Context: an optimization exercise on an open-source flow, tuned for a short achievable clock period and few clock cycles. The choices shown serve that exercise and are no tape-out recipe.
Where RTL was checked, it was by simulation tests only, not by an equivalence proof against the original.
The series may have gaps, and a smaller design here may also do less where the tests do not look.
Function not checked in run 2: the RTL went through the layout flow alone.
Power and IR drop assume default switching activity.

Figure 1. Routed metal per tile (run 1).
The die is cut into 25 by 25 equal tiles; dark purple is low, yellow is high, scaled to the fullest tile. Values are wire area over tile area, all layers added.
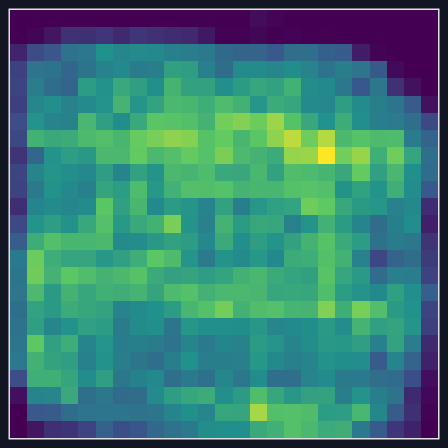
Figure 2. M2 wires (run 1).
Scale bar: 100 um.
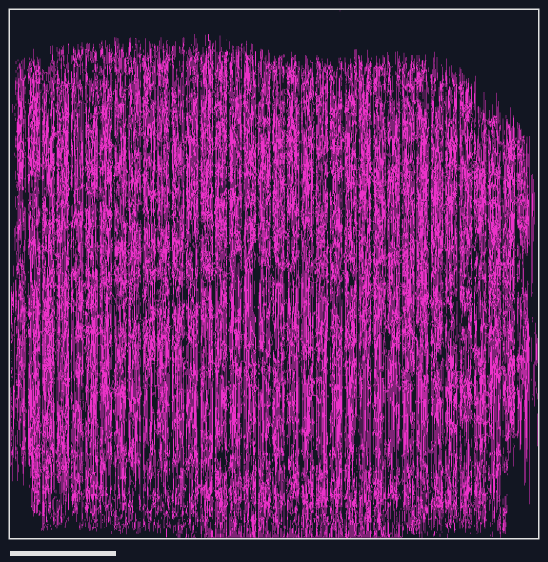
Figure 3. Supply voltage drop heat map (run 1).
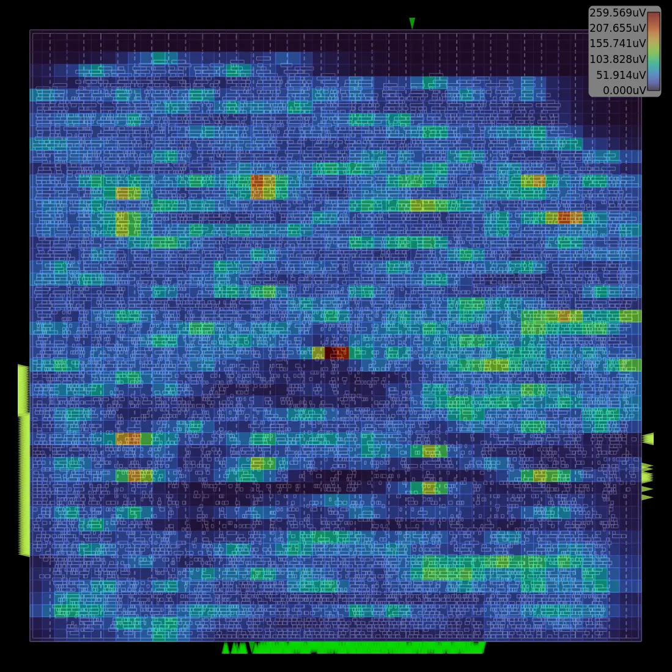
[design/flow/design.v]
module split(ibyte, icode, ifun);
input [7:0] ibyte;
output [3:0] icode;
output [3:0] ifun;
assign icode = ibyte[7:4];
assign ifun = ibyte[3:0];
endmodule
module align(ibytes, need_regids, rA, rB, valC);
input [71:0] ibytes;
input need_regids;
output [ 3:0] rA;
output [ 3:0] rB;
output [63:0] valC;
assign rA = ibytes[71:68];
assign rB = ibytes[67:64];
assign valC = need_regids ? ibytes[63:0] : ibytes[71:8];
endmodule
module pc_increment(pc, need_regids, need_valC, valP);
input [63:0] pc;
input need_regids;
input need_valC;
output [63:0] valP;
assign valP = pc + 1 + 8*need_valC + need_regids;
endmodule
 module cenrreg(out, in, enable, reset, resetval, clock);
 parameter width = 8;
 output [width-1:0] out;
 reg [width-1:0] out;
 input [width-1:0] in;
 input enable;
 input reset;
 input [width-1:0] resetval;
 input clock;
 always @(posedge clock) begin
    if (reset)
        out <= resetval;
    else if (enable)
        out <= in;
    end
 endmodule
 module preg(out, in, stall, bubble, bubbleval, clock);
 parameter width = 8;
 output [width-1:0] out;
 input [width-1:0] in;
 input stall, bubble;
 input [width-1:0] bubbleval;
 input clock;
 cenrreg #(width) r(out, in, ~stall, bubble, bubbleval, clock);
 endmodule
 module regfile(dstE, valE, dstM, valM, srcA, valA, srcB, valB, reset, clock,
 rax, rcx, rdx, rbx, rsp, rbp, rsi, rdi,
 r8, r9, r10, r11, r12, r13, r14);
 input [ 3:0] dstE;
 input [63:0] valE;
 input [ 3:0] dstM;
 input [63:0] valM;
 input [ 3:0] srcA;
 output [63:0] valA;
 input [ 3:0] srcB;
 output [63:0] valB;
 input reset;  
 input clock;
 output [63:0] rax, rcx, rdx, rbx, rsp, rbp, rsi, rdi,
 r8, r9, r10, r11, r12, r13, r14;
parameter RRAX = 4'h0;
parameter RRCX = 4'h1;
parameter RRDX = 4'h2;
parameter RRBX = 4'h3;
parameter RRSP = 4'h4;
parameter RRBP = 4'h5;
parameter RRSI = 4'h6;
parameter RRDI = 4'h7;
parameter R8 = 4'h8;
parameter R9 = 4'h9;
parameter R10 = 4'ha;
parameter R11 = 4'hb;
parameter R12 = 4'hc;
parameter R13 = 4'hd;
parameter R14 = 4'he;
parameter RRNONE = 4'hf;
 wire [63:0] rax_dat, rcx_dat, rdx_dat, rbx_dat,
 rsp_dat, rbp_dat, rsi_dat, rdi_dat,
 r8_dat, r9_dat, r10_dat, r11_dat,
 r12_dat, r13_dat, r14_dat;
 wire rax_wrt, rcx_wrt, rdx_wrt, rbx_wrt,
 rsp_wrt, rbp_wrt, rsi_wrt, rdi_wrt,
 r8_wrt, r9_wrt, r10_wrt, r11_wrt,
 r12_wrt, r13_wrt, r14_wrt;
 cenrreg #(64) rax_reg(rax, rax_dat, rax_wrt, 1'b0, 64'b0, clock);
 cenrreg #(64) rcx_reg(rcx, rcx_dat, rcx_wrt, 1'b0, 64'b0, clock);
 cenrreg #(64) rdx_reg(rdx, rdx_dat, rdx_wrt, 1'b0, 64'b0, clock);
 cenrreg #(64) rbx_reg(rbx, rbx_dat, rbx_wrt, 1'b0, 64'b0, clock);
 cenrreg #(64) rsp_reg(rsp, rsp_dat, rsp_wrt, 1'b0, 64'b0, clock);
 cenrreg #(64) rbp_reg(rbp, rbp_dat, rbp_wrt, 1'b0, 64'b0, clock);
 cenrreg #(64) rsi_reg(rsi, rsi_dat, rsi_wrt, 1'b0, 64'b0, clock);
 cenrreg #(64) rdi_reg(rdi, rdi_dat, rdi_wrt, 1'b0, 64'b0, clock);
 cenrreg #(64) r8_reg(r8, r8_dat, r8_wrt, 1'b0, 64'b0, clock);
 cenrreg #(64) r9_reg(r9, r9_dat, r9_wrt, 1'b0, 64'b0, clock);
 cenrreg #(64) r10_reg(r10, r10_dat, r10_wrt, 1'b0, 64'b0, clock);
 cenrreg #(64) r11_reg(r11, r11_dat, r11_wrt, 1'b0, 64'b0, clock);
 cenrreg #(64) r12_reg(r12, r12_dat, r12_wrt, 1'b0, 64'b0, clock);
 cenrreg #(64) r13_reg(r13, r13_dat, r13_wrt, 1'b0, 64'b0, clock);
 cenrreg #(64) r14_reg(r14, r14_dat, r14_wrt, 1'b0, 64'b0, clock);
 assign valA =
 srcA == RRAX ? rax :
 srcA == RRCX ? rcx :
 srcA == RRDX ? rdx :
 srcA == RRBX ? rbx :
 srcA == RRSP ? rsp :
 srcA == RRBP ? rbp :
 srcA == RRSI ? rsi :
 srcA == RRDI ? rdi :
 srcA == R8 ? r8 :
 srcA == R9 ? r9 :
 srcA == R10 ? r10 :
 srcA == R11 ? r11 :
 srcA == R12 ? r12 :
 srcA == R13 ? r13 :
 srcA == R14 ? r14 :
 0;
 assign valB =
 srcB == RRAX ? rax :
 srcB == RRCX ? rcx :
 srcB == RRDX ? rdx :
 srcB == RRBX ? rbx :
 srcB == RRSP ? rsp :
 srcB == RRBP ? rbp :
 srcB == RRSI ? rsi :
 srcB == RRDI ? rdi :
 srcB == R8 ? r8 :
 srcB == R9 ? r9 :
 srcB == R10 ? r10 :
 srcB == R11 ? r11 :
 srcB == R12 ? r12 :
 srcB == R13 ? r13 :
 srcB == R14 ? r14 :
 0;
 assign rax_dat = dstM == RRAX ? valM : valE;
 assign rcx_dat = dstM == RRCX ? valM : valE;
 assign rdx_dat = dstM == RRDX ? valM : valE;
 assign rbx_dat = dstM == RRBX ? valM : valE;
 assign rsp_dat = dstM == RRSP ? valM : valE;
 assign rbp_dat = dstM == RRBP ? valM : valE;
 assign rsi_dat = dstM == RRSI ? valM : valE;
 assign rdi_dat = dstM == RRDI ? valM : valE;
 assign r8_dat = dstM == R8 ? valM : valE;
 assign r9_dat = dstM == R9 ? valM : valE;
 assign r10_dat = dstM == R10 ? valM : valE;
 assign r11_dat = dstM == R11 ? valM : valE;
 assign r12_dat = dstM == R12 ? valM : valE;
 assign r13_dat = dstM == R13 ? valM : valE;
 assign r14_dat = dstM == R14 ? valM : valE;
 assign rax_wrt = dstM == RRAX | dstE == RRAX;
 assign rcx_wrt = dstM == RRCX | dstE == RRCX;
 assign rdx_wrt = dstM == RRDX | dstE == RRDX;
 assign rbx_wrt = dstM == RRBX | dstE == RRBX;
 assign rsp_wrt = dstM == RRSP | dstE == RRSP;
 assign rbp_wrt = dstM == RRBP | dstE == RRBP;
 assign rsi_wrt = dstM == RRSI | dstE == RRSI;
 assign rdi_wrt = dstM == RRDI | dstE == RRDI;
 assign r8_wrt = dstM == R8 | dstE == R8;
 assign r9_wrt = dstM == R9 | dstE == R9;
 assign r10_wrt = dstM == R10 | dstE == R10;
 assign r11_wrt = dstM == R11 | dstE == R11;
 assign r12_wrt = dstM == R12 | dstE == R12;
 assign r13_wrt = dstM == R13 | dstE == R13;
 assign r14_wrt = dstM == R14 | dstE == R14;
 endmodule
module preg2(out, in, stall, bubble, bubbleval, reset, clock);
 parameter width = 8;
 output reg [width-1:0] out;
 input [width-1:0] in;
 input stall;
 input bubble;
 input [width-1:0] bubbleval;
 input reset;
 input clock;
 always @(posedge clock) begin
    if (reset | bubble)
        out <= bubbleval;
    else if (!stall)
        out <= in;
    end
 endmodule
module alu(aluA, aluB, alufun, valE, new_cc);
input [63:0] aluA, aluB;  
input [ 3:0] alufun;  
output [63:0] valE;  
output [ 2:0] new_cc;  
parameter ALUADD = 4'h0;
parameter ALUSUB = 4'h1;
parameter ALUAND = 4'h2;
parameter ALUXOR = 4'h3;
assign valE =
    alufun == ALUSUB ? aluB - aluA :
    alufun == ALUAND ? aluB & aluA :
    alufun == ALUXOR ? aluB ^ aluA :
    aluB + aluA;
assign new_cc[2] = (valE == 0);  
assign new_cc[1] = valE[63];  
assign new_cc[0] =  
    alufun == ALUADD ?
        (aluA[63] == aluB[63]) & (aluA[63] != valE[63]) :
    alufun == ALUSUB ?
        (~aluA[63] == aluB[63]) & (aluB[63] != valE[63]) :
    0;
endmodule
module cc(cc, new_cc, set_cc, reset, clock);
output[2:0] cc;
input [2:0] new_cc;
input set_cc;
input reset;
input clock;
preg2 #(3) c(cc, new_cc, ~set_cc, 1'b0, 3'b100, reset, clock);
endmodule
module cond(ifun, cc, Cnd);
input [3:0] ifun;
input [2:0] cc;
output Cnd;
wire zf = cc[2];
wire sf = cc[1];
wire of = cc[0];
parameter C_YES = 4'h0;
parameter C_LE = 4'h1;
parameter C_L = 4'h2;
parameter C_E = 4'h3;
parameter C_NE = 4'h4;
parameter C_GE = 4'h5;
parameter C_G = 4'h6;
assign Cnd =
(ifun == C_YES) | 
(ifun == C_LE & ((sf^of)|zf)) |  
(ifun == C_L & (sf^of)) |  
(ifun == C_E & zf) |  
(ifun == C_NE & ~zf) |  
(ifun == C_GE & (~sf^of)) |  
(ifun == C_G & (~sf^of)&~zf);  
endmodule
module y86_pipe(clock, reset, imem_addr, imem_data, dmem_addr, dmem_wdata, dmem_we, dmem_rdata, W_stat);
    input clock;
    input reset;
    output [63:0] imem_addr;
    input [79:0] imem_data;
    output [63:0] dmem_addr;
    output [63:0] dmem_wdata;
    output dmem_we;
    input [63:0] dmem_rdata;
    output [2:0] W_stat;
    parameter IHALT = 4'h0;
    parameter INOP = 4'h1;
    parameter IRRMOVQ = 4'h2;
    parameter IIRMOVQ = 4'h3;
    parameter IRMMOVQ = 4'h4;
    parameter IMRMOVQ = 4'h5;
    parameter IOPQ = 4'h6;
    parameter IJXX = 4'h7;
    parameter ICALL = 4'h8;
    parameter IRET = 4'h9;
    parameter IPUSHQ = 4'hA;
    parameter IPOPQ = 4'hB;
    parameter IIADDQ = 4'hC;
    parameter ILEAVE = 4'hD;
    parameter IPOP2 = 4'hE;
    parameter FNONE = 4'h0;
    parameter UNCOND = 4'h0;
    parameter RRSP = 4'h4;
    parameter RRBP = 4'h5;
    parameter RNONE = 4'hF;
    parameter ALUADD = 4'h0;
    parameter SBUB = 3'h0;
    parameter SAOK = 3'h1;
    parameter SHLT = 3'h2;
    parameter SADR = 3'h3;
    parameter SINS = 3'h4;
    wire [63:0] f_predPC, F_predPC, f_pc;
    wire f_ok;
    wire imem_error;
    wire [ 2:0] f_stat;
    wire [7:0] f_ibyte;
    wire[71:0] f_ibytes;
    wire [ 3:0] f_icode;
    wire [ 3:0] f_ifun;
    wire [ 3:0] f_rA;
    wire [ 3:0] f_rB;
    wire [63:0] f_valC;
    wire [63:0] f_valP;
    wire need_regids;
    wire need_valC;
    wire instr_valid;
    wire F_stall, F_bubble, F_reset;
    wire [ 2:0] D_stat;
    wire [63:0] D_pc;
    wire [ 3:0] D_icode;
    wire [ 3:0] D_ifun;
    wire [ 3:0] D_rA;
    wire [ 3:0] D_rB;
    wire [63:0] D_valC;
    wire [63:0] D_valP;
    wire [63:0] d_valA;
    wire [63:0] d_valB;
    wire [63:0] d_rvalA;
    wire [63:0] d_rvalB;
    wire [ 3:0] d_dstE;
    wire [ 3:0] d_dstM;
    wire [ 3:0] d_srcA;
    wire [ 3:0] d_srcB;
    wire D_stall , D_bubble, D_reset;
    wire [ 2:0] M_stat;
    wire [63:0] M_pc;
    wire [ 3:0] M_icode;
    wire [ 3:0] M_ifun;
    wire M_Cnd;
    wire [63:0] M_valE;
    wire [63:0] M_valA;
    wire [ 3:0] M_dstE;
    wire [ 3:0] M_dstM;
    wire [ 2:0] m_stat;
    wire [63:0] mem_addr;
    wire [63:0] mem_data;
    wire mem_read;
    wire mem_write;
    wire dmem_error;
    wire [63:0] m_valM;
    wire M_stall, M_bubble,M_reset;
    wire m_ok;
    wire [ 2:0] W_stat;
    wire [63:0] W_pc;
    wire [ 3:0] W_icode;
    wire [63:0] W_valE;
    wire [63:0] W_valM;
    wire [ 3:0] W_dstE;
    wire [ 3:0] W_dstM;
    wire [63:0] w_valE;
    wire [63:0] w_valM;
    wire [ 3:0] w_dstE;
    wire [ 3:0] w_dstM;
    wire W_stall, W_bubble, resetting;
    assign resetting = reset;
    wire [ 2:0] E_stat;
    wire [63:0] E_pc;
    wire [ 3:0] E_icode;
    wire [ 3:0] E_ifun;
    wire [63:0] E_valC;
    wire [63:0] E_valA;
    wire [63:0] E_valB;
    wire [ 3:0] E_dstE;
    wire [ 3:0] E_dstM;
    wire [ 3:0] E_srcA;
    wire [ 3:0] E_srcB;
    wire [63:0] aluA;
    wire [63:0] aluB;
    wire set_cc;
    wire [ 2:0] cc;
    wire [ 2:0] new_cc;
    wire [ 3:0] alufun;
    wire e_Cnd;
    wire [63:0] e_valE;
    wire [63:0] e_valA;
    wire [ 3:0] e_dstE;
    wire E_stall, E_bubble;
    assign imem_error = 1'b0;
    assign dmem_error = 1'b0;
    assign f_pc =(((M_icode == IJXX) & ~M_Cnd) ? M_valA : (W_icode == IRET) ? W_valM :F_predPC);
    assign instr_valid = 
    f_icode == INOP ? 1'b1 :
    f_icode == IHALT ? 1'b1 :
    f_icode == IRRMOVQ ? 1'b1 :
    f_icode == IIRMOVQ ? 1'b1 :
    f_icode == IRMMOVQ ? 1'b1 :
    f_icode == IMRMOVQ ? 1'b1 :
    f_icode == IOPQ ? 1'b1 :
    f_icode == IJXX ? 1'b1 :
    f_icode == ICALL ? 1'b1 :
    f_icode == IRET ? 1'b1 :
    f_icode == IPUSHQ ? 1'b1 :
    f_icode == IPOPQ ? 1'b1 : 1'b0;
    assign f_stat =(imem_error ? SADR : ~instr_valid ? SINS : (f_icode == IHALT) ? SHLT :SAOK);
    assign need_regids =
    f_icode == IRRMOVQ ? 1'b1:
    f_icode == IOPQ ? 1'b1:
    f_icode == IPUSHQ ? 1'b1:
    f_icode ==IPOPQ ? 1'b1:
    f_icode == IIRMOVQ ? 1'b1:
    f_icode == IRMMOVQ ? 1'b1:
    f_icode == IMRMOVQ ? 1'b1: 1'b0;
    assign need_valC =(f_icode == IIRMOVQ | f_icode == IRMMOVQ | f_icode == IMRMOVQ | f_icode== IJXX | f_icode == ICALL);
    assign f_predPC =((f_icode == IJXX | f_icode == ICALL) ? f_valC : f_valP);
    assign d_srcA =
    D_icode == IRRMOVQ ? D_rA: 
    D_icode == IRMMOVQ ? D_rA:
    D_icode == IOPQ ? D_rA:
    D_icode== IPUSHQ ? D_rA :
    D_icode == IPOPQ ? RRSP:
    D_icode == IRET ? RRSP :RNONE;
    assign d_srcB =
    D_icode == IOPQ ? D_rB:
    D_icode == IRMMOVQ ? D_rB:
    D_icode == IMRMOVQ ? D_rB :
    D_icode == IPUSHQ ? RRSP:
    D_icode == IPOPQ ? RRSP:
    D_icode == ICALL ? RRSP:  
    D_icode== IRET ? RRSP : RNONE;
    assign d_dstE =
    D_icode == IRRMOVQ ? D_rB:
    D_icode == IIRMOVQ ? D_rB :
    D_icode == IOPQ ? D_rB :
    D_icode == IPUSHQ ? RRSP:
    D_icode == IPOPQ ? RRSP:
    D_icode == ICALL ? RRSP: 
    D_icode== IRET ? RRSP : RNONE;
    assign d_dstM =((D_icode == IMRMOVQ | D_icode == IPOPQ) ? D_rA : RNONE);
    assign d_valA =
    D_icode == ICALL ? D_valP: 
    D_icode == IJXX ? D_valP :
    d_srcA == e_dstE ? e_valE : 
    d_srcA == M_dstM ? m_valM : 
    d_srcA == M_dstE ? M_valE :
    d_srcA == W_dstM ? W_valM : 
    d_srcA == W_dstE ? W_valE : d_rvalA;
    assign d_valB =
    d_srcB == e_dstE ? e_valE : 
    d_srcB == M_dstM ? m_valM : 
    d_srcB== M_dstE ? M_valE : 
    d_srcB == W_dstM ? W_valM : 
    d_srcB ==W_dstE ? W_valE : d_rvalB;
    assign aluA =
    E_icode == IRRMOVQ ? E_valA: 
    E_icode == IOPQ ? E_valA : 
    E_icode == IIRMOVQ ? E_valC:
    E_icode == IRMMOVQ ? E_valC: 
    E_icode == IMRMOVQ ? E_valC : 
    E_icode ==ICALL ? -8:
    E_icode == IPUSHQ ? -8 : 
    E_icode == IRET ? 8:
    E_icode == IPOPQ ? 8 : 0;
    assign aluB =
    E_icode == IRMMOVQ ? E_valB:
    E_icode == IMRMOVQ ? E_valB:
    E_icode == IOPQ ? E_valB:
    E_icode== ICALL ? E_valB:
    E_icode == IPUSHQ ? E_valB:
    E_icode == IRET ? E_valB:
    E_icode == IPOPQ ? E_valB : 
    E_icode == IRRMOVQ ? 0:
    E_icode == IIRMOVQ ? 0 : 0;
    assign alufun =((E_icode == IOPQ) ? E_ifun : ALUADD);
    assign set_cc =(((E_icode == IOPQ) & ~(m_stat == SADR | m_stat == SINS | m_stat ==SHLT)) & ~(W_stat == SADR | W_stat == SINS | W_stat == SHLT));
    assign e_valA =E_valA;
    assign e_dstE =(((E_icode == IRRMOVQ) & ~e_Cnd) ? RNONE : E_dstE);
    assign mem_addr =
    M_icode == IRMMOVQ ? M_valE :
    M_icode == IPUSHQ ? M_valE :
    M_icode == ICALL ? M_valE :
    M_icode == IMRMOVQ ? M_valE : 
    M_icode == IPOPQ ? M_valA : 
    M_icode == IRET ? M_valA : 0;
    assign mem_read =(M_icode == IMRMOVQ | M_icode == IPOPQ | M_icode == IRET);
    assign mem_write =(M_icode == IRMMOVQ | M_icode == IPUSHQ | M_icode == ICALL);
    assign m_stat =(dmem_error ? SADR : M_stat);
    assign w_dstE =W_dstE;
    assign w_valE =W_valE;
    assign w_dstM =W_dstM;
    assign w_valM =W_valM;
    assign F_bubble =0;
    assign F_stall =(((E_icode == IMRMOVQ | E_icode == IPOPQ) & (E_dstM == d_srcA | E_dstM == d_srcB)) | (IRET == D_icode | IRET == E_icode | IRET == M_icode));
    assign D_stall =((E_icode == IMRMOVQ | E_icode == IPOPQ) & (E_dstM == d_srcA | E_dstM == d_srcB));
    assign D_bubble =(((E_icode == IJXX) & ~e_Cnd) | (~((E_icode == IMRMOVQ | E_icode ==IPOPQ) & (E_dstM == d_srcA | E_dstM == d_srcB)) & (IRET ==D_icode | IRET == E_icode | IRET == M_icode)));
    assign E_stall =0;
    assign E_bubble =(((E_icode == IJXX) & ~e_Cnd) | ((E_icode == IMRMOVQ | E_icode == IPOPQ) & (E_dstM == d_srcA | E_dstM == d_srcB)));
    assign M_stall =0;
    assign M_bubble =((m_stat == SADR | m_stat == SINS | m_stat == SHLT) | (W_stat == SADR | W_stat == SINS | W_stat == SHLT));
    assign W_stall =(W_stat == SADR | W_stat == SINS | W_stat == SHLT);
    assign W_bubble =0;
    preg2 #(64) F_predPC_reg(F_predPC, f_predPC, F_stall, 1'b0, 64'b0, reset, clock);
    preg2 #(3) D_stat_reg(D_stat, f_stat, D_stall, D_bubble, SBUB, reset, clock);
    preg2 #(64) D_pc_reg(D_pc, f_pc, D_stall, D_bubble, 64'b0, reset, clock);
    preg2 #(4) D_icode_reg(D_icode, f_icode, D_stall, D_bubble, INOP, reset, clock);
    preg2 #(4) D_ifun_reg(D_ifun, f_ifun, D_stall, D_bubble, FNONE, reset, clock);
    preg2 #(4) D_rA_reg(D_rA, f_rA, D_stall, D_bubble, RNONE, reset, clock);
    preg2 #(4) D_rB_reg(D_rB, f_rB, D_stall, D_bubble, RNONE, reset, clock);
    preg2 #(64) D_valC_reg(D_valC, f_valC, D_stall, D_bubble, 64'b0, reset, clock);
    preg2 #(64) D_valP_reg(D_valP, f_valP, D_stall, D_bubble, 64'b0, reset, clock);
    preg2 #(3) E_stat_reg(E_stat, D_stat, E_stall, E_bubble, SBUB, reset, clock);
    preg2 #(64) E_pc_reg(E_pc, D_pc, E_stall, E_bubble, 64'b0, reset, clock);
    preg2 #(4) E_icode_reg(E_icode, D_icode, E_stall, E_bubble, INOP, reset, clock);
    preg2 #(4) E_ifun_reg(E_ifun, D_ifun, E_stall, E_bubble, FNONE, reset, clock);
    preg2 #(64) E_valC_reg(E_valC, D_valC, E_stall, E_bubble, 64'b0, reset, clock);
    preg2 #(64) E_valA_reg(E_valA, d_valA, E_stall, E_bubble, 64'b0, reset, clock);
    preg2 #(64) E_valB_reg(E_valB, d_valB, E_stall, E_bubble, 64'b0, reset, clock);
    preg2 #(4) E_dstE_reg(E_dstE, d_dstE, E_stall, E_bubble, RNONE, reset, clock);
    preg2 #(4) E_dstM_reg(E_dstM, d_dstM, E_stall, E_bubble, RNONE, reset, clock);
    preg2 #(4) E_srcA_reg(E_srcA, d_srcA, E_stall, E_bubble, RNONE, reset, clock);
    preg2 #(4) E_srcB_reg(E_srcB, d_srcB, E_stall, E_bubble, RNONE, reset, clock);
    preg2 #(3) M_stat_reg(M_stat, E_stat, M_stall, M_bubble, SBUB, reset, clock);
    preg2 #(64) M_pc_reg(M_pc, E_pc, M_stall, M_bubble, 64'b0, reset, clock);
    preg2 #(4) M_icode_reg(M_icode, E_icode, M_stall, M_bubble, INOP, reset, clock);
    preg2 #(4) M_ifun_reg(M_ifun, E_ifun, M_stall, M_bubble, FNONE, reset, clock);
    preg2 #(1) M_Cnd_reg(M_Cnd, e_Cnd, M_stall, M_bubble, 1'b0, reset, clock);
    preg2 #(64) M_valE_reg(M_valE, e_valE, M_stall, M_bubble, 64'b0, reset, clock);
    preg2 #(64) M_valA_reg(M_valA, e_valA, M_stall, M_bubble, 64'b0, reset, clock);
    preg2 #(4) M_dstE_reg(M_dstE, e_dstE, M_stall, M_bubble, RNONE, reset, clock);
    preg2 #(4) M_dstM_reg(M_dstM, E_dstM, M_stall, M_bubble, RNONE, reset, clock);
    preg2 #(3) W_stat_reg(W_stat, m_stat, W_stall, W_bubble, SBUB, reset, clock);
    preg2 #(64) W_pc_reg(W_pc, M_pc, W_stall, W_bubble, 64'b0, reset, clock);
    preg2 #(4) W_icode_reg(W_icode, M_icode, W_stall, W_bubble, INOP, reset, clock);
    preg2 #(64) W_valE_reg(W_valE, M_valE, W_stall, W_bubble, 64'b0, reset, clock);
    preg2 #(64) W_valM_reg(W_valM, m_valM, W_stall, W_bubble, 64'b0, reset, clock);
    preg2 #(4) W_dstE_reg(W_dstE, M_dstE, W_stall, W_bubble, RNONE, reset, clock);
    preg2 #(4) W_dstM_reg(W_dstM, M_dstM, W_stall, W_bubble, RNONE, reset, clock);
    assign imem_addr = f_pc;
    assign f_ibyte = imem_data[79:72];
    assign f_ibytes = imem_data[71:0];
    split split(f_ibyte[7:0], f_icode, f_ifun);
    align align(f_ibytes[71:0], need_regids, f_rA, f_rB, f_valC);
    pc_increment pci(f_pc, need_regids, need_valC, f_valP);
    wire [63:0] rax, rcx, rdx, rbx, rsp, rbp, rsi, rdi, r8, r9, r10, r11, r12, r13, r14;
    regfile regf(w_dstE, w_valE, w_dstM, w_valM,
    d_srcA, d_rvalA, d_srcB, d_rvalB, resetting, clock,
    rax, rcx, rdx, rbx, rsp, rbp, rsi, rdi,
    r8, r9, r10, r11, r12, r13, r14);
    alu alu(aluA, aluB, alufun, e_valE, new_cc);
    cc ccreg(cc, new_cc,set_cc, resetting, clock);
    cond cond_check(E_ifun, cc, e_Cnd);
    assign dmem_addr = mem_addr;
    assign dmem_wdata = M_valA;
    assign dmem_we = mem_write;
    assign m_valM = dmem_rdata;
endmodule
[design/flow/config.mk]
export PLATFORM = sky130hd
export DESIGN_NAME = y86_pipe
export DESIGN_NICKNAME = y86_pipe
export VERILOG_FILES = /design/flow/design.v
export SDC_FILE = /design/flow/constraint.sdc
export NUM_CORES = 4
export LEC_CHECK = 0
export CAP_MARGIN = 20
export CORE_MARGIN = 2
export CORE_UTILIZATION = 40
export SLEW_MARGIN = 20
[design/flow/constraint.sdc]
create_clock -name core_clock -period 7.0 [get_ports {clock}]
set_input_delay 1.4000 -clock core_clock [delete_from_list [all_inputs] [get_ports {clock}]]
set_output_delay 1.4000 -clock core_clock [all_outputs]
set_load 0.01 [all_outputs]
[design/flow/run.sh]
#!/bin/bash
# synth_recipe.tcl (not shown) runs the flow's synth.tcl, then flattens the netlist and writes it again
# the make line also repeats each setting of config.mk as NAME=value (left out here)
make -C /OpenROAD-flow-scripts/flow DESIGN_CONFIG=/design/flow/config.mk WORK_HOME=/design/flow/orfs CLKGATE_MAP_FILE= SYNTH_SCRIPT=/design/flow/synth_recipe.tcl finish
==> metrics.md, run 1 <==
| Metric | Value |
|---|---|
| Most frequent cells after synthesis | 971 x mux2_2, 960 x clkbuf_1, 960 x edfxtp_1, 836 x nor2_1, 819 x a21oi_1 |
| Worst supply voltage drop on vdd | between 0.00015 and 0.0002 V |
| Hold Violations, Final | 0 |
| Async set-or-reset flop fraction in the synthesized netlist | 0% |
| Syn-to-layout area delta | 14.9% |
| Clock transition at the registers of the reported paths | ~0.07 ns |
| Compound-gate portion of the synthesized area | roughly 22% |
| Synth Area in Adders | 1.71% |
| Largest cells by area after synthesis | edfxtp_1 30%, dfxtp_1 15%, mux2_2 11% |
| Inserted tap cell count | between 3,000 and 4,000 |
| Combinational family with the most area after synthesis | compound AO/OA/AOI/OAI gates |
| Clock-net power | 10.2 mW |
| Clock Latency Late Sink | approximately 0.90 ns |
| Cell with the largest stage delay on the worst path | ha_1 |
| Number of enable flip-flop cells after synthesis | 960 |
| Setup slack, reg-to-reg | 0.25 ns |
| Count of input and output buffers | roughly 340 |
| CP Launch Type | register |
| Kind of end point of the critical path | register |
| Met1 layer wirelength in the final routing | approximately 200,000 um |
| Synthesized flop and latch total | about 1,700 |
| Logic inverters | 170 |
| Effective utilization at floorplan | around 40% |
| Number of gates resized after CTS | 1 |
| RSZ-0062 raised after global routing | false |
| Kind of critical path | reg2reg |
| Design Area, Final | around 110,000 um2 |
| Hold Path Sink | M_stat_reg.out[1] |
| Count of filler cells inserted in the layout | 23,100 |
| Share of cell area taken by flip-flops and latches | ~38% |
| Chain of cells forming the critical path | nand2_1 > o21a_1 > nor2_4 > buf_4 > buf_4 > and2_1 > o22a_1 > ha_1 > nand4_1 > nor3_2 > nand4_1 > a21oi_2 > nor3b_1 > o21ai_0 > nand3_1 > o221a_2 > o22ai_1 > nand4_1 > buf_4 > and4b_1 > nand4b_1 > o31ai_1 |
| Buffers, non-clock | approximately 840 |
| Drt first pass iters | 12 |
| Final critical path time including I/O delays and setup | 6.75 ns |
| Worst max-slew margin expressed relative to the limit | 14.3% |
| Setup violators final | 0 |
| Summed negative setup slack over all endpoints | 0 ns |
| Sequential cell area in the final layout | approximately 43,000 um2 |
| Worst setup skew after layout | 0.0844 ns |
| Run status | finished clean |
| Most common cell after layout, fill and taps aside | mux2_2 |
| Switching fraction of total power | a little over a third |
| Launch point of the worst reg-to-reg path | E_icode_reg.out[1] |
| Fraction of final layout cells with drive strength greater than 1 | 18.8% |
| Fin cells | 13,600 |
| Layer with the highest usage after global routing | met2 |
| Routed vias/inst | a little over 7 |
| Cells on Worst Hold Path | 1 |
| Post-synthesis cell type with the largest combined area | edfxtp_1 |
| Placement Setup Slack | between 0.06 and 0.07 ns |
| Timing-limited maximum frequency | between 100 and 150 MHz |
| Total of max-cap violations | 0 |
Testbench counts for the RTL of run 1, summed over its fixed seeds: cycles 57,485.
-- Figure 1 (at the start) --
mean over tiles: 0.38
densest ninth of the die: centre
tiles over half the peak: 49%
nearly empty tiles: 8.0%
total routing resource utilization after global routing: 41.1%
vias post-DR: 95,400
routed wirelength normalized by instance count: 39.5 um

-- Figure 2 (at the start) --
nets with wire on the layer: 9,111
share of all routed wire: 43%
wire length on this layer: 230 mm
met2 Usage GRT: 62.1%
detailed-route wire length: 535,000 um

-- Figure 3 (at the start) --
Sw Pwr: 10.9 mW
internal power: 19.0 mW
Overall Power: 29.9 mW
total power per unit cell area: 266 nW/um2

--- run 2 (changed files replaced; the others as in run 1) ---
==> design/flow/design.v <==
module predecode(ibytes, icode, ifun, rA, rB, valC, need_regids, need_valC,
                 stat, srcA, useA, srcB, useB, dstE, dstM);
input  [79:0] ibytes;
output [3:0] icode, ifun, rA, rB;
output [63:0] valC;
output need_regids, need_valC;
output [2:0] stat;
output [3:0] srcA, srcB, dstE, dstM;
output useA, useB;
assign icode = ibytes[79:76];
assign ifun  = ibytes[75:72];
assign rA    = ibytes[71:68];
assign rB    = ibytes[67:64];
wire i_halt = icode == 4'h0;
wire i_rrm  = icode == 4'h2;
wire i_irm  = icode == 4'h3;
wire i_rmm  = icode == 4'h4;
wire i_mrm  = icode == 4'h5;
wire i_op   = icode == 4'h6;
wire i_jxx  = icode == 4'h7;
wire i_call = icode == 4'h8;
wire i_ret  = icode == 4'h9;
wire i_push = icode == 4'hA;
wire i_pop  = icode == 4'hB;
assign need_regids = i_rrm | i_irm | i_rmm | i_mrm | i_op | i_push | i_pop;
assign need_valC   = i_irm | i_rmm | i_mrm | i_jxx | i_call;
assign valC = need_regids ? ibytes[63:0] : ibytes[71:8];
assign stat = i_halt ? 3'd2 : (icode[3] & icode[2]) ? 3'd4 : 3'd1;
assign useA = i_rrm | i_rmm | i_op | i_push;
assign srcA = useA ? rA : 4'hF;
assign useB = i_op | i_rmm | i_mrm | i_push | i_pop | i_call | i_ret;
assign srcB = (i_op | i_rmm | i_mrm) ? rB : useB ? 4'h4 : 4'hF;
assign dstE = (i_rrm | i_irm | i_op) ? rB :
              (i_push | i_pop | i_call | i_ret) ? 4'h4 : 4'hF;
assign dstM = (i_mrm | i_pop) ? rA : 4'hF;
endmodule
module regfile(dstE, valE, dstM, valM, wen, srcA, valA, srcB, valB, clock);
input [3:0] dstE, dstM, srcA, srcB;
input [63:0] valE, valM;
input wen;
output [63:0] valA, valB;
input clock;
reg [64*15-1:0] r;
wire [64*16-1:0] rall = {64'b0, r};
integer i;
always @(posedge clock)
  for (i = 0; i < 15; i = i + 1)
    if (wen & (dstM == i))
      r[i*64 +: 64] <= valM;
    else if (wen & (dstE == i))
      r[i*64 +: 64] <= valE;
assign valA = rall[srcA*64 +: 64];
assign valB = rall[srcB*64 +: 64];
endmodule
module alu(aluA, aluB, cin, f_and, f_xor, arith, valE, of);
input [63:0] aluA, aluB;
input cin, f_and, f_xor, arith;
output [63:0] valE;
output of;
wire [63:0] sum = aluB + aluA + {63'b0, cin};
assign valE = f_and ? (aluB & aluA) : f_xor ? (aluB ^ aluA) : sum;
assign of = arith & (aluA[63] == aluB[63]) & (sum[63] != aluB[63]);
endmodule
module cond(ifun, zf, sf, of, Cnd);
input [3:0] ifun;
input zf, sf, of;
output Cnd;
assign Cnd =
    (ifun == 4'h0) |
    (ifun == 4'h1 & ((sf ^ of) | zf)) |
    (ifun == 4'h2 & (sf ^ of)) |
    (ifun == 4'h3 & zf) |
    (ifun == 4'h4 & ~zf) |
    (ifun == 4'h5 & ~(sf ^ of)) |
    (ifun == 4'h6 & ~(sf ^ of) & ~zf);
endmodule
module y86_pipe(clock, reset, imem_addr, imem_data, dmem_addr, dmem_wdata, dmem_we, dmem_rdata, W_stat);
    input clock;
    input reset;
    output [63:0] imem_addr;
    input [79:0] imem_data;
    output [63:0] dmem_addr;
    output [63:0] dmem_wdata;
    output dmem_we;
    input [63:0] dmem_rdata;
    output reg [2:0] W_stat;
    localparam RNONE = 4'hF;
    reg [63:0] F_pc;
    reg [63:0] ras0, ras1, ras2, ras3;
    reg [1:0]  ras_ptr;
    reg [2:0]  D_stat;
    reg        D_rrm, D_irm, D_rmm, D_mrm, D_op, D_jxx, D_call, D_ret, D_push, D_pop;
    reg [3:0]  D_ifun, D_srcA, D_srcB, D_dstE, D_dstM;
    reg        D_useA, D_useB;
    reg [63:0] D_valC, D_valP;
    reg [1:0]  D_rasptr;
    reg [2:0]  E_stat;
    reg [63:0] E_aluA, E_aluB, E_valA;
    reg        E_cin, E_and, E_xor, E_arith, E_setcc, E_jxx, E_cmov, E_load, E_store, E_popret, E_ret;
    reg [3:0]  E_ifun, E_dstE, E_dstM;
    reg [1:0]  E_rasptr;
    reg [63:0] CC_val;
    reg        CC_of;
    reg [63:0] M_valE, M_addr, M_wdata;
    reg        M_we, M_ret;
    reg [3:0]  M_dstE, M_dstM;
    reg [1:0]  M_rasptr;
    reg        ret_misp_q;
    reg [63:0] W_rettgt;
    reg [1:0]  W_rasptr;
    wire W_final = W_stat[1] | W_stat[2];
    wire [3:0]  f_icode, f_ifun, f_rA, f_rB, f_srcA, f_srcB, f_dstE, f_dstM;
    wire [63:0] f_valC;
    wire        need_regids, need_valC, f_useA, f_useB;
    wire [2:0]  f_stat;
    predecode pd(imem_data, f_icode, f_ifun, f_rA, f_rB, f_valC, need_regids, need_valC,
                 f_stat, f_srcA, f_useA, f_srcB, f_useB, f_dstE, f_dstM);
    wire f_jxx  = f_icode == 4'h7;
    wire f_call = f_icode == 4'h8;
    wire f_ret  = f_icode == 4'h9;
    wire [63:0] pc_p1  = F_pc + 64'd1;
    wire [63:0] pc_p2  = F_pc + 64'd2;
    wire [63:0] pc_p9  = F_pc + 64'd9;
    wire [63:0] pc_p10 = F_pc + 64'd10;
    wire [63:0] f_valP = need_valC ? (need_regids ? pc_p10 : pc_p9) : (need_regids ? pc_p2 : pc_p1);
    reg [63:0] ras_top;
    always @(*)
        case (ras_ptr)
            2'd0: ras_top = ras0;
            2'd1: ras_top = ras1;
            2'd2: ras_top = ras2;
            default: ras_top = ras3;
        endcase
    wire [63:0] f_pred = (f_jxx | f_call) ? imem_data[71:8] : f_ret ? ras_top : f_valP;
    wire [1:0]  f_rasptr = f_call ? ras_ptr + 2'd1 : f_ret ? ras_ptr - 2'd1 : ras_ptr;
    wire [63:0] e_valE;
    wire        e_of, e_cnd;
    alu alu(E_aluA, E_aluB, E_cin, E_and, E_xor, E_arith, e_valE, e_of);
    cond cond_check(E_ifun, CC_val == 64'b0, CC_val[63], CC_of, e_cnd);
    wire [3:0] e_dstE = (E_cmov & ~e_cnd) ? RNONE : E_dstE;
    wire e_misp = E_jxx & ~e_cnd;
    wire flush = e_misp | ret_misp_q;
    wire lu = E_load & ((D_useA & (E_dstM == D_srcA)) | (D_useB & (E_dstM == D_srcB)));
    wire stall = lu & ~flush;
    wire [63:0] rfA, rfB;
    regfile regf(M_dstE, M_valE, M_dstM, dmem_rdata, ~ret_misp_q, D_srcA, rfA, D_srcB, rfB, clock);
    wire [63:0] mA = (D_srcA == M_dstM) ? dmem_rdata : (D_srcA == M_dstE) ? M_valE : rfA;
    wire [63:0] mB = (D_srcB == M_dstM) ? dmem_rdata : (D_srcB == M_dstE) ? M_valE : rfB;
    wire eA = D_srcA == e_dstE;
    wire eB = D_srcB == e_dstE;
    wire [63:0] fwdA = eA ? e_valE : mA;
    wire [63:0] fwdB = eB ? e_valE : mB;
    wire d_sub = D_op & (D_ifun == 4'h1);
    wire [63:0] inv = {64{d_sub}};
    wire [63:0] d_aluA =
        (D_op | D_rrm) ? (fwdA ^ inv) :
        (D_irm | D_rmm | D_mrm) ? D_valC :
        (D_call | D_push) ? 64'hFFFFFFFFFFFFFFF8 :
        (D_ret | D_pop) ? 64'd8 : 64'd0;
    wire [63:0] d_aluB = (D_op | D_rmm | D_mrm | D_call | D_push | D_ret | D_pop) ? fwdB : 64'd0;
    wire [63:0] d_valA = (D_rmm | D_push) ? fwdA : D_ret ? D_valC : D_valP;
    always @(posedge clock) begin
        if (reset) F_pc <= 64'd0;
        else if (ret_misp_q) F_pc <= W_rettgt;
        else if (e_misp) F_pc <= E_valA;
        else if (!stall) F_pc <= f_pred;
        if (reset) ras_ptr <= 2'd0;
        else if (ret_misp_q) ras_ptr <= W_rasptr;
        else if (e_misp) ras_ptr <= E_rasptr;
        else if (!stall) ras_ptr <= f_rasptr;
        if (!reset & !flush & !stall & f_call)
            case (f_rasptr)
                2'd0: ras0 <= pc_p9;
                2'd1: ras1 <= pc_p9;
                2'd2: ras2 <= pc_p9;
                default: ras3 <= pc_p9;
            endcase
        if (reset | flush) begin
            D_stat <= 3'd0;
            {D_rrm, D_irm, D_rmm, D_mrm, D_op, D_jxx, D_call, D_ret, D_push, D_pop} <= 10'b0;
            D_useA <= 1'b0; D_useB <= 1'b0;
            D_srcA <= RNONE; D_srcB <= RNONE; D_dstE <= RNONE; D_dstM <= RNONE;
        end else if (!stall) begin
            D_stat <= f_stat;
            D_rrm <= f_icode == 4'h2; D_irm <= f_icode == 4'h3; D_rmm <= f_icode == 4'h4;
            D_mrm <= f_icode == 4'h5; D_op <= f_icode == 4'h6; D_jxx <= f_jxx;
            D_call <= f_call; D_ret <= f_ret; D_push <= f_icode == 4'hA; D_pop <= f_icode == 4'hB;
            D_useA <= f_useA; D_useB <= f_useB;
            D_srcA <= f_srcA; D_srcB <= f_srcB; D_dstE <= f_dstE; D_dstM <= f_dstM;
        end
        if (!stall) begin
            D_ifun <= f_ifun;
            D_valC <= f_ret ? ras_top : f_valC;
            D_valP <= f_valP;
            D_rasptr <= f_rasptr;
        end
        if (reset | flush | stall) begin
            E_stat <= 3'd0;
            {E_setcc, E_arith, E_and, E_xor, E_cin, E_jxx, E_cmov, E_load, E_store, E_popret, E_ret} <= 11'b0;
            E_dstE <= RNONE; E_dstM <= RNONE;
        end else begin
            E_stat <= D_stat;
            E_setcc <= D_op;
            E_arith <= D_op & ~D_ifun[1];
            E_and <= D_op & (D_ifun == 4'h2);
            E_xor <= D_op & (D_ifun == 4'h3);
            E_cin <= d_sub;
            E_jxx <= D_jxx;
            E_cmov <= D_rrm;
            E_load <= D_mrm | D_pop;
            E_store <= D_rmm | D_push | D_call;
            E_popret <= D_pop | D_ret;
            E_ret <= D_ret;
            E_dstE <= D_dstE; E_dstM <= D_dstM;
        end
        E_aluA <= d_aluA;
        E_aluB <= d_aluB;
        E_valA <= d_valA;
        E_ifun <= D_ifun;
        E_rasptr <= D_rasptr;
        if (reset) begin
            CC_val <= 64'd0; CC_of <= 1'b0;
        end else if (E_setcc & ~ret_misp_q) begin
            CC_val <= e_valE; CC_of <= e_of;
        end
        if (reset | ret_misp_q) begin
            M_we <= 1'b0; M_ret <= 1'b0;
            M_dstE <= RNONE; M_dstM <= RNONE;
        end else begin
            M_we <= E_store; M_ret <= E_ret;
            M_dstE <= e_dstE; M_dstM <= E_dstM;
        end
        M_valE <= e_valE;
        M_addr <= E_popret ? E_aluB : e_valE;
        M_wdata <= E_valA;
        M_rasptr <= E_rasptr;
        if (reset) ret_misp_q <= 1'b0;
        else ret_misp_q <= M_ret & ~ret_misp_q & (dmem_rdata != M_wdata);
        W_rettgt <= dmem_rdata;
        W_rasptr <= M_rasptr;
        if (reset) W_stat <= 3'd0;
        else if (!W_final)
            W_stat <= (ret_misp_q | (M_ret & (dmem_rdata != M_wdata))) ? 3'd0 : E_stat;
    end
    assign imem_addr = F_pc;
    assign dmem_addr = M_addr;
    assign dmem_wdata = M_wdata;
    assign dmem_we = M_we & ~ret_misp_q & ~W_final;
endmodule
==> design/flow/config.mk <==
export PLATFORM = sky130hd
export DESIGN_NAME = y86_pipe
export DESIGN_NICKNAME = y86_pipe
export VERILOG_FILES = /design/flow/design.v
export SDC_FILE = /design/flow/constraint.sdc
export NUM_CORES = 4
export LEC_CHECK = 0
export ABC_CLOCK_PERIOD_IN_PS = 2800
export CAP_MARGIN = 20
export CORE_MARGIN = 2
export CORE_UTILIZATION = 40
export SETUP_SLACK_MARGIN = 4.2
export SLEW_MARGIN = 20
==> run 2 against run 1 <==
  * Largest power group unchanged
  * Fmax increased by 76%
  * Critical path type unchanged
  * Non-clock buffer count increased by 614
  * Global-route usage decreased by 5.1 points
  * Clock skew increased by 0.044 ns
  * Synthesized area increased by 8.7%
  * Final cell count decreased by 3.2%
  * Wire length decreased by 5.0%
  * Combinational power decreased by 6.8%
  * Sequential share of layout area increased by 0.47 points
  * Clock power increased by 19%
  * Now fails the layout checks on antenna violations
==> metrics.md, run 2 <==
| Metric | Value |
|---|---|
| Run status | finished with violations |
| Causes of the layout check failure | antenna violations |
| Cell with the largest stage delay on the worst path | o31ai_4 |
| Routed vias/inst | 6.76 (-3.9%) |
| CP Launch Type | register |
| Area of the die | roughly 270,000 um2 |
| Inserted tap cell count | 3,515 (+9.8%) |
| Final layout net count | just under 10,000 |
| Compound-gate portion of the synthesized area | 9.43% (-13 points) |
| Placement Setup Slack | 1.43 ns (+1.37 ns) |
| Worst supply voltage drop on vdd | 0.000267 V (+35%) |
| CTS tree | done |
| Clock Latency Late Sink | 0.95 ns (+0.05 ns) |
| Yosys warns | 2 |
| Die W | ~520 um |
| Post-synthesis cell type with the largest combined area | edfxtp_1 |
| Worst setup path endpoint | E_aluA[58] |
| Design Area, Final | 140,000 um2 (+24%) |
| Setup slack, reg-to-reg | 3.17 ns (+2.92 ns) |
| Number of enable flip-flop cells after synthesis | 1,350 (+41%) |
| Count of hold-fix buffers inserted at cts | 0 |
| Largest cells by area after synthesis | edfxtp_1 38%, dfxtp_1 12%, mux2_2 11% |
| Total routing resource utilization after global routing | 36.0% (-5.1 points) |
| Initial antenna violation count | 23 |
| Residual antenna-violating net count after detailed routing | 1 |
| Switching fraction of total power | 30.1% (-6.2 points) |
| Synth Area in Adders | 0.883% (-0.83 points) |
| Routed wirelength normalized by instance count | 38.7 um (-1.9%) |
| Chain of cells forming the critical path | inv_2 > fa_2 > inv_2 > fa_2 > a211oi_4 > o21ai_4 > o211ai_4 > a2111oi_4 > buf_6 > o31ai_4 > o2111ai_4 > nand3_4 > buf_12 > a21oi_4 > o21ai_4 > mux2i_1 > a211oi_2 |
| Setup violators final | 0 (unchanged) |
| Timing-limited maximum frequency | 261 MHz (+76%) |
| Hold Violations, Final | 0 (unchanged) |
| Count of filler cells inserted in the layout | 21,900 (-5.3%) |
| Seq Cell Count | 2,006 |
| Highest-power group | sequential cells |
| Clock-net power | 12.1 mW (+19%) |
| Worst max-slew margin expressed relative to the limit | 6.64% (-7.7 points) |
| Fin cells | 13,100 (-3.2%) |
| Synthesized flop and latch total | 2,006 (+20%) |
| Multi-input gate share of the layout cell area | 40.0% |
| Kind of critical path | reg2reg |
| Summed negative setup slack over all endpoints | 0 ns (unchanged) |
| Worst setup skew after layout | 0.129 ns (+0.0441 ns) |
| Most frequent cells after synthesis | 1,350 x edfxtp_1, 1,046 x mux2_2, 683 x clkbuf_1, 675 x nand2_1, 656 x dfxtp_1 |
| Drc violations | 0 |
| Layer with the highest usage after global routing | met2 |
| Count of input and output buffers | 341 (unchanged) |
| Buffers, non-clock | 1,458 (+73%) |
| Most common cell after layout, fill and taps aside | edfxtp_1 |
| Hold Path Sink | M_wdata[22] |
| Cells on Worst Hold Path | 0 (-1) |
| Async set-or-reset flop fraction in the synthesized netlist | 0% (unchanged) |
| Total of max-cap violations | 0 (unchanged) |
| Effective utilization at floorplan | 40.3% (+0.12 points) |
| Final critical path time including I/O delays and setup | 3.83 ns (-2.92 ns) |
| Drt first pass iters | 9 (-3) |
| Clock transition at the registers of the reported paths | 0.07 ns (about the same) |
| Kind of end point of the critical path | register |
| Number of gates resized after CTS | 2,654 (+2,653) |
| Combinational family with the most area after synthesis | multiplexers |
| Number of distinct library cell variants in the gate-level netlist after synthesis | roughly 120 |
| Met1 layer wirelength in the final routing | 184,000 um (-8.1%) |
| Fraction of final layout cells with drive strength greater than 1 | 46.6% (+28 points) |
| Syn-to-layout area delta | 31.6% |
| Launch point of the worst reg-to-reg path | E_aluA[0] |
| Logic inverters | 73 (-57%) |
| RSZ-0062 raised after global routing | true |
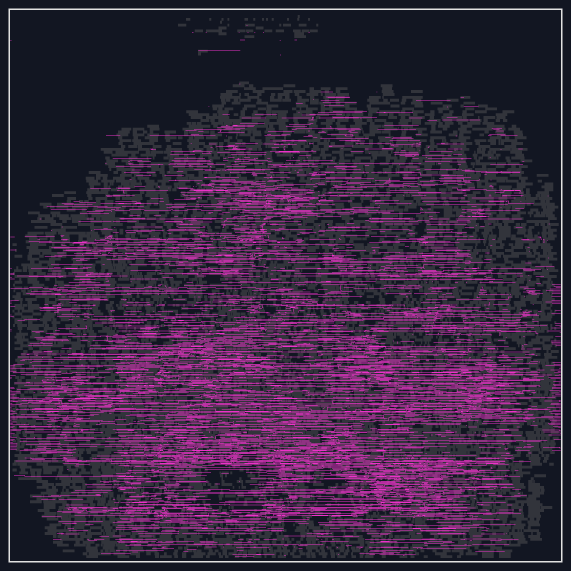
Figure 4: run 2, met3 routing.
Cells faint in the background.
share of all routed wire: 15%
nets with wire on the layer: 1,784
wire length on this layer: 75.4 mm
vias post-DR: 88,700
Global Route met3 Usage: 12.7%
detailed-route wire length: 508,000 um

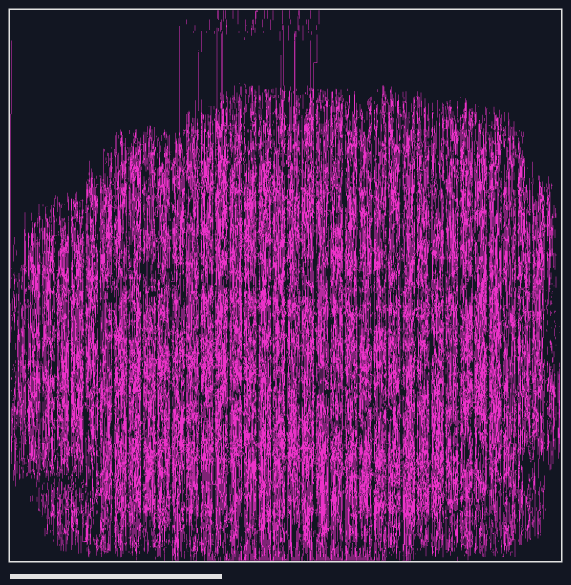
Figure 5: run 2, M2 wires.
Scale bar: 200 um.
share of all routed wire: 41%
nets with wire on the layer: 8,822
longest straight run: 195 um
wire length on this layer: 210 mm
met2 Usage GRT: 51.2%

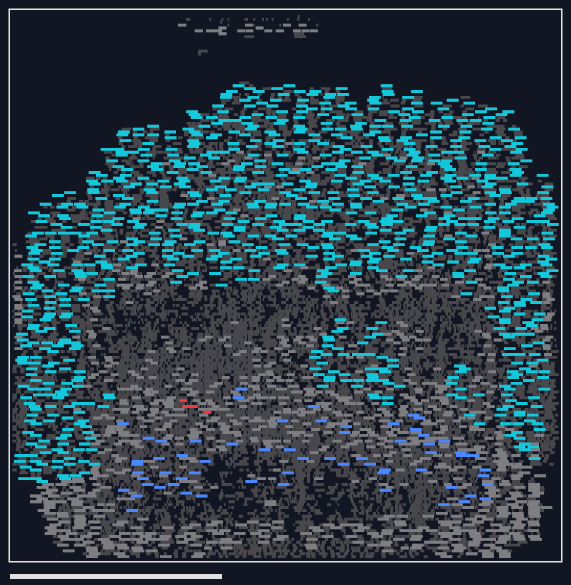
Figure 6: run 2, sequential cells grouped by signal name.
Scale bar: 200 um.
legend:
  red:
    name_in_the_netlist: D_dstM
    sequential_cells: 4
  blue:
    name_in_the_netlist: D_valP
    sequential_cells: 64
  cyan:
    name_in_the_netlist: regf.r
    sequential_cells: 960
share of cell area taken by flip-flops and latches: 38.9%
sequential power: 14.4 mW
sequential cell area in the final layout: 54,300 um2
post-layout utilization of the core: 53.1%

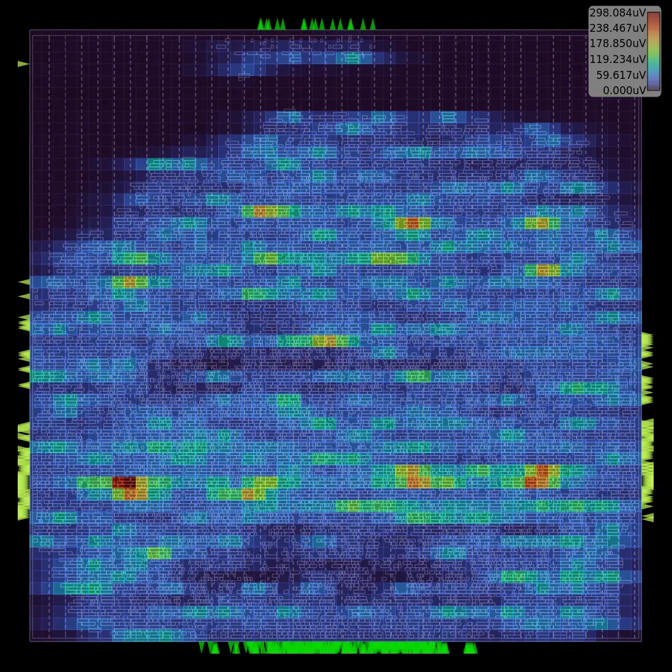
Figure 7: run 2, supply voltage drop heat map.
Overall Power: 34.0 mW
Sw Pwr: 10.3 mW
internal power: 23.8 mW
total power per unit cell area: 244 nW/um2

==> run 3: a larger rewrite; changed files in full <==
==> design/flow/design.v <==
module predecode(ibytes, icode, ifun, rA, rB, valC, need_regids, need_valC,
                 stat, srcA, useA, srcB, useB, dstE, dstM);
input  [79:0] ibytes;
output [3:0] icode, ifun, rA, rB;
output [63:0] valC;
output need_regids, need_valC;
output [2:0] stat;
output [3:0] srcA, srcB, dstE, dstM;
output useA, useB;
assign icode = ibytes[79:76];
assign ifun  = ibytes[75:72];
assign rA    = ibytes[71:68];
assign rB    = ibytes[67:64];
wire i_halt = icode == 4'h0;
wire i_rrm  = icode == 4'h2;
wire i_irm  = icode == 4'h3;
wire i_rmm  = icode == 4'h4;
wire i_mrm  = icode == 4'h5;
wire i_op   = icode == 4'h6;
wire i_jxx  = icode == 4'h7;
wire i_call = icode == 4'h8;
wire i_ret  = icode == 4'h9;
wire i_push = icode == 4'hA;
wire i_pop  = icode == 4'hB;
assign need_regids = i_rrm | i_irm | i_rmm | i_mrm | i_op | i_push | i_pop;
assign need_valC   = i_irm | i_rmm | i_mrm | i_jxx | i_call;
assign valC = need_regids ? ibytes[63:0] : ibytes[71:8];
assign stat = i_halt ? 3'd2 : (icode[3] & icode[2]) ? 3'd4 : 3'd1;
assign useA = i_rrm | i_rmm | i_op | i_push;
assign srcA = useA ? rA : 4'hF;
assign useB = i_op | i_rmm | i_mrm | i_push | i_pop | i_call | i_ret;
assign srcB = (i_op | i_rmm | i_mrm) ? rB : useB ? 4'h4 : 4'hF;
assign dstE = (i_rrm | i_irm | i_op) ? rB :
              (i_push | i_pop | i_call | i_ret) ? 4'h4 : 4'hF;
assign dstM = (i_mrm | i_pop) ? rA : 4'hF;
endmodule
module regfile(dstE, valE, dstM, valM, wen, srcA, valA, srcB, valB, clock);
input [3:0] dstE, dstM, srcA, srcB;
input [63:0] valE, valM;
input wen;
output [63:0] valA, valB;
input clock;
reg [64*15-1:0] r;
wire [64*16-1:0] rall = {64'b0, r};
integer i;
always @(posedge clock)
  for (i = 0; i < 15; i = i + 1)
    if (wen & (dstM == i))
      r[i*64 +: 64] <= valM;
    else if (wen & (dstE == i))
      r[i*64 +: 64] <= valE;
assign valA = rall[srcA*64 +: 64];
assign valB = rall[srcB*64 +: 64];
endmodule
module alu(aluA, aluB, cin, f_and, f_xor, arith, valE, zf, of);
input [63:0] aluA, aluB;
input cin, f_and, f_xor, arith;
output [63:0] valE;
output zf, of;
wire [64:0] s65 = {aluB, 1'b1} + {aluA, cin};
wire [63:0] sum = s65[64:1];
wire [63:0] t = aluA ^ aluB;
wire [63:0] k = aluA | aluB;
wire zsum = ~|(t ^ {k[62:0], cin});
wire zand = ~|(aluA & aluB);
wire zxor = ~|t;
assign valE = f_and ? (aluB & aluA) : f_xor ? t : sum;
assign zf = f_and ? zand : f_xor ? zxor : zsum;
assign of = arith & (aluA[63] == aluB[63]) & (sum[63] != aluB[63]);
endmodule
module cond(ifun, zf, sf, of, Cnd);
input [3:0] ifun;
input zf, sf, of;
output Cnd;
assign Cnd =
    (ifun == 4'h0) |
    (ifun == 4'h1 & ((sf ^ of) | zf)) |
    (ifun == 4'h2 & (sf ^ of)) |
    (ifun == 4'h3 & zf) |
    (ifun == 4'h4 & ~zf) |
    (ifun == 4'h5 & ~(sf ^ of)) |
    (ifun == 4'h6 & ~(sf ^ of) & ~zf);
endmodule
module y86_pipe(clock, reset, imem_addr, imem_data, dmem_addr, dmem_wdata, dmem_we, dmem_rdata, W_stat);
    input clock;
    input reset;
    output [63:0] imem_addr;
    input [79:0] imem_data;
    output [63:0] dmem_addr;
    output [63:0] dmem_wdata;
    output dmem_we;
    input [63:0] dmem_rdata;
    output reg [2:0] W_stat;
    localparam RNONE = 4'hF;
    reg [63:0] F_pc;
    reg [63:0] ras0, ras1, ras2, ras3;
    reg [1:0]  ras_ptr;
    reg [2:0]  D_stat;
    reg        D_rrm, D_irm, D_rmm, D_mrm, D_op, D_jxx, D_call, D_ret, D_push, D_pop;
    reg [3:0]  D_ifun, D_srcA, D_srcB, D_dstE, D_dstM;
    reg        D_useA, D_useB;
    reg [63:0] D_valC, D_valP;
    reg [1:0]  D_rasptr;
    reg [2:0]  E_stat;
    reg [63:0] E_aluA, E_aluB, E_valA;
    reg        E_cin, E_and, E_xor, E_arith, E_setcc, E_jxx, E_cmov, E_load, E_store, E_popret, E_ret;
    reg [3:0]  E_ifun, E_dstE, E_dstM;
    reg [1:0]  E_rasptr;
    reg [2:0]  CC;
    reg [63:0] M_valE, M_addr, M_wdata;
    reg        M_we, M_ret;
    reg [3:0]  M_dstE, M_dstM;
    reg [1:0]  M_rasptr;
    wire W_final = W_stat[1] | W_stat[2];
    wire [3:0]  f_icode, f_ifun, f_rA, f_rB, f_srcA, f_srcB, f_dstE, f_dstM;
    wire [63:0] f_valC;
    wire        need_regids, need_valC, f_useA, f_useB;
    wire [2:0]  f_stat;
    predecode pd(imem_data, f_icode, f_ifun, f_rA, f_rB, f_valC, need_regids, need_valC,
                 f_stat, f_srcA, f_useA, f_srcB, f_useB, f_dstE, f_dstM);
    wire f_jxx  = f_icode == 4'h7;
    wire f_call = f_icode == 4'h8;
    wire f_ret  = f_icode == 4'h9;
    wire [63:0] pc_p1  = F_pc + 64'd1;
    wire [63:0] pc_p2  = F_pc + 64'd2;
    wire [63:0] pc_p9  = F_pc + 64'd9;
    wire [63:0] pc_p10 = F_pc + 64'd10;
    wire [63:0] f_valP = need_valC ? (need_regids ? pc_p10 : pc_p9) : (need_regids ? pc_p2 : pc_p1);
    reg [63:0] ras_top;
    always @(*)
        case (ras_ptr)
            2'd0: ras_top = ras0;
            2'd1: ras_top = ras1;
            2'd2: ras_top = ras2;
            default: ras_top = ras3;
        endcase
    wire f_cnd;
    cond f_cond(f_ifun, CC[2], CC[1], CC[0], f_cnd);
    wire f_known = ~D_op & ~E_setcc;
    wire f_jtaken = ~f_known | f_cnd;
    wire [63:0] f_pred = ((f_jxx & f_jtaken) | f_call) ? imem_data[71:8] : f_ret ? ras_top : f_valP;
    wire [1:0]  f_rasptr = f_call ? ras_ptr + 2'd1 : f_ret ? ras_ptr - 2'd1 : ras_ptr;
    wire [63:0] e_valE;
    wire        e_zf, e_of, e_cnd;
    alu alu(E_aluA, E_aluB, E_cin, E_and, E_xor, E_arith, e_valE, e_zf, e_of);
    cond cond_check(E_ifun, CC[2], CC[1], CC[0], e_cnd);
    wire [3:0] e_dstE = (E_cmov & ~e_cnd) ? RNONE : E_dstE;
    wire e_misp = E_jxx & ~e_cnd;
    wire d_cnd;
    cond d_cond(D_ifun, CC[2], CC[1], CC[0], d_cnd);
    wire d_resolve = D_jxx & ~E_setcc;
    wire d_misp = d_resolve & ~d_cnd;
    wire ret_misp = M_ret & (dmem_rdata != M_wdata);
    wire flush = e_misp | ret_misp;
    wire fflush = flush | d_misp;
    wire lu = E_load & ((D_useA & (E_dstM == D_srcA)) | (D_useB & (E_dstM == D_srcB)));
    wire stall = lu & ~flush;
    wire [63:0] rfA, rfB;
    regfile regf(M_dstE, M_valE, M_dstM, dmem_rdata, 1'b1, D_srcA, rfA, D_srcB, rfB, clock);
    wire [63:0] mA = (D_srcA == M_dstM) ? dmem_rdata : (D_srcA == M_dstE) ? M_valE : rfA;
    wire [63:0] mB = (D_srcB == M_dstM) ? dmem_rdata : (D_srcB == M_dstE) ? M_valE : rfB;
    wire eA = D_srcA == e_dstE;
    wire eB = D_srcB == e_dstE;
    wire [63:0] fwdA = eA ? e_valE : mA;
    wire [63:0] fwdB = eB ? e_valE : mB;
    wire d_sub = D_op & (D_ifun == 4'h1);
    wire [63:0] inv = {64{d_sub}};
    wire [63:0] d_aluA =
        (D_op | D_rrm) ? (fwdA ^ inv) :
        (D_irm | D_rmm | D_mrm) ? D_valC :
        (D_call | D_push) ? 64'hFFFFFFFFFFFFFFF8 :
        (D_ret | D_pop) ? 64'd8 : 64'd0;
    wire [63:0] d_aluB = (D_op | D_rmm | D_mrm | D_call | D_push | D_ret | D_pop) ? fwdB : 64'd0;
    wire [63:0] d_valA = (D_rmm | D_push) ? fwdA : D_ret ? D_valC : D_valP;
    always @(posedge clock) begin
        if (reset) F_pc <= 64'd0;
        else if (ret_misp) F_pc <= dmem_rdata;
        else if (e_misp) F_pc <= E_valA;
        else if (d_misp) F_pc <= D_valP;
        else if (!stall) F_pc <= f_pred;
        if (reset) ras_ptr <= 2'd0;
        else if (ret_misp) ras_ptr <= M_rasptr;
        else if (e_misp) ras_ptr <= E_rasptr;
        else if (d_misp) ras_ptr <= D_rasptr;
        else if (!stall) ras_ptr <= f_rasptr;
        if (f_call)
            case (f_rasptr)
                2'd0: ras0 <= pc_p9;
                2'd1: ras1 <= pc_p9;
                2'd2: ras2 <= pc_p9;
                default: ras3 <= pc_p9;
            endcase
        if (reset | fflush) begin
            D_stat <= 3'd0;
            {D_rrm, D_irm, D_rmm, D_mrm, D_op, D_jxx, D_call, D_ret, D_push, D_pop} <= 10'b0;
            D_useA <= 1'b0; D_useB <= 1'b0;
            D_srcA <= RNONE; D_srcB <= RNONE; D_dstE <= RNONE; D_dstM <= RNONE;
        end else if (!stall) begin
            D_stat <= f_stat;
            D_rrm <= f_icode == 4'h2; D_irm <= f_icode == 4'h3; D_rmm <= f_icode == 4'h4;
            D_mrm <= f_icode == 4'h5; D_op <= f_icode == 4'h6; D_jxx <= f_jxx & ~f_known;
            D_call <= f_call; D_ret <= f_ret; D_push <= f_icode == 4'hA; D_pop <= f_icode == 4'hB;
            D_useA <= f_useA; D_useB <= f_useB;
            D_srcA <= f_srcA; D_srcB <= f_srcB; D_dstE <= f_dstE; D_dstM <= f_dstM;
        end
        if (!stall) begin
            D_ifun <= f_ifun;
            D_valC <= f_ret ? ras_top : f_valC;
            D_valP <= f_valP;
            D_rasptr <= f_rasptr;
        end
        if (reset | flush | stall) begin
            E_stat <= 3'd0;
            {E_setcc, E_arith, E_and, E_xor, E_cin, E_jxx, E_cmov, E_load, E_store, E_popret, E_ret} <= 11'b0;
            E_dstE <= RNONE; E_dstM <= RNONE;
        end else begin
            E_stat <= D_stat;
            E_setcc <= D_op;
            E_arith <= D_op & ~D_ifun[1];
            E_and <= D_op & (D_ifun == 4'h2);
            E_xor <= D_op & (D_ifun == 4'h3);
            E_cin <= d_sub;
            E_jxx <= D_jxx & ~d_resolve;
            E_cmov <= D_rrm;
            E_load <= D_mrm | D_pop;
            E_store <= D_rmm | D_push | D_call;
            E_popret <= D_pop | D_ret;
            E_ret <= D_ret;
            E_dstE <= D_dstE; E_dstM <= D_dstM;
        end
        E_aluA <= d_aluA;
        E_aluB <= d_aluB;
        E_valA <= d_valA;
        E_ifun <= D_ifun;
        E_rasptr <= D_rasptr;
        if (reset) CC <= 3'b100;
        else if (E_setcc & ~ret_misp) CC <= {e_zf, e_valE[63], e_of};
        if (reset | ret_misp) begin
            M_we <= 1'b0; M_ret <= 1'b0;
            M_dstE <= RNONE; M_dstM <= RNONE;
        end else begin
            M_we <= E_store & ~W_final; M_ret <= E_ret;
            M_dstE <= e_dstE; M_dstM <= E_dstM;
        end
        M_valE <= e_valE;
        M_addr <= E_popret ? E_aluB : e_valE;
        M_wdata <= E_valA;
        M_rasptr <= E_rasptr;
        if (reset) W_stat <= 3'd0;
        else if (!W_final) W_stat <= ret_misp ? 3'd0 : E_stat;
    end
    assign imem_addr = F_pc;
    assign dmem_addr = M_addr;
    assign dmem_wdata = M_wdata;
    assign dmem_we = M_we;
endmodule
==> design/flow/config.mk <==
export PLATFORM = sky130hd
export DESIGN_NAME = y86_pipe
export DESIGN_NICKNAME = y86_pipe
export VERILOG_FILES = /design/flow/design.v
export SDC_FILE = /design/flow/constraint.sdc
export NUM_CORES = 4
export LEC_CHECK = 0
export CAP_MARGIN = 20
export CORE_MARGIN = 2
export CORE_UTILIZATION = 40
export SETUP_SLACK_MARGIN = 4.5
export SLEW_MARGIN = 20
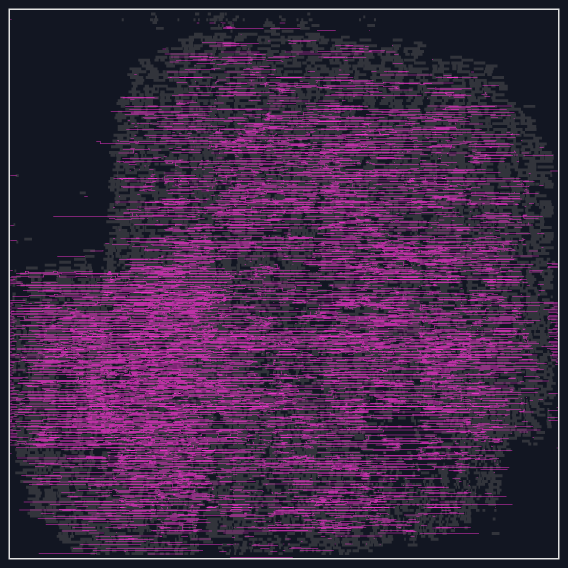
Figure 8: run 3, met3 routing.
Cells faint in the background.
nets with wire on the layer: 2,396
longest straight run: 209 um
share of all routed wire: 16%
wire length on this layer: 97.7 mm
main direction: horizontal
vias post-DR: 95,700
detailed-route wire length: 607,000 um
Global Route met3 Usage: 19.1%

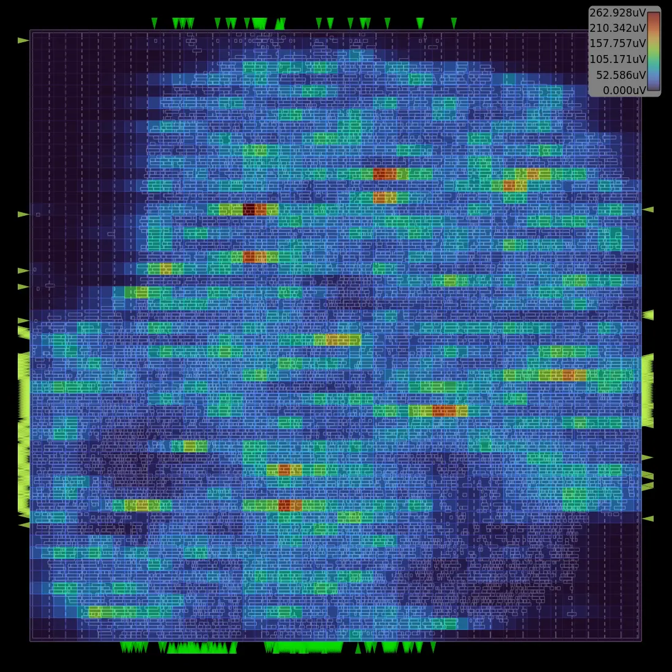
Figure 9: run 3, supply voltage drop heat map.
Sw Pwr: 11.4 mW
total power per unit cell area: 240 nW/um2

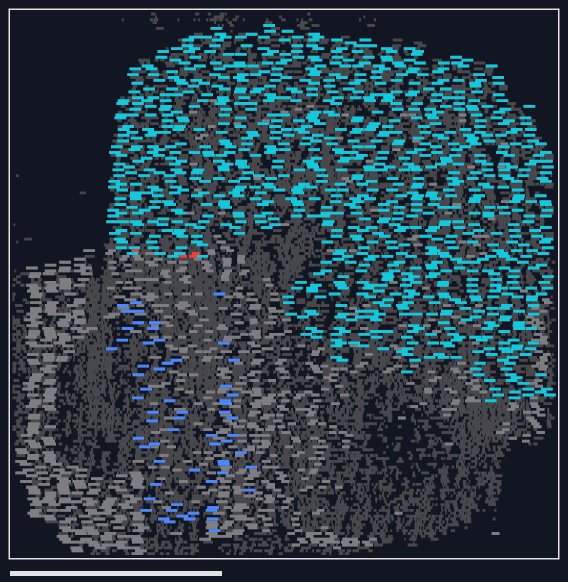
Figure 10: run 3, sequential cells grouped by signal name.
Scale bar: 200 um.
legend:
  red:
    name_in_the_netlist: D_dstM
    sequential_cells: 4
  cyan:
    name_in_the_netlist: regf.r
    sequential_cells: 960
  blue:
    name_in_the_netlist: D_valP
    sequential_cells: 64
not coloured: 849
sequential power: 13.6 mW
post-layout utilization of the core: 55.3%
share of cell area taken by flip-flops and latches: 35.7%
sequential cell area in the final layout: 51,700 um2

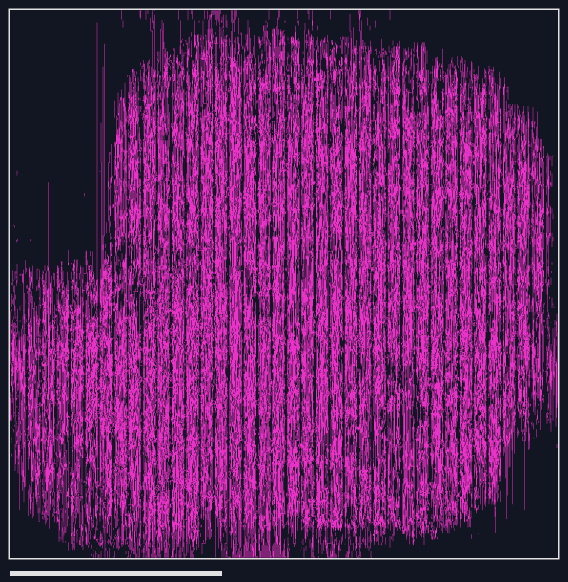
Figure 11: run 3, M2 wires.
Scale bar: 200 um.
share of all routed wire: 39%
longest straight run: 245 um
nets with wire on the layer: 9,230
wire length on this layer: 239 mm
met2 Usage GRT: 59.0%

==> run 3 against run 2 <==
  * The run now finishes clean
  * Worst setup slack got worse by 0.14 ns
  * Die area shrank 0.88%
  * Critical path depth is 3 lower
  * Final area grew 3.7%
  * Final cell count up 4.0%
  * Sequential power is 6% lower
  * Critical endpoint is now E_aluB[53]
  * Clock skew shrank 0.040 ns
  * Sequential share of layout area fell by 3.2 points
  * Synthesized cell count grew 3.1%
  * First-iteration DRC count grew 22%
  * Largest cell class unchanged
  * Hold slack better by 0.029 ns
==> metrics.md, run 3 <==
| Metric | Value |
|---|---|
| Run status | finished clean |
| Worst supply voltage drop on vdd | 0.000325 V (+22%) |
| Cell with the largest stage delay on the worst path | or4_4 |
| Final layout net count | 10,200 (+6.1%) |
| Fraction of final layout cells with drive strength greater than 1 | 49.9% (+3.3 points) |
| Switching fraction of total power | 32.9% (+2.8 points) |
| Buffers, non-clock | 1,773 (+22%) |
| Worst max-slew margin expressed relative to the limit | 6.26% (-0.37 points) |
| Count of hold-fix buffers inserted at cts | 0 (unchanged) |
| Chain of cells forming the critical path | inv_2 > ha_4 > nand4_4 > or3_4 > or4_4 > a31oi_4 > a211oi_2 > buf_4 > a2111o_1 > a211oi_4 > xnor2_1 > mux2_4 > a21oi_4 > nor2_4 |
| Count of input and output buffers | 341 (unchanged) |
| Met1 layer wirelength in the final routing | 200,000 um (+8.4%) |
| Smallest setup slack after layout | 3.03 ns |
| Kind of critical path | reg2reg |
| Setup slack, reg-to-reg | 3.03 ns (-0.14 ns) |
| Drt first pass iters | 11 (+2) |
| Cells on Worst Hold Path | 0 (unchanged) |
| Effective utilization at floorplan | 40.1% (-0.18 points) |
| Placement Setup Slack | 0.842 ns (-0.592 ns) |
| Count of filler cells inserted in the layout | 21,100 (-3.3%) |
| Routed wirelength normalized by instance count | 44.5 um (+15%) |
| Async set-or-reset flop fraction in the synthesized netlist | 0% (unchanged) |
| Post-synthesis cell type with the largest combined area | edfxtp_1 |
| Fin cells | 13,700 (+4.0%) |
| Synth Area in Adders | 1.63% (+0.75 points) |
| Total routing resource utilization after global routing | 43.5% (+7.5 points) |
| Inserted tap cell count | 3,515 (unchanged) |
| Yosys warns | 2 (unchanged) |
| Number of gates resized after CTS | 3,534 (+33%) |
| Share of Yosys cell area claimed by the top area cell type | between 30% and 40% |
| Hold Violations, Final | 0 (unchanged) |
| Family with the most delay on the worst path | simple AND/OR/NAND/NOR gates |
| CP Launch Type | register |
| Number of top-level pins | roughly 340 |
| Worst-case reg-to-reg path depth | 14 |
| Clock Latency Late Sink | 0.94 ns (about the same) |
| Routed vias/inst | 7.01 (+3.7%) |
| Clock-net power | 11.6 mW (-4%) |
| Multi-input gate share of the layout cell area | 41.1% (+1.1 points) |
| Internal power | 23.3 mW (-2.1%) |
| Syn-to-layout area delta | 37.8% |
| Final critical path time including I/O delays and setup | 3.97 ns (+0.137 ns) |
| Clock transition at the registers of the reported paths | 0.07 ns (about the same) |
| Number of enable flip-flop cells after synthesis | 1,350 (unchanged) |
| RSZ-0062 raised after global routing | true |
| Synthesized flop and latch total | 1,877 (-6.4%) |
| Post-Syn Area per Cell | 11.9 um2 |
| Initial antenna violation count | 51 (+120%) |
| Total of max-cap violations | 0 (unchanged) |
| Worst setup path endpoint | E_aluB[53] |
| Design Area, Final | 145,000 um2 (+3.7%) |
| CTS tree | done |
| Critical path startpoint | E_aluA[24] |
| Kind of end point of the critical path | register |
| Remaining global-route overflow | 0 |
| Highest-power group | sequential cells |
| Die W | 516 um (-0.44%) |
| Drc violations | 0 (unchanged) |
| Antenna diode instance count | 29 |
| Summed negative setup slack over all endpoints | 0 ns (unchanged) |
| Most common cell after layout, fill and taps aside | edfxtp_1 |
| Worst setup skew after layout | 0.0884 ns (-0.0401 ns) |
| Timing-limited maximum frequency | 252 MHz (-3.5%) |
| Setup violators final | 0 (unchanged) |
| Residual antenna-violating net count after detailed routing | 0 (-1) |
| Logic inverters | 211 (+190%) |
| Number of slew-limit violations in the final report | 0 |
| Overall Power | 34.7 mW (+1.9%) |
| Hold Path Sink | M_wdata[31] |
| Launch point of the worst reg-to-reg path | E_aluA[24] |
| Most frequent cells after synthesis | 1,350 x edfxtp_1, 951 x mux2_2, 753 x clkbuf_1, 665 x nand2_1, 527 x dfxtp_1 |
| Area of the die | 267,000 um2 (-0.88%) |
| Layer with the highest usage after global routing | met2 |
Testbench counts for the RTL of run 3, summed over its fixed seeds: cycles 51,435.
==> inputs of run 4 (changes only) <==
--- a/design/flow/design.v
+++ b/design/flow/design.v
@@ -101,14 +101,22 @@
     reg        D_useA, D_useB;
     reg [63:0] D_valC, D_valP;
     reg [1:0]  D_rasptr;
+    reg        D_ptk;               
+    reg        D_kill;              
+    reg [3:0]  D_bidx;              
     reg [2:0]  E_stat;
     reg [63:0] E_aluA, E_aluB, E_valA;
     reg        E_cin, E_and, E_xor, E_arith, E_setcc, E_jxx, E_cmov, E_load, E_store, E_popret, E_ret;
     reg [3:0]  E_ifun, E_dstE, E_dstM;
     reg [1:0]  E_rasptr;
+    reg        E_ptk;
+    reg [3:0]  E_bidx;
     reg [2:0]  CC;
     reg [63:0] M_valE, M_addr, M_wdata;
     reg        M_we, M_ret;
+    reg        ret_misp_q;
+    reg [63:0] W_rettgt;
+    reg [1:0]  W_rasptr;
     reg [3:0]  M_dstE, M_dstM;
     reg [1:0]  M_rasptr;
     wire W_final = W_stat[1] | W_stat[2];
@@ -137,22 +145,27 @@
     wire f_cnd;
     cond f_cond(f_ifun, CC[2], CC[1], CC[0], f_cnd);
     wire f_known = ~D_op & ~E_setcc;
-    wire f_jtaken = ~f_known | f_cnd;
+    reg [31:0] bht;
+    wire [3:0] f_bidx = F_pc[3:0];
+    wire [1:0] bht_f = bht[f_bidx*2 +: 2];
+    wire f_bht = bht_f[1];
+    wire f_jtaken = f_known ? f_cnd : f_bht;
     wire [63:0] f_pred = ((f_jxx & f_jtaken) | f_call) ? imem_data[71:8] : f_ret ? ras_top : f_valP;
+    wire [63:0] f_alt = (f_jxx & f_jtaken) ? f_valP : imem_data[71:8];
     wire [1:0]  f_rasptr = f_call ? ras_ptr + 2'd1 : f_ret ? ras_ptr - 2'd1 : ras_ptr;
     wire [63:0] e_valE;
     wire        e_zf, e_of, e_cnd;
     alu alu(E_aluA, E_aluB, E_cin, E_and, E_xor, E_arith, e_valE, e_zf, e_of);
     cond cond_check(E_ifun, CC[2], CC[1], CC[0], e_cnd);
     wire [3:0] e_dstE = (E_cmov & ~e_cnd) ? RNONE : E_dstE;
-    wire e_misp = E_jxx & ~e_cnd;
+    wire e_misp = E_jxx & (e_cnd != E_ptk);
+    wire d_zf = E_setcc ? e_zf : CC[2];
     wire d_cnd;
-    cond d_cond(D_ifun, CC[2], CC[1], CC[0], d_cnd);
-    wire d_resolve = D_jxx & ~E_setcc;
-    wire d_misp = d_resolve & ~d_cnd;
-    wire ret_misp = M_ret & (dmem_rdata != M_wdata);
-    wire flush = e_misp | ret_misp;
-    wire fflush = flush | d_misp;
+    cond d_cond(D_ifun, d_zf, CC[1], CC[0], d_cnd);
+    wire d_resolve = D_jxx & ~D_kill & (~E_setcc | (D_ifun == 4'h0) | (D_ifun == 4'h3) | (D_ifun == 4'h4));
+    wire d_misp = d_resolve & (d_cnd != D_ptk);
+    wire ret_misp = M_ret & ~ret_misp_q & (dmem_rdata != M_wdata);
+    wire flush = e_misp | ret_misp_q;
     wire lu = E_load & ((D_useA & (E_dstM == D_srcA)) | (D_useB & (E_dstM == D_srcB)));
     wire stall = lu & ~flush;
     wire [63:0] rfA, rfB;
@@ -172,14 +185,17 @@
         (D_ret | D_pop) ? 64'd8 : 64'd0;
     wire [63:0] d_aluB = (D_op | D_rmm | D_mrm | D_call | D_push | D_ret | D_pop) ? fwdB : 64'd0;
     wire [63:0] d_valA = (D_rmm | D_push) ? fwdA : D_ret ? D_valC : D_valP;
+    function [1:0] ctr_next(input [1:0] c, input t);
+        ctr_next = t ? ((c == 2'b11) ? c : c + 2'b01) : ((c == 2'b00) ? c : c - 2'b01);
+    endfunction
     always @(posedge clock) begin
         if (reset) F_pc <= 64'd0;
-        else if (ret_misp) F_pc <= dmem_rdata;
+        else if (ret_misp_q) F_pc <= W_rettgt;
         else if (e_misp) F_pc <= E_valA;
         else if (d_misp) F_pc <= D_valP;
         else if (!stall) F_pc <= f_pred;
         if (reset) ras_ptr <= 2'd0;
-        else if (ret_misp) ras_ptr <= M_rasptr;
+        else if (ret_misp_q) ras_ptr <= W_rasptr;
         else if (e_misp) ras_ptr <= E_rasptr;
         else if (d_misp) ras_ptr <= D_rasptr;
         else if (!stall) ras_ptr <= f_rasptr;
@@ -190,7 +206,9 @@
                 2'd2: ras2 <= pc_p9;
                 default: ras3 <= pc_p9;
             endcase
-        if (reset | fflush) begin
+        if (reset | flush) D_kill <= 1'b0;
+        else if (!stall) D_kill <= d_misp;
+        if (reset | flush) begin
             D_stat <= 3'd0;
             {D_rrm, D_irm, D_rmm, D_mrm, D_op, D_jxx, D_call, D_ret, D_push, D_pop} <= 10'b0;
             D_useA <= 1'b0; D_useB <= 1'b0;
@@ -206,10 +224,12 @@
         if (!stall) begin
             D_ifun <= f_ifun;
             D_valC <= f_ret ? ras_top : f_valC;
-            D_valP <= f_valP;
+            D_valP <= (f_jxx & ~f_call) ? f_alt : f_valP;
+            D_ptk <= f_jtaken;
+            D_bidx <= f_bidx;
             D_rasptr <= f_rasptr;
         end
-        if (reset | flush | stall) begin
+        if (reset | flush | stall | D_kill) begin
             E_stat <= 3'd0;
             {E_setcc, E_arith, E_and, E_xor, E_cin, E_jxx, E_cmov, E_load, E_store, E_popret, E_ret} <= 11'b0;
             E_dstE <= RNONE; E_dstM <= RNONE;
@@ -233,9 +253,18 @@
         E_valA <= d_valA;
         E_ifun <= D_ifun;
         E_rasptr <= D_rasptr;
+        E_ptk <= D_ptk;
+        E_bidx <= D_bidx;
+        if (reset) bht <= {16{2'b10}};
+        else begin
+            if (E_jxx & ~ret_misp & ~ret_misp_q)
+                bht[E_bidx*2 +: 2] <= ctr_next(bht[E_bidx*2 +: 2], e_cnd);
+            if (d_resolve & ~flush)
+                bht[D_bidx*2 +: 2] <= ctr_next(bht[D_bidx*2 +: 2], d_cnd);
+        end
         if (reset) CC <= 3'b100;
-        else if (E_setcc & ~ret_misp) CC <= {e_zf, e_valE[63], e_of};
-        if (reset | ret_misp) begin
+        else if (E_setcc & ~ret_misp & ~ret_misp_q) CC <= {e_zf, e_valE[63], e_of};
+        if (reset | ret_misp | ret_misp_q) begin
             M_we <= 1'b0; M_ret <= 1'b0;
             M_dstE <= RNONE; M_dstM <= RNONE;
         end else begin
@@ -247,7 +276,11 @@
         M_wdata <= E_valA;
         M_rasptr <= E_rasptr;
         if (reset) W_stat <= 3'd0;
-        else if (!W_final) W_stat <= ret_misp ? 3'd0 : E_stat;
+        else if (!W_final) W_stat <= (ret_misp | ret_misp_q) ? 3'd0 : E_stat;
+        if (reset) ret_misp_q <= 1'b0;
+        else ret_misp_q <= ret_misp;
+        W_rettgt <= dmem_rdata;
+        W_rasptr <= M_rasptr;
     end
     assign imem_addr = F_pc;
     assign dmem_addr = M_addr;
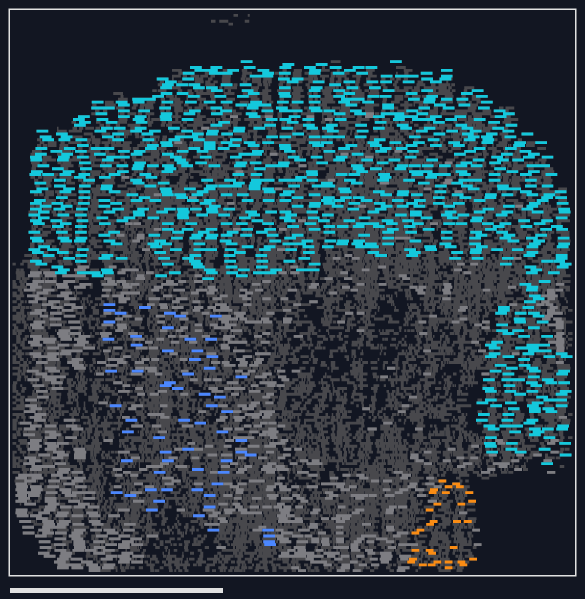
Figure 12: run 4, sequential cells grouped by signal name.
Scale bar: 200 um.
legend:
  orange:
    name_in_the_netlist: bht
    sequential_cells: 32
    where: lower right
  blue:
    name_in_the_netlist: D_valP
    sequential_cells: 64
  cyan:
    name_in_the_netlist: regf.r
    sequential_cells: 960
post-layout utilization of the core: 56.7%
sequential power: 14.2 mW

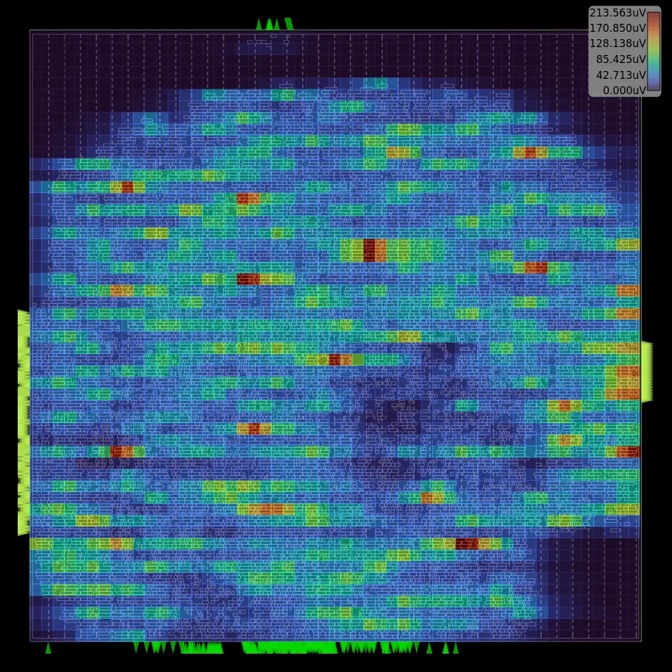
Figure 13: run 4, supply voltage drop heat map.
total power per unit cell area: 229 nW/um2
Overall Power: 35.9 mW

==> run 4 against run 3 <==
  * Core utilization grew 1.4 points
  * Clock skew grew 0.019 ns
  * Worst setup slack lost 0.035 ns
  * Critical endpoint is now E_aluA[20]
  * Largest cell class unchanged
==> metrics.md, run 4 <==
| Metric | Value |
|---|---|
| Run status | finished clean |
| Initial antenna violation count | 65 (+27%) |
| Switching fraction of total power | 31.8% (-1.1 points) |
| Cells on Worst Hold Path | 0 (unchanged) |
| Launch point of the worst reg-to-reg path | D_srcA[0] |
| Total of max-cap violations | 0 (unchanged) |
| Final critical path time including I/O delays and setup | 4.00 ns (+0.0351 ns) |
| Post-synthesis cell type with the largest combined area | edfxtp_1 |
| Design Area, Final | 157,000 um2 (+8.3%) |
| Number of enable flip-flop cells after synthesis | 1,355 (+0.37%) |
| Number of slew-limit violations in the final report | 0 (unchanged) |
| Routed wirelength normalized by instance count | 42.3 um (-5.0%) |
| CTS tree | done |
| Hold Violations, Final | 0 (unchanged) |
| Drt first pass iters | 10 (-1) |
| Share of Yosys cell area claimed by the top area cell type | 36.6% (-2.0 points) |
| Worst supply voltage drop on vdd | 0.000205 V (-37%) |
| Multi-input gate share of the layout cell area | 41.2% (+0.12 points) |
| Most frequent cells after synthesis | 1,355 x edfxtp_1, 1,055 x mux2_2, 703 x clkbuf_1, 699 x nor2_1, 632 x dfxtp_1 |
| Timing-limited maximum frequency | 250 MHz (-0.88%) |
| Kind of end point of the critical path | register |
| RSZ-0062 raised after global routing | true |
| Final layout net count | 11,000 (+7.8%) |
| Area of the die | 282,000 um2 (+5.9%) |
| Smallest setup slack after layout | 3.00 ns (-0.0351 ns) |
| Setup slack, reg-to-reg | 3.00 ns (-0.04 ns) |
| Number of top-level pins | 342 (unchanged) |
| Residual antenna-violating net count after detailed routing | 0 (unchanged) |
| Sequential cell area in the final layout | 54,000 um2 (+4.4%) |
| Worst setup skew after layout | 0.108 ns (+0.0193 ns) |
| Worst setup path endpoint | E_aluA[20] |
| Post-Syn Area per Cell | 11.9 um2 (-0.38%) |
| Layer with the highest usage after global routing | met2 |
| Worst max-slew margin expressed relative to the limit | 13.2% (+7.0 points) |
| Critical path startpoint | D_srcA[0] |
| Internal power | 24.5 mW (+5.4%) |
| Routed vias/inst | 6.94 (-1.0%) |
| Hold Path Sink | W_rasptr[1] |
| Antenna diode instance count | 30 (+3.4%) |
| Met1 layer wirelength in the final routing | 213,000 um (+6.6%) |
| Count of input and output buffers | 341 (unchanged) |
| Kind of critical path | reg2reg |
| Async set-or-reset flop fraction in the synthesized netlist | 0% (unchanged) |
| Synthesized flop and latch total | 1,987 (+5.9%) |
| Number of gates resized after CTS | 3,882 (+9.8%) |
| Buffers, non-clock | 2,048 (+16%) |
| CP Launch Type | register |
| Count of filler cells inserted in the layout | 21,900 (+3.6%) |
| Setup violators final | 0 (unchanged) |
| Total routing resource utilization after global routing | 41.6% (-2.0 points) |
| Die W | 531 um (+2.9%) |
| Count of hold-fix buffers inserted at cts | 0 (unchanged) |
| Highest-power group | sequential cells |
| Summed negative setup slack over all endpoints | 0 ns (unchanged) |
| Remaining global-route overflow | 0 (unchanged) |
| Family with the most delay on the worst path | multiplexers |
| Drc violations | 0 (unchanged) |
| Clock Latency Late Sink | 0.98 ns (+0.04 ns) |
| Most common cell after layout, fill and taps aside | edfxtp_1 |
| Effective utilization at floorplan | 40.2% (+0.11 points) |
| Chain of cells forming the critical path | buf_6 > buf_6 > buf_6 > buf_6 > buf_12 > buf_16 > mux4_2 > mux4_2 > mux2i_2 > nand2_1 > o211ai_1 > o21ai_4 > xnor2_2 > a21oi_4 |
| Syn-to-layout area delta | 40.8% |
| Sw Pwr | 11.4 mW (+0.10%) |
| Synth Area in Adders | 1.59% (-0.046 points) |
| Logic inverters | 241 (+14%) |
| Yosys warns | 2 (unchanged) |
| Worst-case reg-to-reg path depth | 14 (unchanged) |
Testbench counts for the RTL of run 4, summed over its fixed seeds: cycles 49,423.
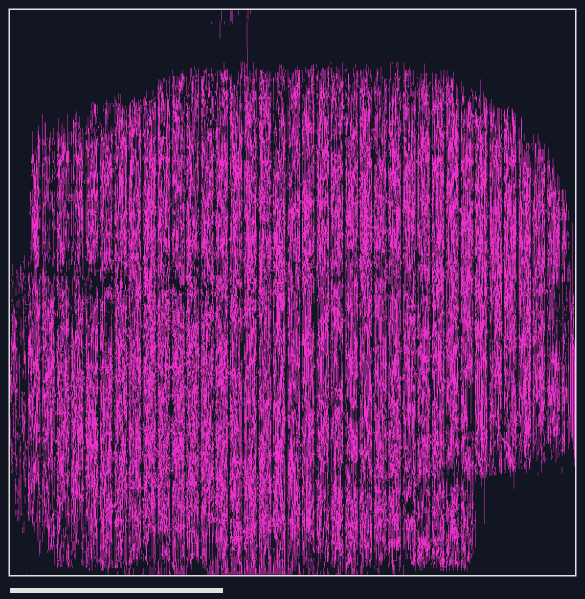
Figure 14: run 4, M2 wires.
Scale bar: 200 um.
longest straight run: 153 um
nets with wire on the layer: 10,047
wire length on this layer: 243 mm
share of all routed wire: 39%
main direction: vertical
vias post-DR: 102,000
detailed-route wire length: 619,000 um

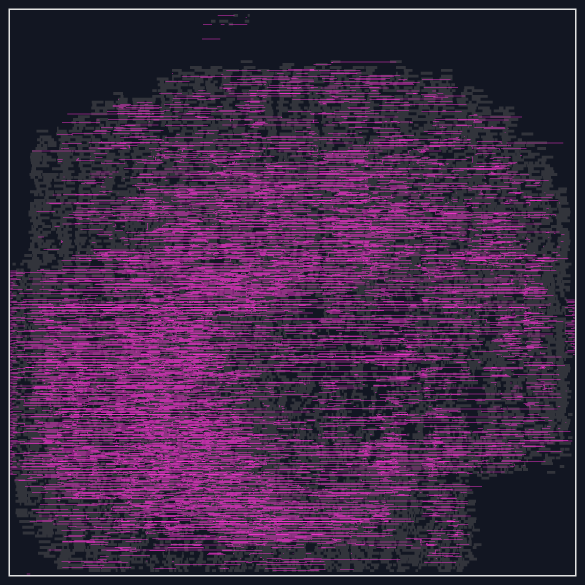
Figure 15: run 4, met3 routing.
Cells faint in the background.
nets with wire on the layer: 2,450
main direction: horizontal
Global Route met3 Usage: 18.9%

==> inputs of run 5 (changes only) <==
--- a/design/flow/design.v
+++ b/design/flow/design.v
@@ -34,14 +34,14 @@
               (i_push | i_pop | i_call | i_ret) ? 4'h4 : 4'hF;
 assign dstM = (i_mrm | i_pop) ? rA : 4'hF;
 endmodule
-module regfile(dstE, valE, dstM, valM, wen, srcA, valA, srcB, valB, clock);
-input [3:0] dstE, dstM, srcA, srcB;
+module regfile(dstE, valE, dstM, valM, wen, selA_lo, selA_hin, valA, selB_lo, selB_hin, valB, clock);
+input [3:0] dstE, dstM;
 input [63:0] valE, valM;
 input wen;
-output [63:0] valA, valB;
+input [14:0] selA_lo, selA_hin, selB_lo, selB_hin;
+output reg [63:0] valA, valB;
 input clock;
 reg [64*15-1:0] r;
-wire [64*16-1:0] rall = {64'b0, r};
 integer i;
 always @(posedge clock)
   for (i = 0; i < 15; i = i + 1)
@@ -49,8 +49,16 @@
       r[i*64 +: 64] <= valM;
     else if (wen & (dstE == i))
       r[i*64 +: 64] <= valE;
-assign valA = rall[srcA*64 +: 64];
-assign valB = rall[srcB*64 +: 64];
+always @(*) begin
+  valA = 64'b0;
+  valB = 64'b0;
+  for (i = 0; i < 15; i = i + 1) begin
+    valA[31:0]  = valA[31:0]  | ({32{ selA_lo[i]}}  & r[i*64 +: 32]);
+    valA[63:32] = valA[63:32] | ({32{~selA_hin[i]}} & r[i*64+32 +: 32]);
+    valB[31:0]  = valB[31:0]  | ({32{ selB_lo[i]}}  & r[i*64 +: 32]);
+    valB[63:32] = valB[63:32] | ({32{~selB_hin[i]}} & r[i*64+32 +: 32]);
+  end
+end
 endmodule
 module alu(aluA, aluB, cin, f_and, f_xor, arith, valE, zf, of);
 input [63:0] aluA, aluB;
@@ -98,10 +106,13 @@
     reg [2:0]  D_stat;
     reg        D_rrm, D_irm, D_rmm, D_mrm, D_op, D_jxx, D_call, D_ret, D_push, D_pop;
     reg [3:0]  D_ifun, D_srcA, D_srcB, D_dstE, D_dstM;
+    reg [14:0] D_selA_lo, D_selA_hin, D_selB_lo, D_selB_hin;    
     reg        D_useA, D_useB;
     reg [63:0] D_valC, D_valP;
     reg [1:0]  D_rasptr;
     reg        D_ptk;               
+    reg        D_zq;                
+    reg        D_mz1, D_mz0;        
     reg        D_kill;              
     reg [3:0]  D_bidx;              
     reg [2:0]  E_stat;
@@ -111,7 +122,7 @@
     reg [1:0]  E_rasptr;
     reg        E_ptk;
     reg [3:0]  E_bidx;
-    reg [2:0]  CC;
+    reg [2:0]  CC, CC_bak;
     reg [63:0] M_valE, M_addr, M_wdata;
     reg        M_we, M_ret;
     reg        ret_misp_q;
@@ -152,6 +163,12 @@
     wire f_jtaken = f_known ? f_cnd : f_bht;
     wire [63:0] f_pred = ((f_jxx & f_jtaken) | f_call) ? imem_data[71:8] : f_ret ? ras_top : f_valP;
     wire [63:0] f_alt = (f_jxx & f_jtaken) ? f_valP : imem_data[71:8];
+    wire [14:0] f_ohA, f_ohB;
+    genvar gi;
+    generate for (gi = 0; gi < 15; gi = gi + 1) begin : oh
+        assign f_ohA[gi] = f_srcA == gi;
+        assign f_ohB[gi] = f_srcB == gi;
+    end endgenerate
     wire [1:0]  f_rasptr = f_call ? ras_ptr + 2'd1 : f_ret ? ras_ptr - 2'd1 : ras_ptr;
     wire [63:0] e_valE;
     wire        e_zf, e_of, e_cnd;
@@ -159,17 +176,21 @@
     cond cond_check(E_ifun, CC[2], CC[1], CC[0], e_cnd);
     wire [3:0] e_dstE = (E_cmov & ~e_cnd) ? RNONE : E_dstE;
     wire e_misp = E_jxx & (e_cnd != E_ptk);
-    wire d_zf = E_setcc ? e_zf : CC[2];
-    wire d_cnd;
-    cond d_cond(D_ifun, d_zf, CC[1], CC[0], d_cnd);
-    wire d_resolve = D_jxx & ~D_kill & (~E_setcc | (D_ifun == 4'h0) | (D_ifun == 4'h3) | (D_ifun == 4'h4));
-    wire d_misp = d_resolve & (d_cnd != D_ptk);
+    wire e_add = ~E_cin & ~E_and & ~E_xor;
+    wire e_zfast = E_cin ? &(E_aluA ^ E_aluB) : E_and ? ~|(E_aluA & E_aluB) : ~|(E_aluA ^ E_aluB);
+    wire d_ccnd;
+    cond d_cond(D_ifun, CC[2], CC[1], CC[0], d_ccnd);
+    wire d_zres = E_setcc & ~e_add & D_zq;
+    wire d_resolve = D_jxx & ~D_kill & (~E_setcc | d_zres);
+    wire d_cnd = E_setcc ? ((D_ifun == 4'h0) | ((D_ifun == 4'h3) & e_zfast) | ((D_ifun == 4'h4) & ~e_zfast)) : d_ccnd;
+    wire d_misp = D_jxx & ~D_kill & (E_setcc ? (d_zres & (e_zfast ? D_mz1 : D_mz0)) : (d_ccnd != D_ptk));
     wire ret_misp = M_ret & ~ret_misp_q & (dmem_rdata != M_wdata);
     wire flush = e_misp | ret_misp_q;
     wire lu = E_load & ((D_useA & (E_dstM == D_srcA)) | (D_useB & (E_dstM == D_srcB)));
     wire stall = lu & ~flush;
     wire [63:0] rfA, rfB;
-    regfile regf(M_dstE, M_valE, M_dstM, dmem_rdata, 1'b1, D_srcA, rfA, D_srcB, rfB, clock);
+    regfile regf(M_dstE, M_valE, M_dstM, dmem_rdata, ~ret_misp_q,
+                 D_selA_lo, D_selA_hin, rfA, D_selB_lo, D_selB_hin, rfB, clock);
     wire [63:0] mA = (D_srcA == M_dstM) ? dmem_rdata : (D_srcA == M_dstE) ? M_valE : rfA;
     wire [63:0] mB = (D_srcB == M_dstM) ? dmem_rdata : (D_srcB == M_dstE) ? M_valE : rfB;
     wire eA = D_srcA == e_dstE;
@@ -188,12 +209,11 @@
     function [1:0] ctr_next(input [1:0] c, input t);
         ctr_next = t ? ((c == 2'b11) ? c : c + 2'b01) : ((c == 2'b00) ? c : c - 2'b01);
     endfunction
+    wire d_redirect = d_misp & ~reset & ~ret_misp_q & ~e_misp;
+    wire [63:0] f_next_other = reset ? 64'd0 : ret_misp_q ? W_rettgt : e_misp ? E_valA : stall ? F_pc : f_pred;
+    wire [63:0] f_next = d_redirect ? D_valP : f_next_other;
     always @(posedge clock) begin
-        if (reset) F_pc <= 64'd0;
-        else if (ret_misp_q) F_pc <= W_rettgt;
-        else if (e_misp) F_pc <= E_valA;
-        else if (d_misp) F_pc <= D_valP;
-        else if (!stall) F_pc <= f_pred;
+        F_pc <= f_next;
         if (reset) ras_ptr <= 2'd0;
         else if (ret_misp_q) ras_ptr <= W_rasptr;
         else if (e_misp) ras_ptr <= E_rasptr;
@@ -213,6 +233,7 @@
             {D_rrm, D_irm, D_rmm, D_mrm, D_op, D_jxx, D_call, D_ret, D_push, D_pop} <= 10'b0;
             D_useA <= 1'b0; D_useB <= 1'b0;
             D_srcA <= RNONE; D_srcB <= RNONE; D_dstE <= RNONE; D_dstM <= RNONE;
+            D_selA_lo <= 15'b0; D_selB_lo <= 15'b0;
         end else if (!stall) begin
             D_stat <= f_stat;
             D_rrm <= f_icode == 4'h2; D_irm <= f_icode == 4'h3; D_rmm <= f_icode == 4'h4;
@@ -220,12 +241,17 @@
             D_call <= f_call; D_ret <= f_ret; D_push <= f_icode == 4'hA; D_pop <= f_icode == 4'hB;
             D_useA <= f_useA; D_useB <= f_useB;
             D_srcA <= f_srcA; D_srcB <= f_srcB; D_dstE <= f_dstE; D_dstM <= f_dstM;
+            D_selA_lo <= f_ohA; D_selB_lo <= f_ohB;
         end
         if (!stall) begin
+            D_selA_hin <= ~f_ohA; D_selB_hin <= ~f_ohB;
             D_ifun <= f_ifun;
             D_valC <= f_ret ? ras_top : f_valC;
             D_valP <= (f_jxx & ~f_call) ? f_alt : f_valP;
             D_ptk <= f_jtaken;
+            D_zq <= (f_ifun == 4'h0) | (f_ifun == 4'h3) | (f_ifun == 4'h4);
+            D_mz1 <= ((f_ifun == 4'h0) | (f_ifun == 4'h3)) != f_jtaken;
+            D_mz0 <= ((f_ifun == 4'h0) | (f_ifun == 4'h4)) != f_jtaken;
             D_bidx <= f_bidx;
             D_rasptr <= f_rasptr;
         end
@@ -257,18 +283,21 @@
         E_bidx <= D_bidx;
         if (reset) bht <= {16{2'b10}};
         else begin
-            if (E_jxx & ~ret_misp & ~ret_misp_q)
+            if (E_jxx)
                 bht[E_bidx*2 +: 2] <= ctr_next(bht[E_bidx*2 +: 2], e_cnd);
             if (d_resolve & ~flush)
                 bht[D_bidx*2 +: 2] <= ctr_next(bht[D_bidx*2 +: 2], d_cnd);
         end
         if (reset) CC <= 3'b100;
-        else if (E_setcc & ~ret_misp & ~ret_misp_q) CC <= {e_zf, e_valE[63], e_of};
-        if (reset | ret_misp | ret_misp_q) begin
-            M_we <= 1'b0; M_ret <= 1'b0;
+        else if (ret_misp_q) CC <= CC_bak;
+        else if (E_setcc) CC <= {e_zf, e_valE[63], e_of};
+        CC_bak <= CC;
+        M_we <= ~reset & ~ret_misp & ~ret_misp_q & E_store & ~W_final;
+        if (reset | ret_misp_q) begin
+            M_ret <= 1'b0;
             M_dstE <= RNONE; M_dstM <= RNONE;
         end else begin
-            M_we <= E_store & ~W_final; M_ret <= E_ret;
+            M_ret <= E_ret;
             M_dstE <= e_dstE; M_dstM <= E_dstM;
         end
         M_valE <= e_valE;
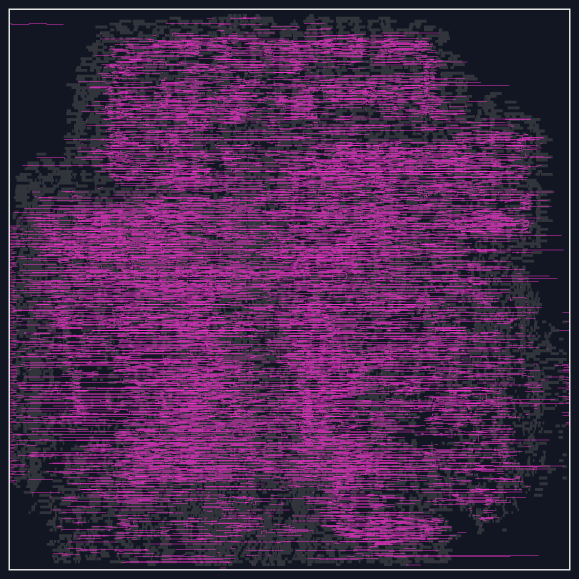
Figure 16: run 5, met3 routing.
Cells faint in the background.
share of all routed wire: 18%
nets with wire on the layer: 2,834
Global Route met3 Usage: 27.3%
vias post-DR: 112,000

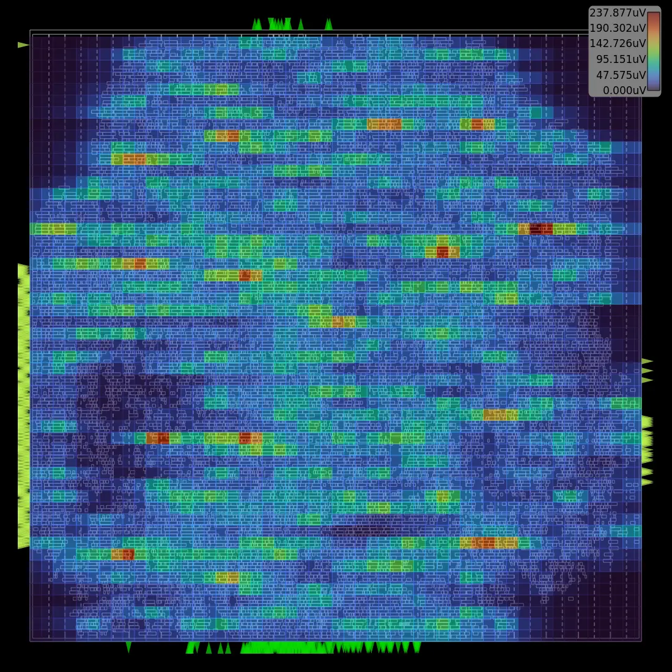
Figure 17: run 5, supply voltage drop heat map.
internal power: 25.3 mW
total power per unit cell area: 255 nW/um2
Overall Power: 38.0 mW

==> run 5 against run 4 <==
  * Still clean on timing, DRC and antenna
  * Fmax is 7.0% lower
  * Hold slack got worse by 0.027 ns
  * Core utilization shrank 1.8 points
  * Critical path type unchanged
==> metrics.md, run 5 <==
| Metric | Value |
|---|---|
| Critical path startpoint | E_aluA[13] |
| CP Launch Type | register |
| Summed negative setup slack over all endpoints | 0 ns (unchanged) |
| Logic inverters | 258 (+7.1%) |
| Family with the most delay on the worst path | simple AND/OR/NAND/NOR gates |
| Worst supply voltage drop on vdd | 0.000275 V (+34%) |
| Total routing resource utilization after global routing | 49.6% (+8.0 points) |
| Yosys warns | 2 (unchanged) |
| Final critical path time including I/O delays and setup | 4.31 ns (+0.302 ns) |
| Worst-case reg-to-reg path depth | 12 (-2) |
| Sw Pwr | 12.7 mW (+11%) |
| Synthesized flop and latch total | 2,053 (+3.3%) |
| Count of filler cells inserted in the layout | 22,900 (+4.4%) |
| Run status | finished clean |
| Worst max-slew margin expressed relative to the limit | 7.35% (-5.9 points) |
| Most frequent cells after synthesis | 1,452 x edfxtp_1, 1,025 x mux2_2, 810 x clkbuf_1, 745 x nand2_1, 601 x dfxtp_1 |
| Buffers, non-clock | 1,862 (-9.1%) |
| Routed wirelength normalized by instance count | 48.5 um (+15%) |
| Share of Yosys cell area claimed by the top area cell type | 40.0% (+3.4 points) |
| Synth Area in Adders | 1.71% (+0.12 points) |
| Design Area, Final | 149,000 um2 (-5.1%) |
| Most common cell after layout, fill and taps aside | edfxtp_1 |
| Count of input and output buffers | 341 (unchanged) |
| Kind of end point of the critical path | register |
| Total of max-cap violations | 0 (unchanged) |
| Switching fraction of total power | 33.3% (+1.5 points) |
| Number of top-level pins | 342 (unchanged) |
| Timing-limited maximum frequency | 232 MHz (-7.0%) |
| Post-Syn Area per Cell | 10.9 um2 (-8.0%) |
| Hold Violations, Final | 0 (unchanged) |
| Layer with the highest usage after global routing | met2 |
| Met1 layer wirelength in the final routing | 237,000 um (+11%) |
| Effective utilization at floorplan | 40.2% (about the same) |
| Async set-or-reset flop fraction in the synthesized netlist | 0% (unchanged) |
| Hold Path Sink | M_wdata[4] |
| Drc violations | 0 (unchanged) |
| RSZ-0062 raised after global routing | true |
| Setup violators final | 0 (unchanged) |
| Launch point of the worst reg-to-reg path | E_aluA[13] |
| Number of gates resized after CTS | 3,295 (-15%) |
| Count of hold-fix buffers inserted at cts | 0 (unchanged) |
| Chain of cells forming the critical path | ha_1 > nor4_4 > nand4_1 > nor3_4 > a22oi_2 > a21o_1 > a311oi_4 > and2b_4 > buf_8 > buf_12 > nor2_4 > a22o_1 |
| Residual antenna-violating net count after detailed routing | 0 (unchanged) |
| Drt first pass iters | 13 (+3) |
| Post-synthesis cell type with the largest combined area | edfxtp_1 |
| Highest-power group | sequential cells |
Testbench counts for the RTL of run 5, summed over its fixed seeds: cycles 49,476.
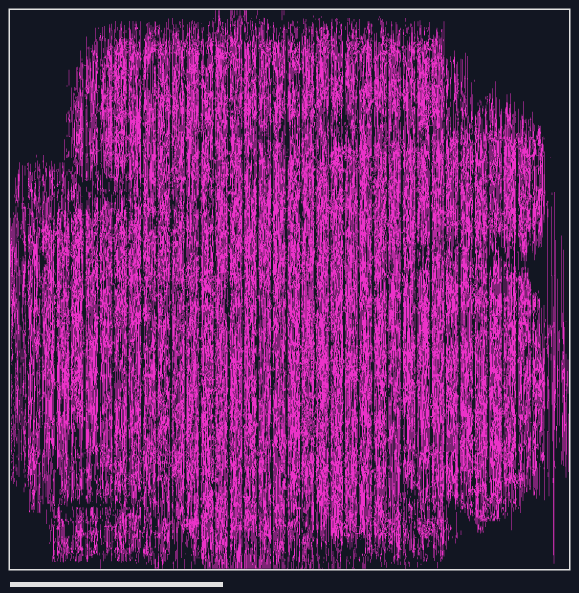
Figure 18: run 5, M2 wires.
Scale bar: 200 um.
share of all routed wire: 37%
longest straight run: 291 um
main direction: vertical
met2 Usage GRT: 64.5%
detailed-route wire length: 726,000 um

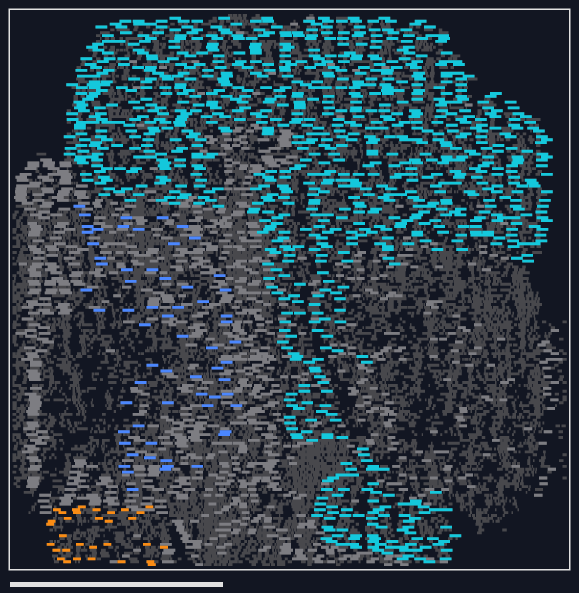
Figure 19: run 5, sequential cells grouped by signal name.
Scale bar: 200 um.
legend:
  orange:
    name_in_the_netlist: bht
    sequential_cells: 32
    where: lower left
  blue:
    name_in_the_netlist: D_valP
    sequential_cells: 64
  cyan:
    name_in_the_netlist: regf.r
    sequential_cells: 960
    where: widely spread
sequential power: 15.1 mW
share of cell area taken by flip-flops and latches: 37.8%
sequential cell area in the final layout: 56,200 um2
post-layout utilization of the core: 54.9%

[separate check: timing with driven ports]
The results above use ideal ports. As a check the final layouts listed here were re-extracted and re-timed, cells and wires unchanged. Step 1, drivers: a clkbuf_16 drives clock and a buf_2 each remaining input, both assumed. Step 2 moves the port delays by t, midway between the first and last clock arrival at a register: inputs arrive t later, outputs are due t later. That takes back most of the time a late clock gives input paths. a / b / c = no drivers / after step 1 / after step 2; a / b = the first two.
run	t (ns)	setup slack, ns	worst setup path at the end	slew at the worst register clock pin (ns)	pins driven straight from the clock port
run 1	0.935	0.253 / 0.253 / 0.174	input to register	0.07 / 0.07	1
run 2	0.971	3.169 / 3.169 / 2.827	input to register	0.07 / 0.07	1
run 3	1.000	3.031 / 3.031 / 2.244	input to register	0.08 / 0.08	1
run 4	1.032	2.996 / 2.996 / 2.202	input to register	0.07 / 0.07	1
run 5	1.105	2.694 / 2.694 / 1.943	input to register	0.07 / 0.07	1
For run 4, which loses most, drivers alone change the setup slack by 0.000 ns; drivers and shift together by -0.794 ns.
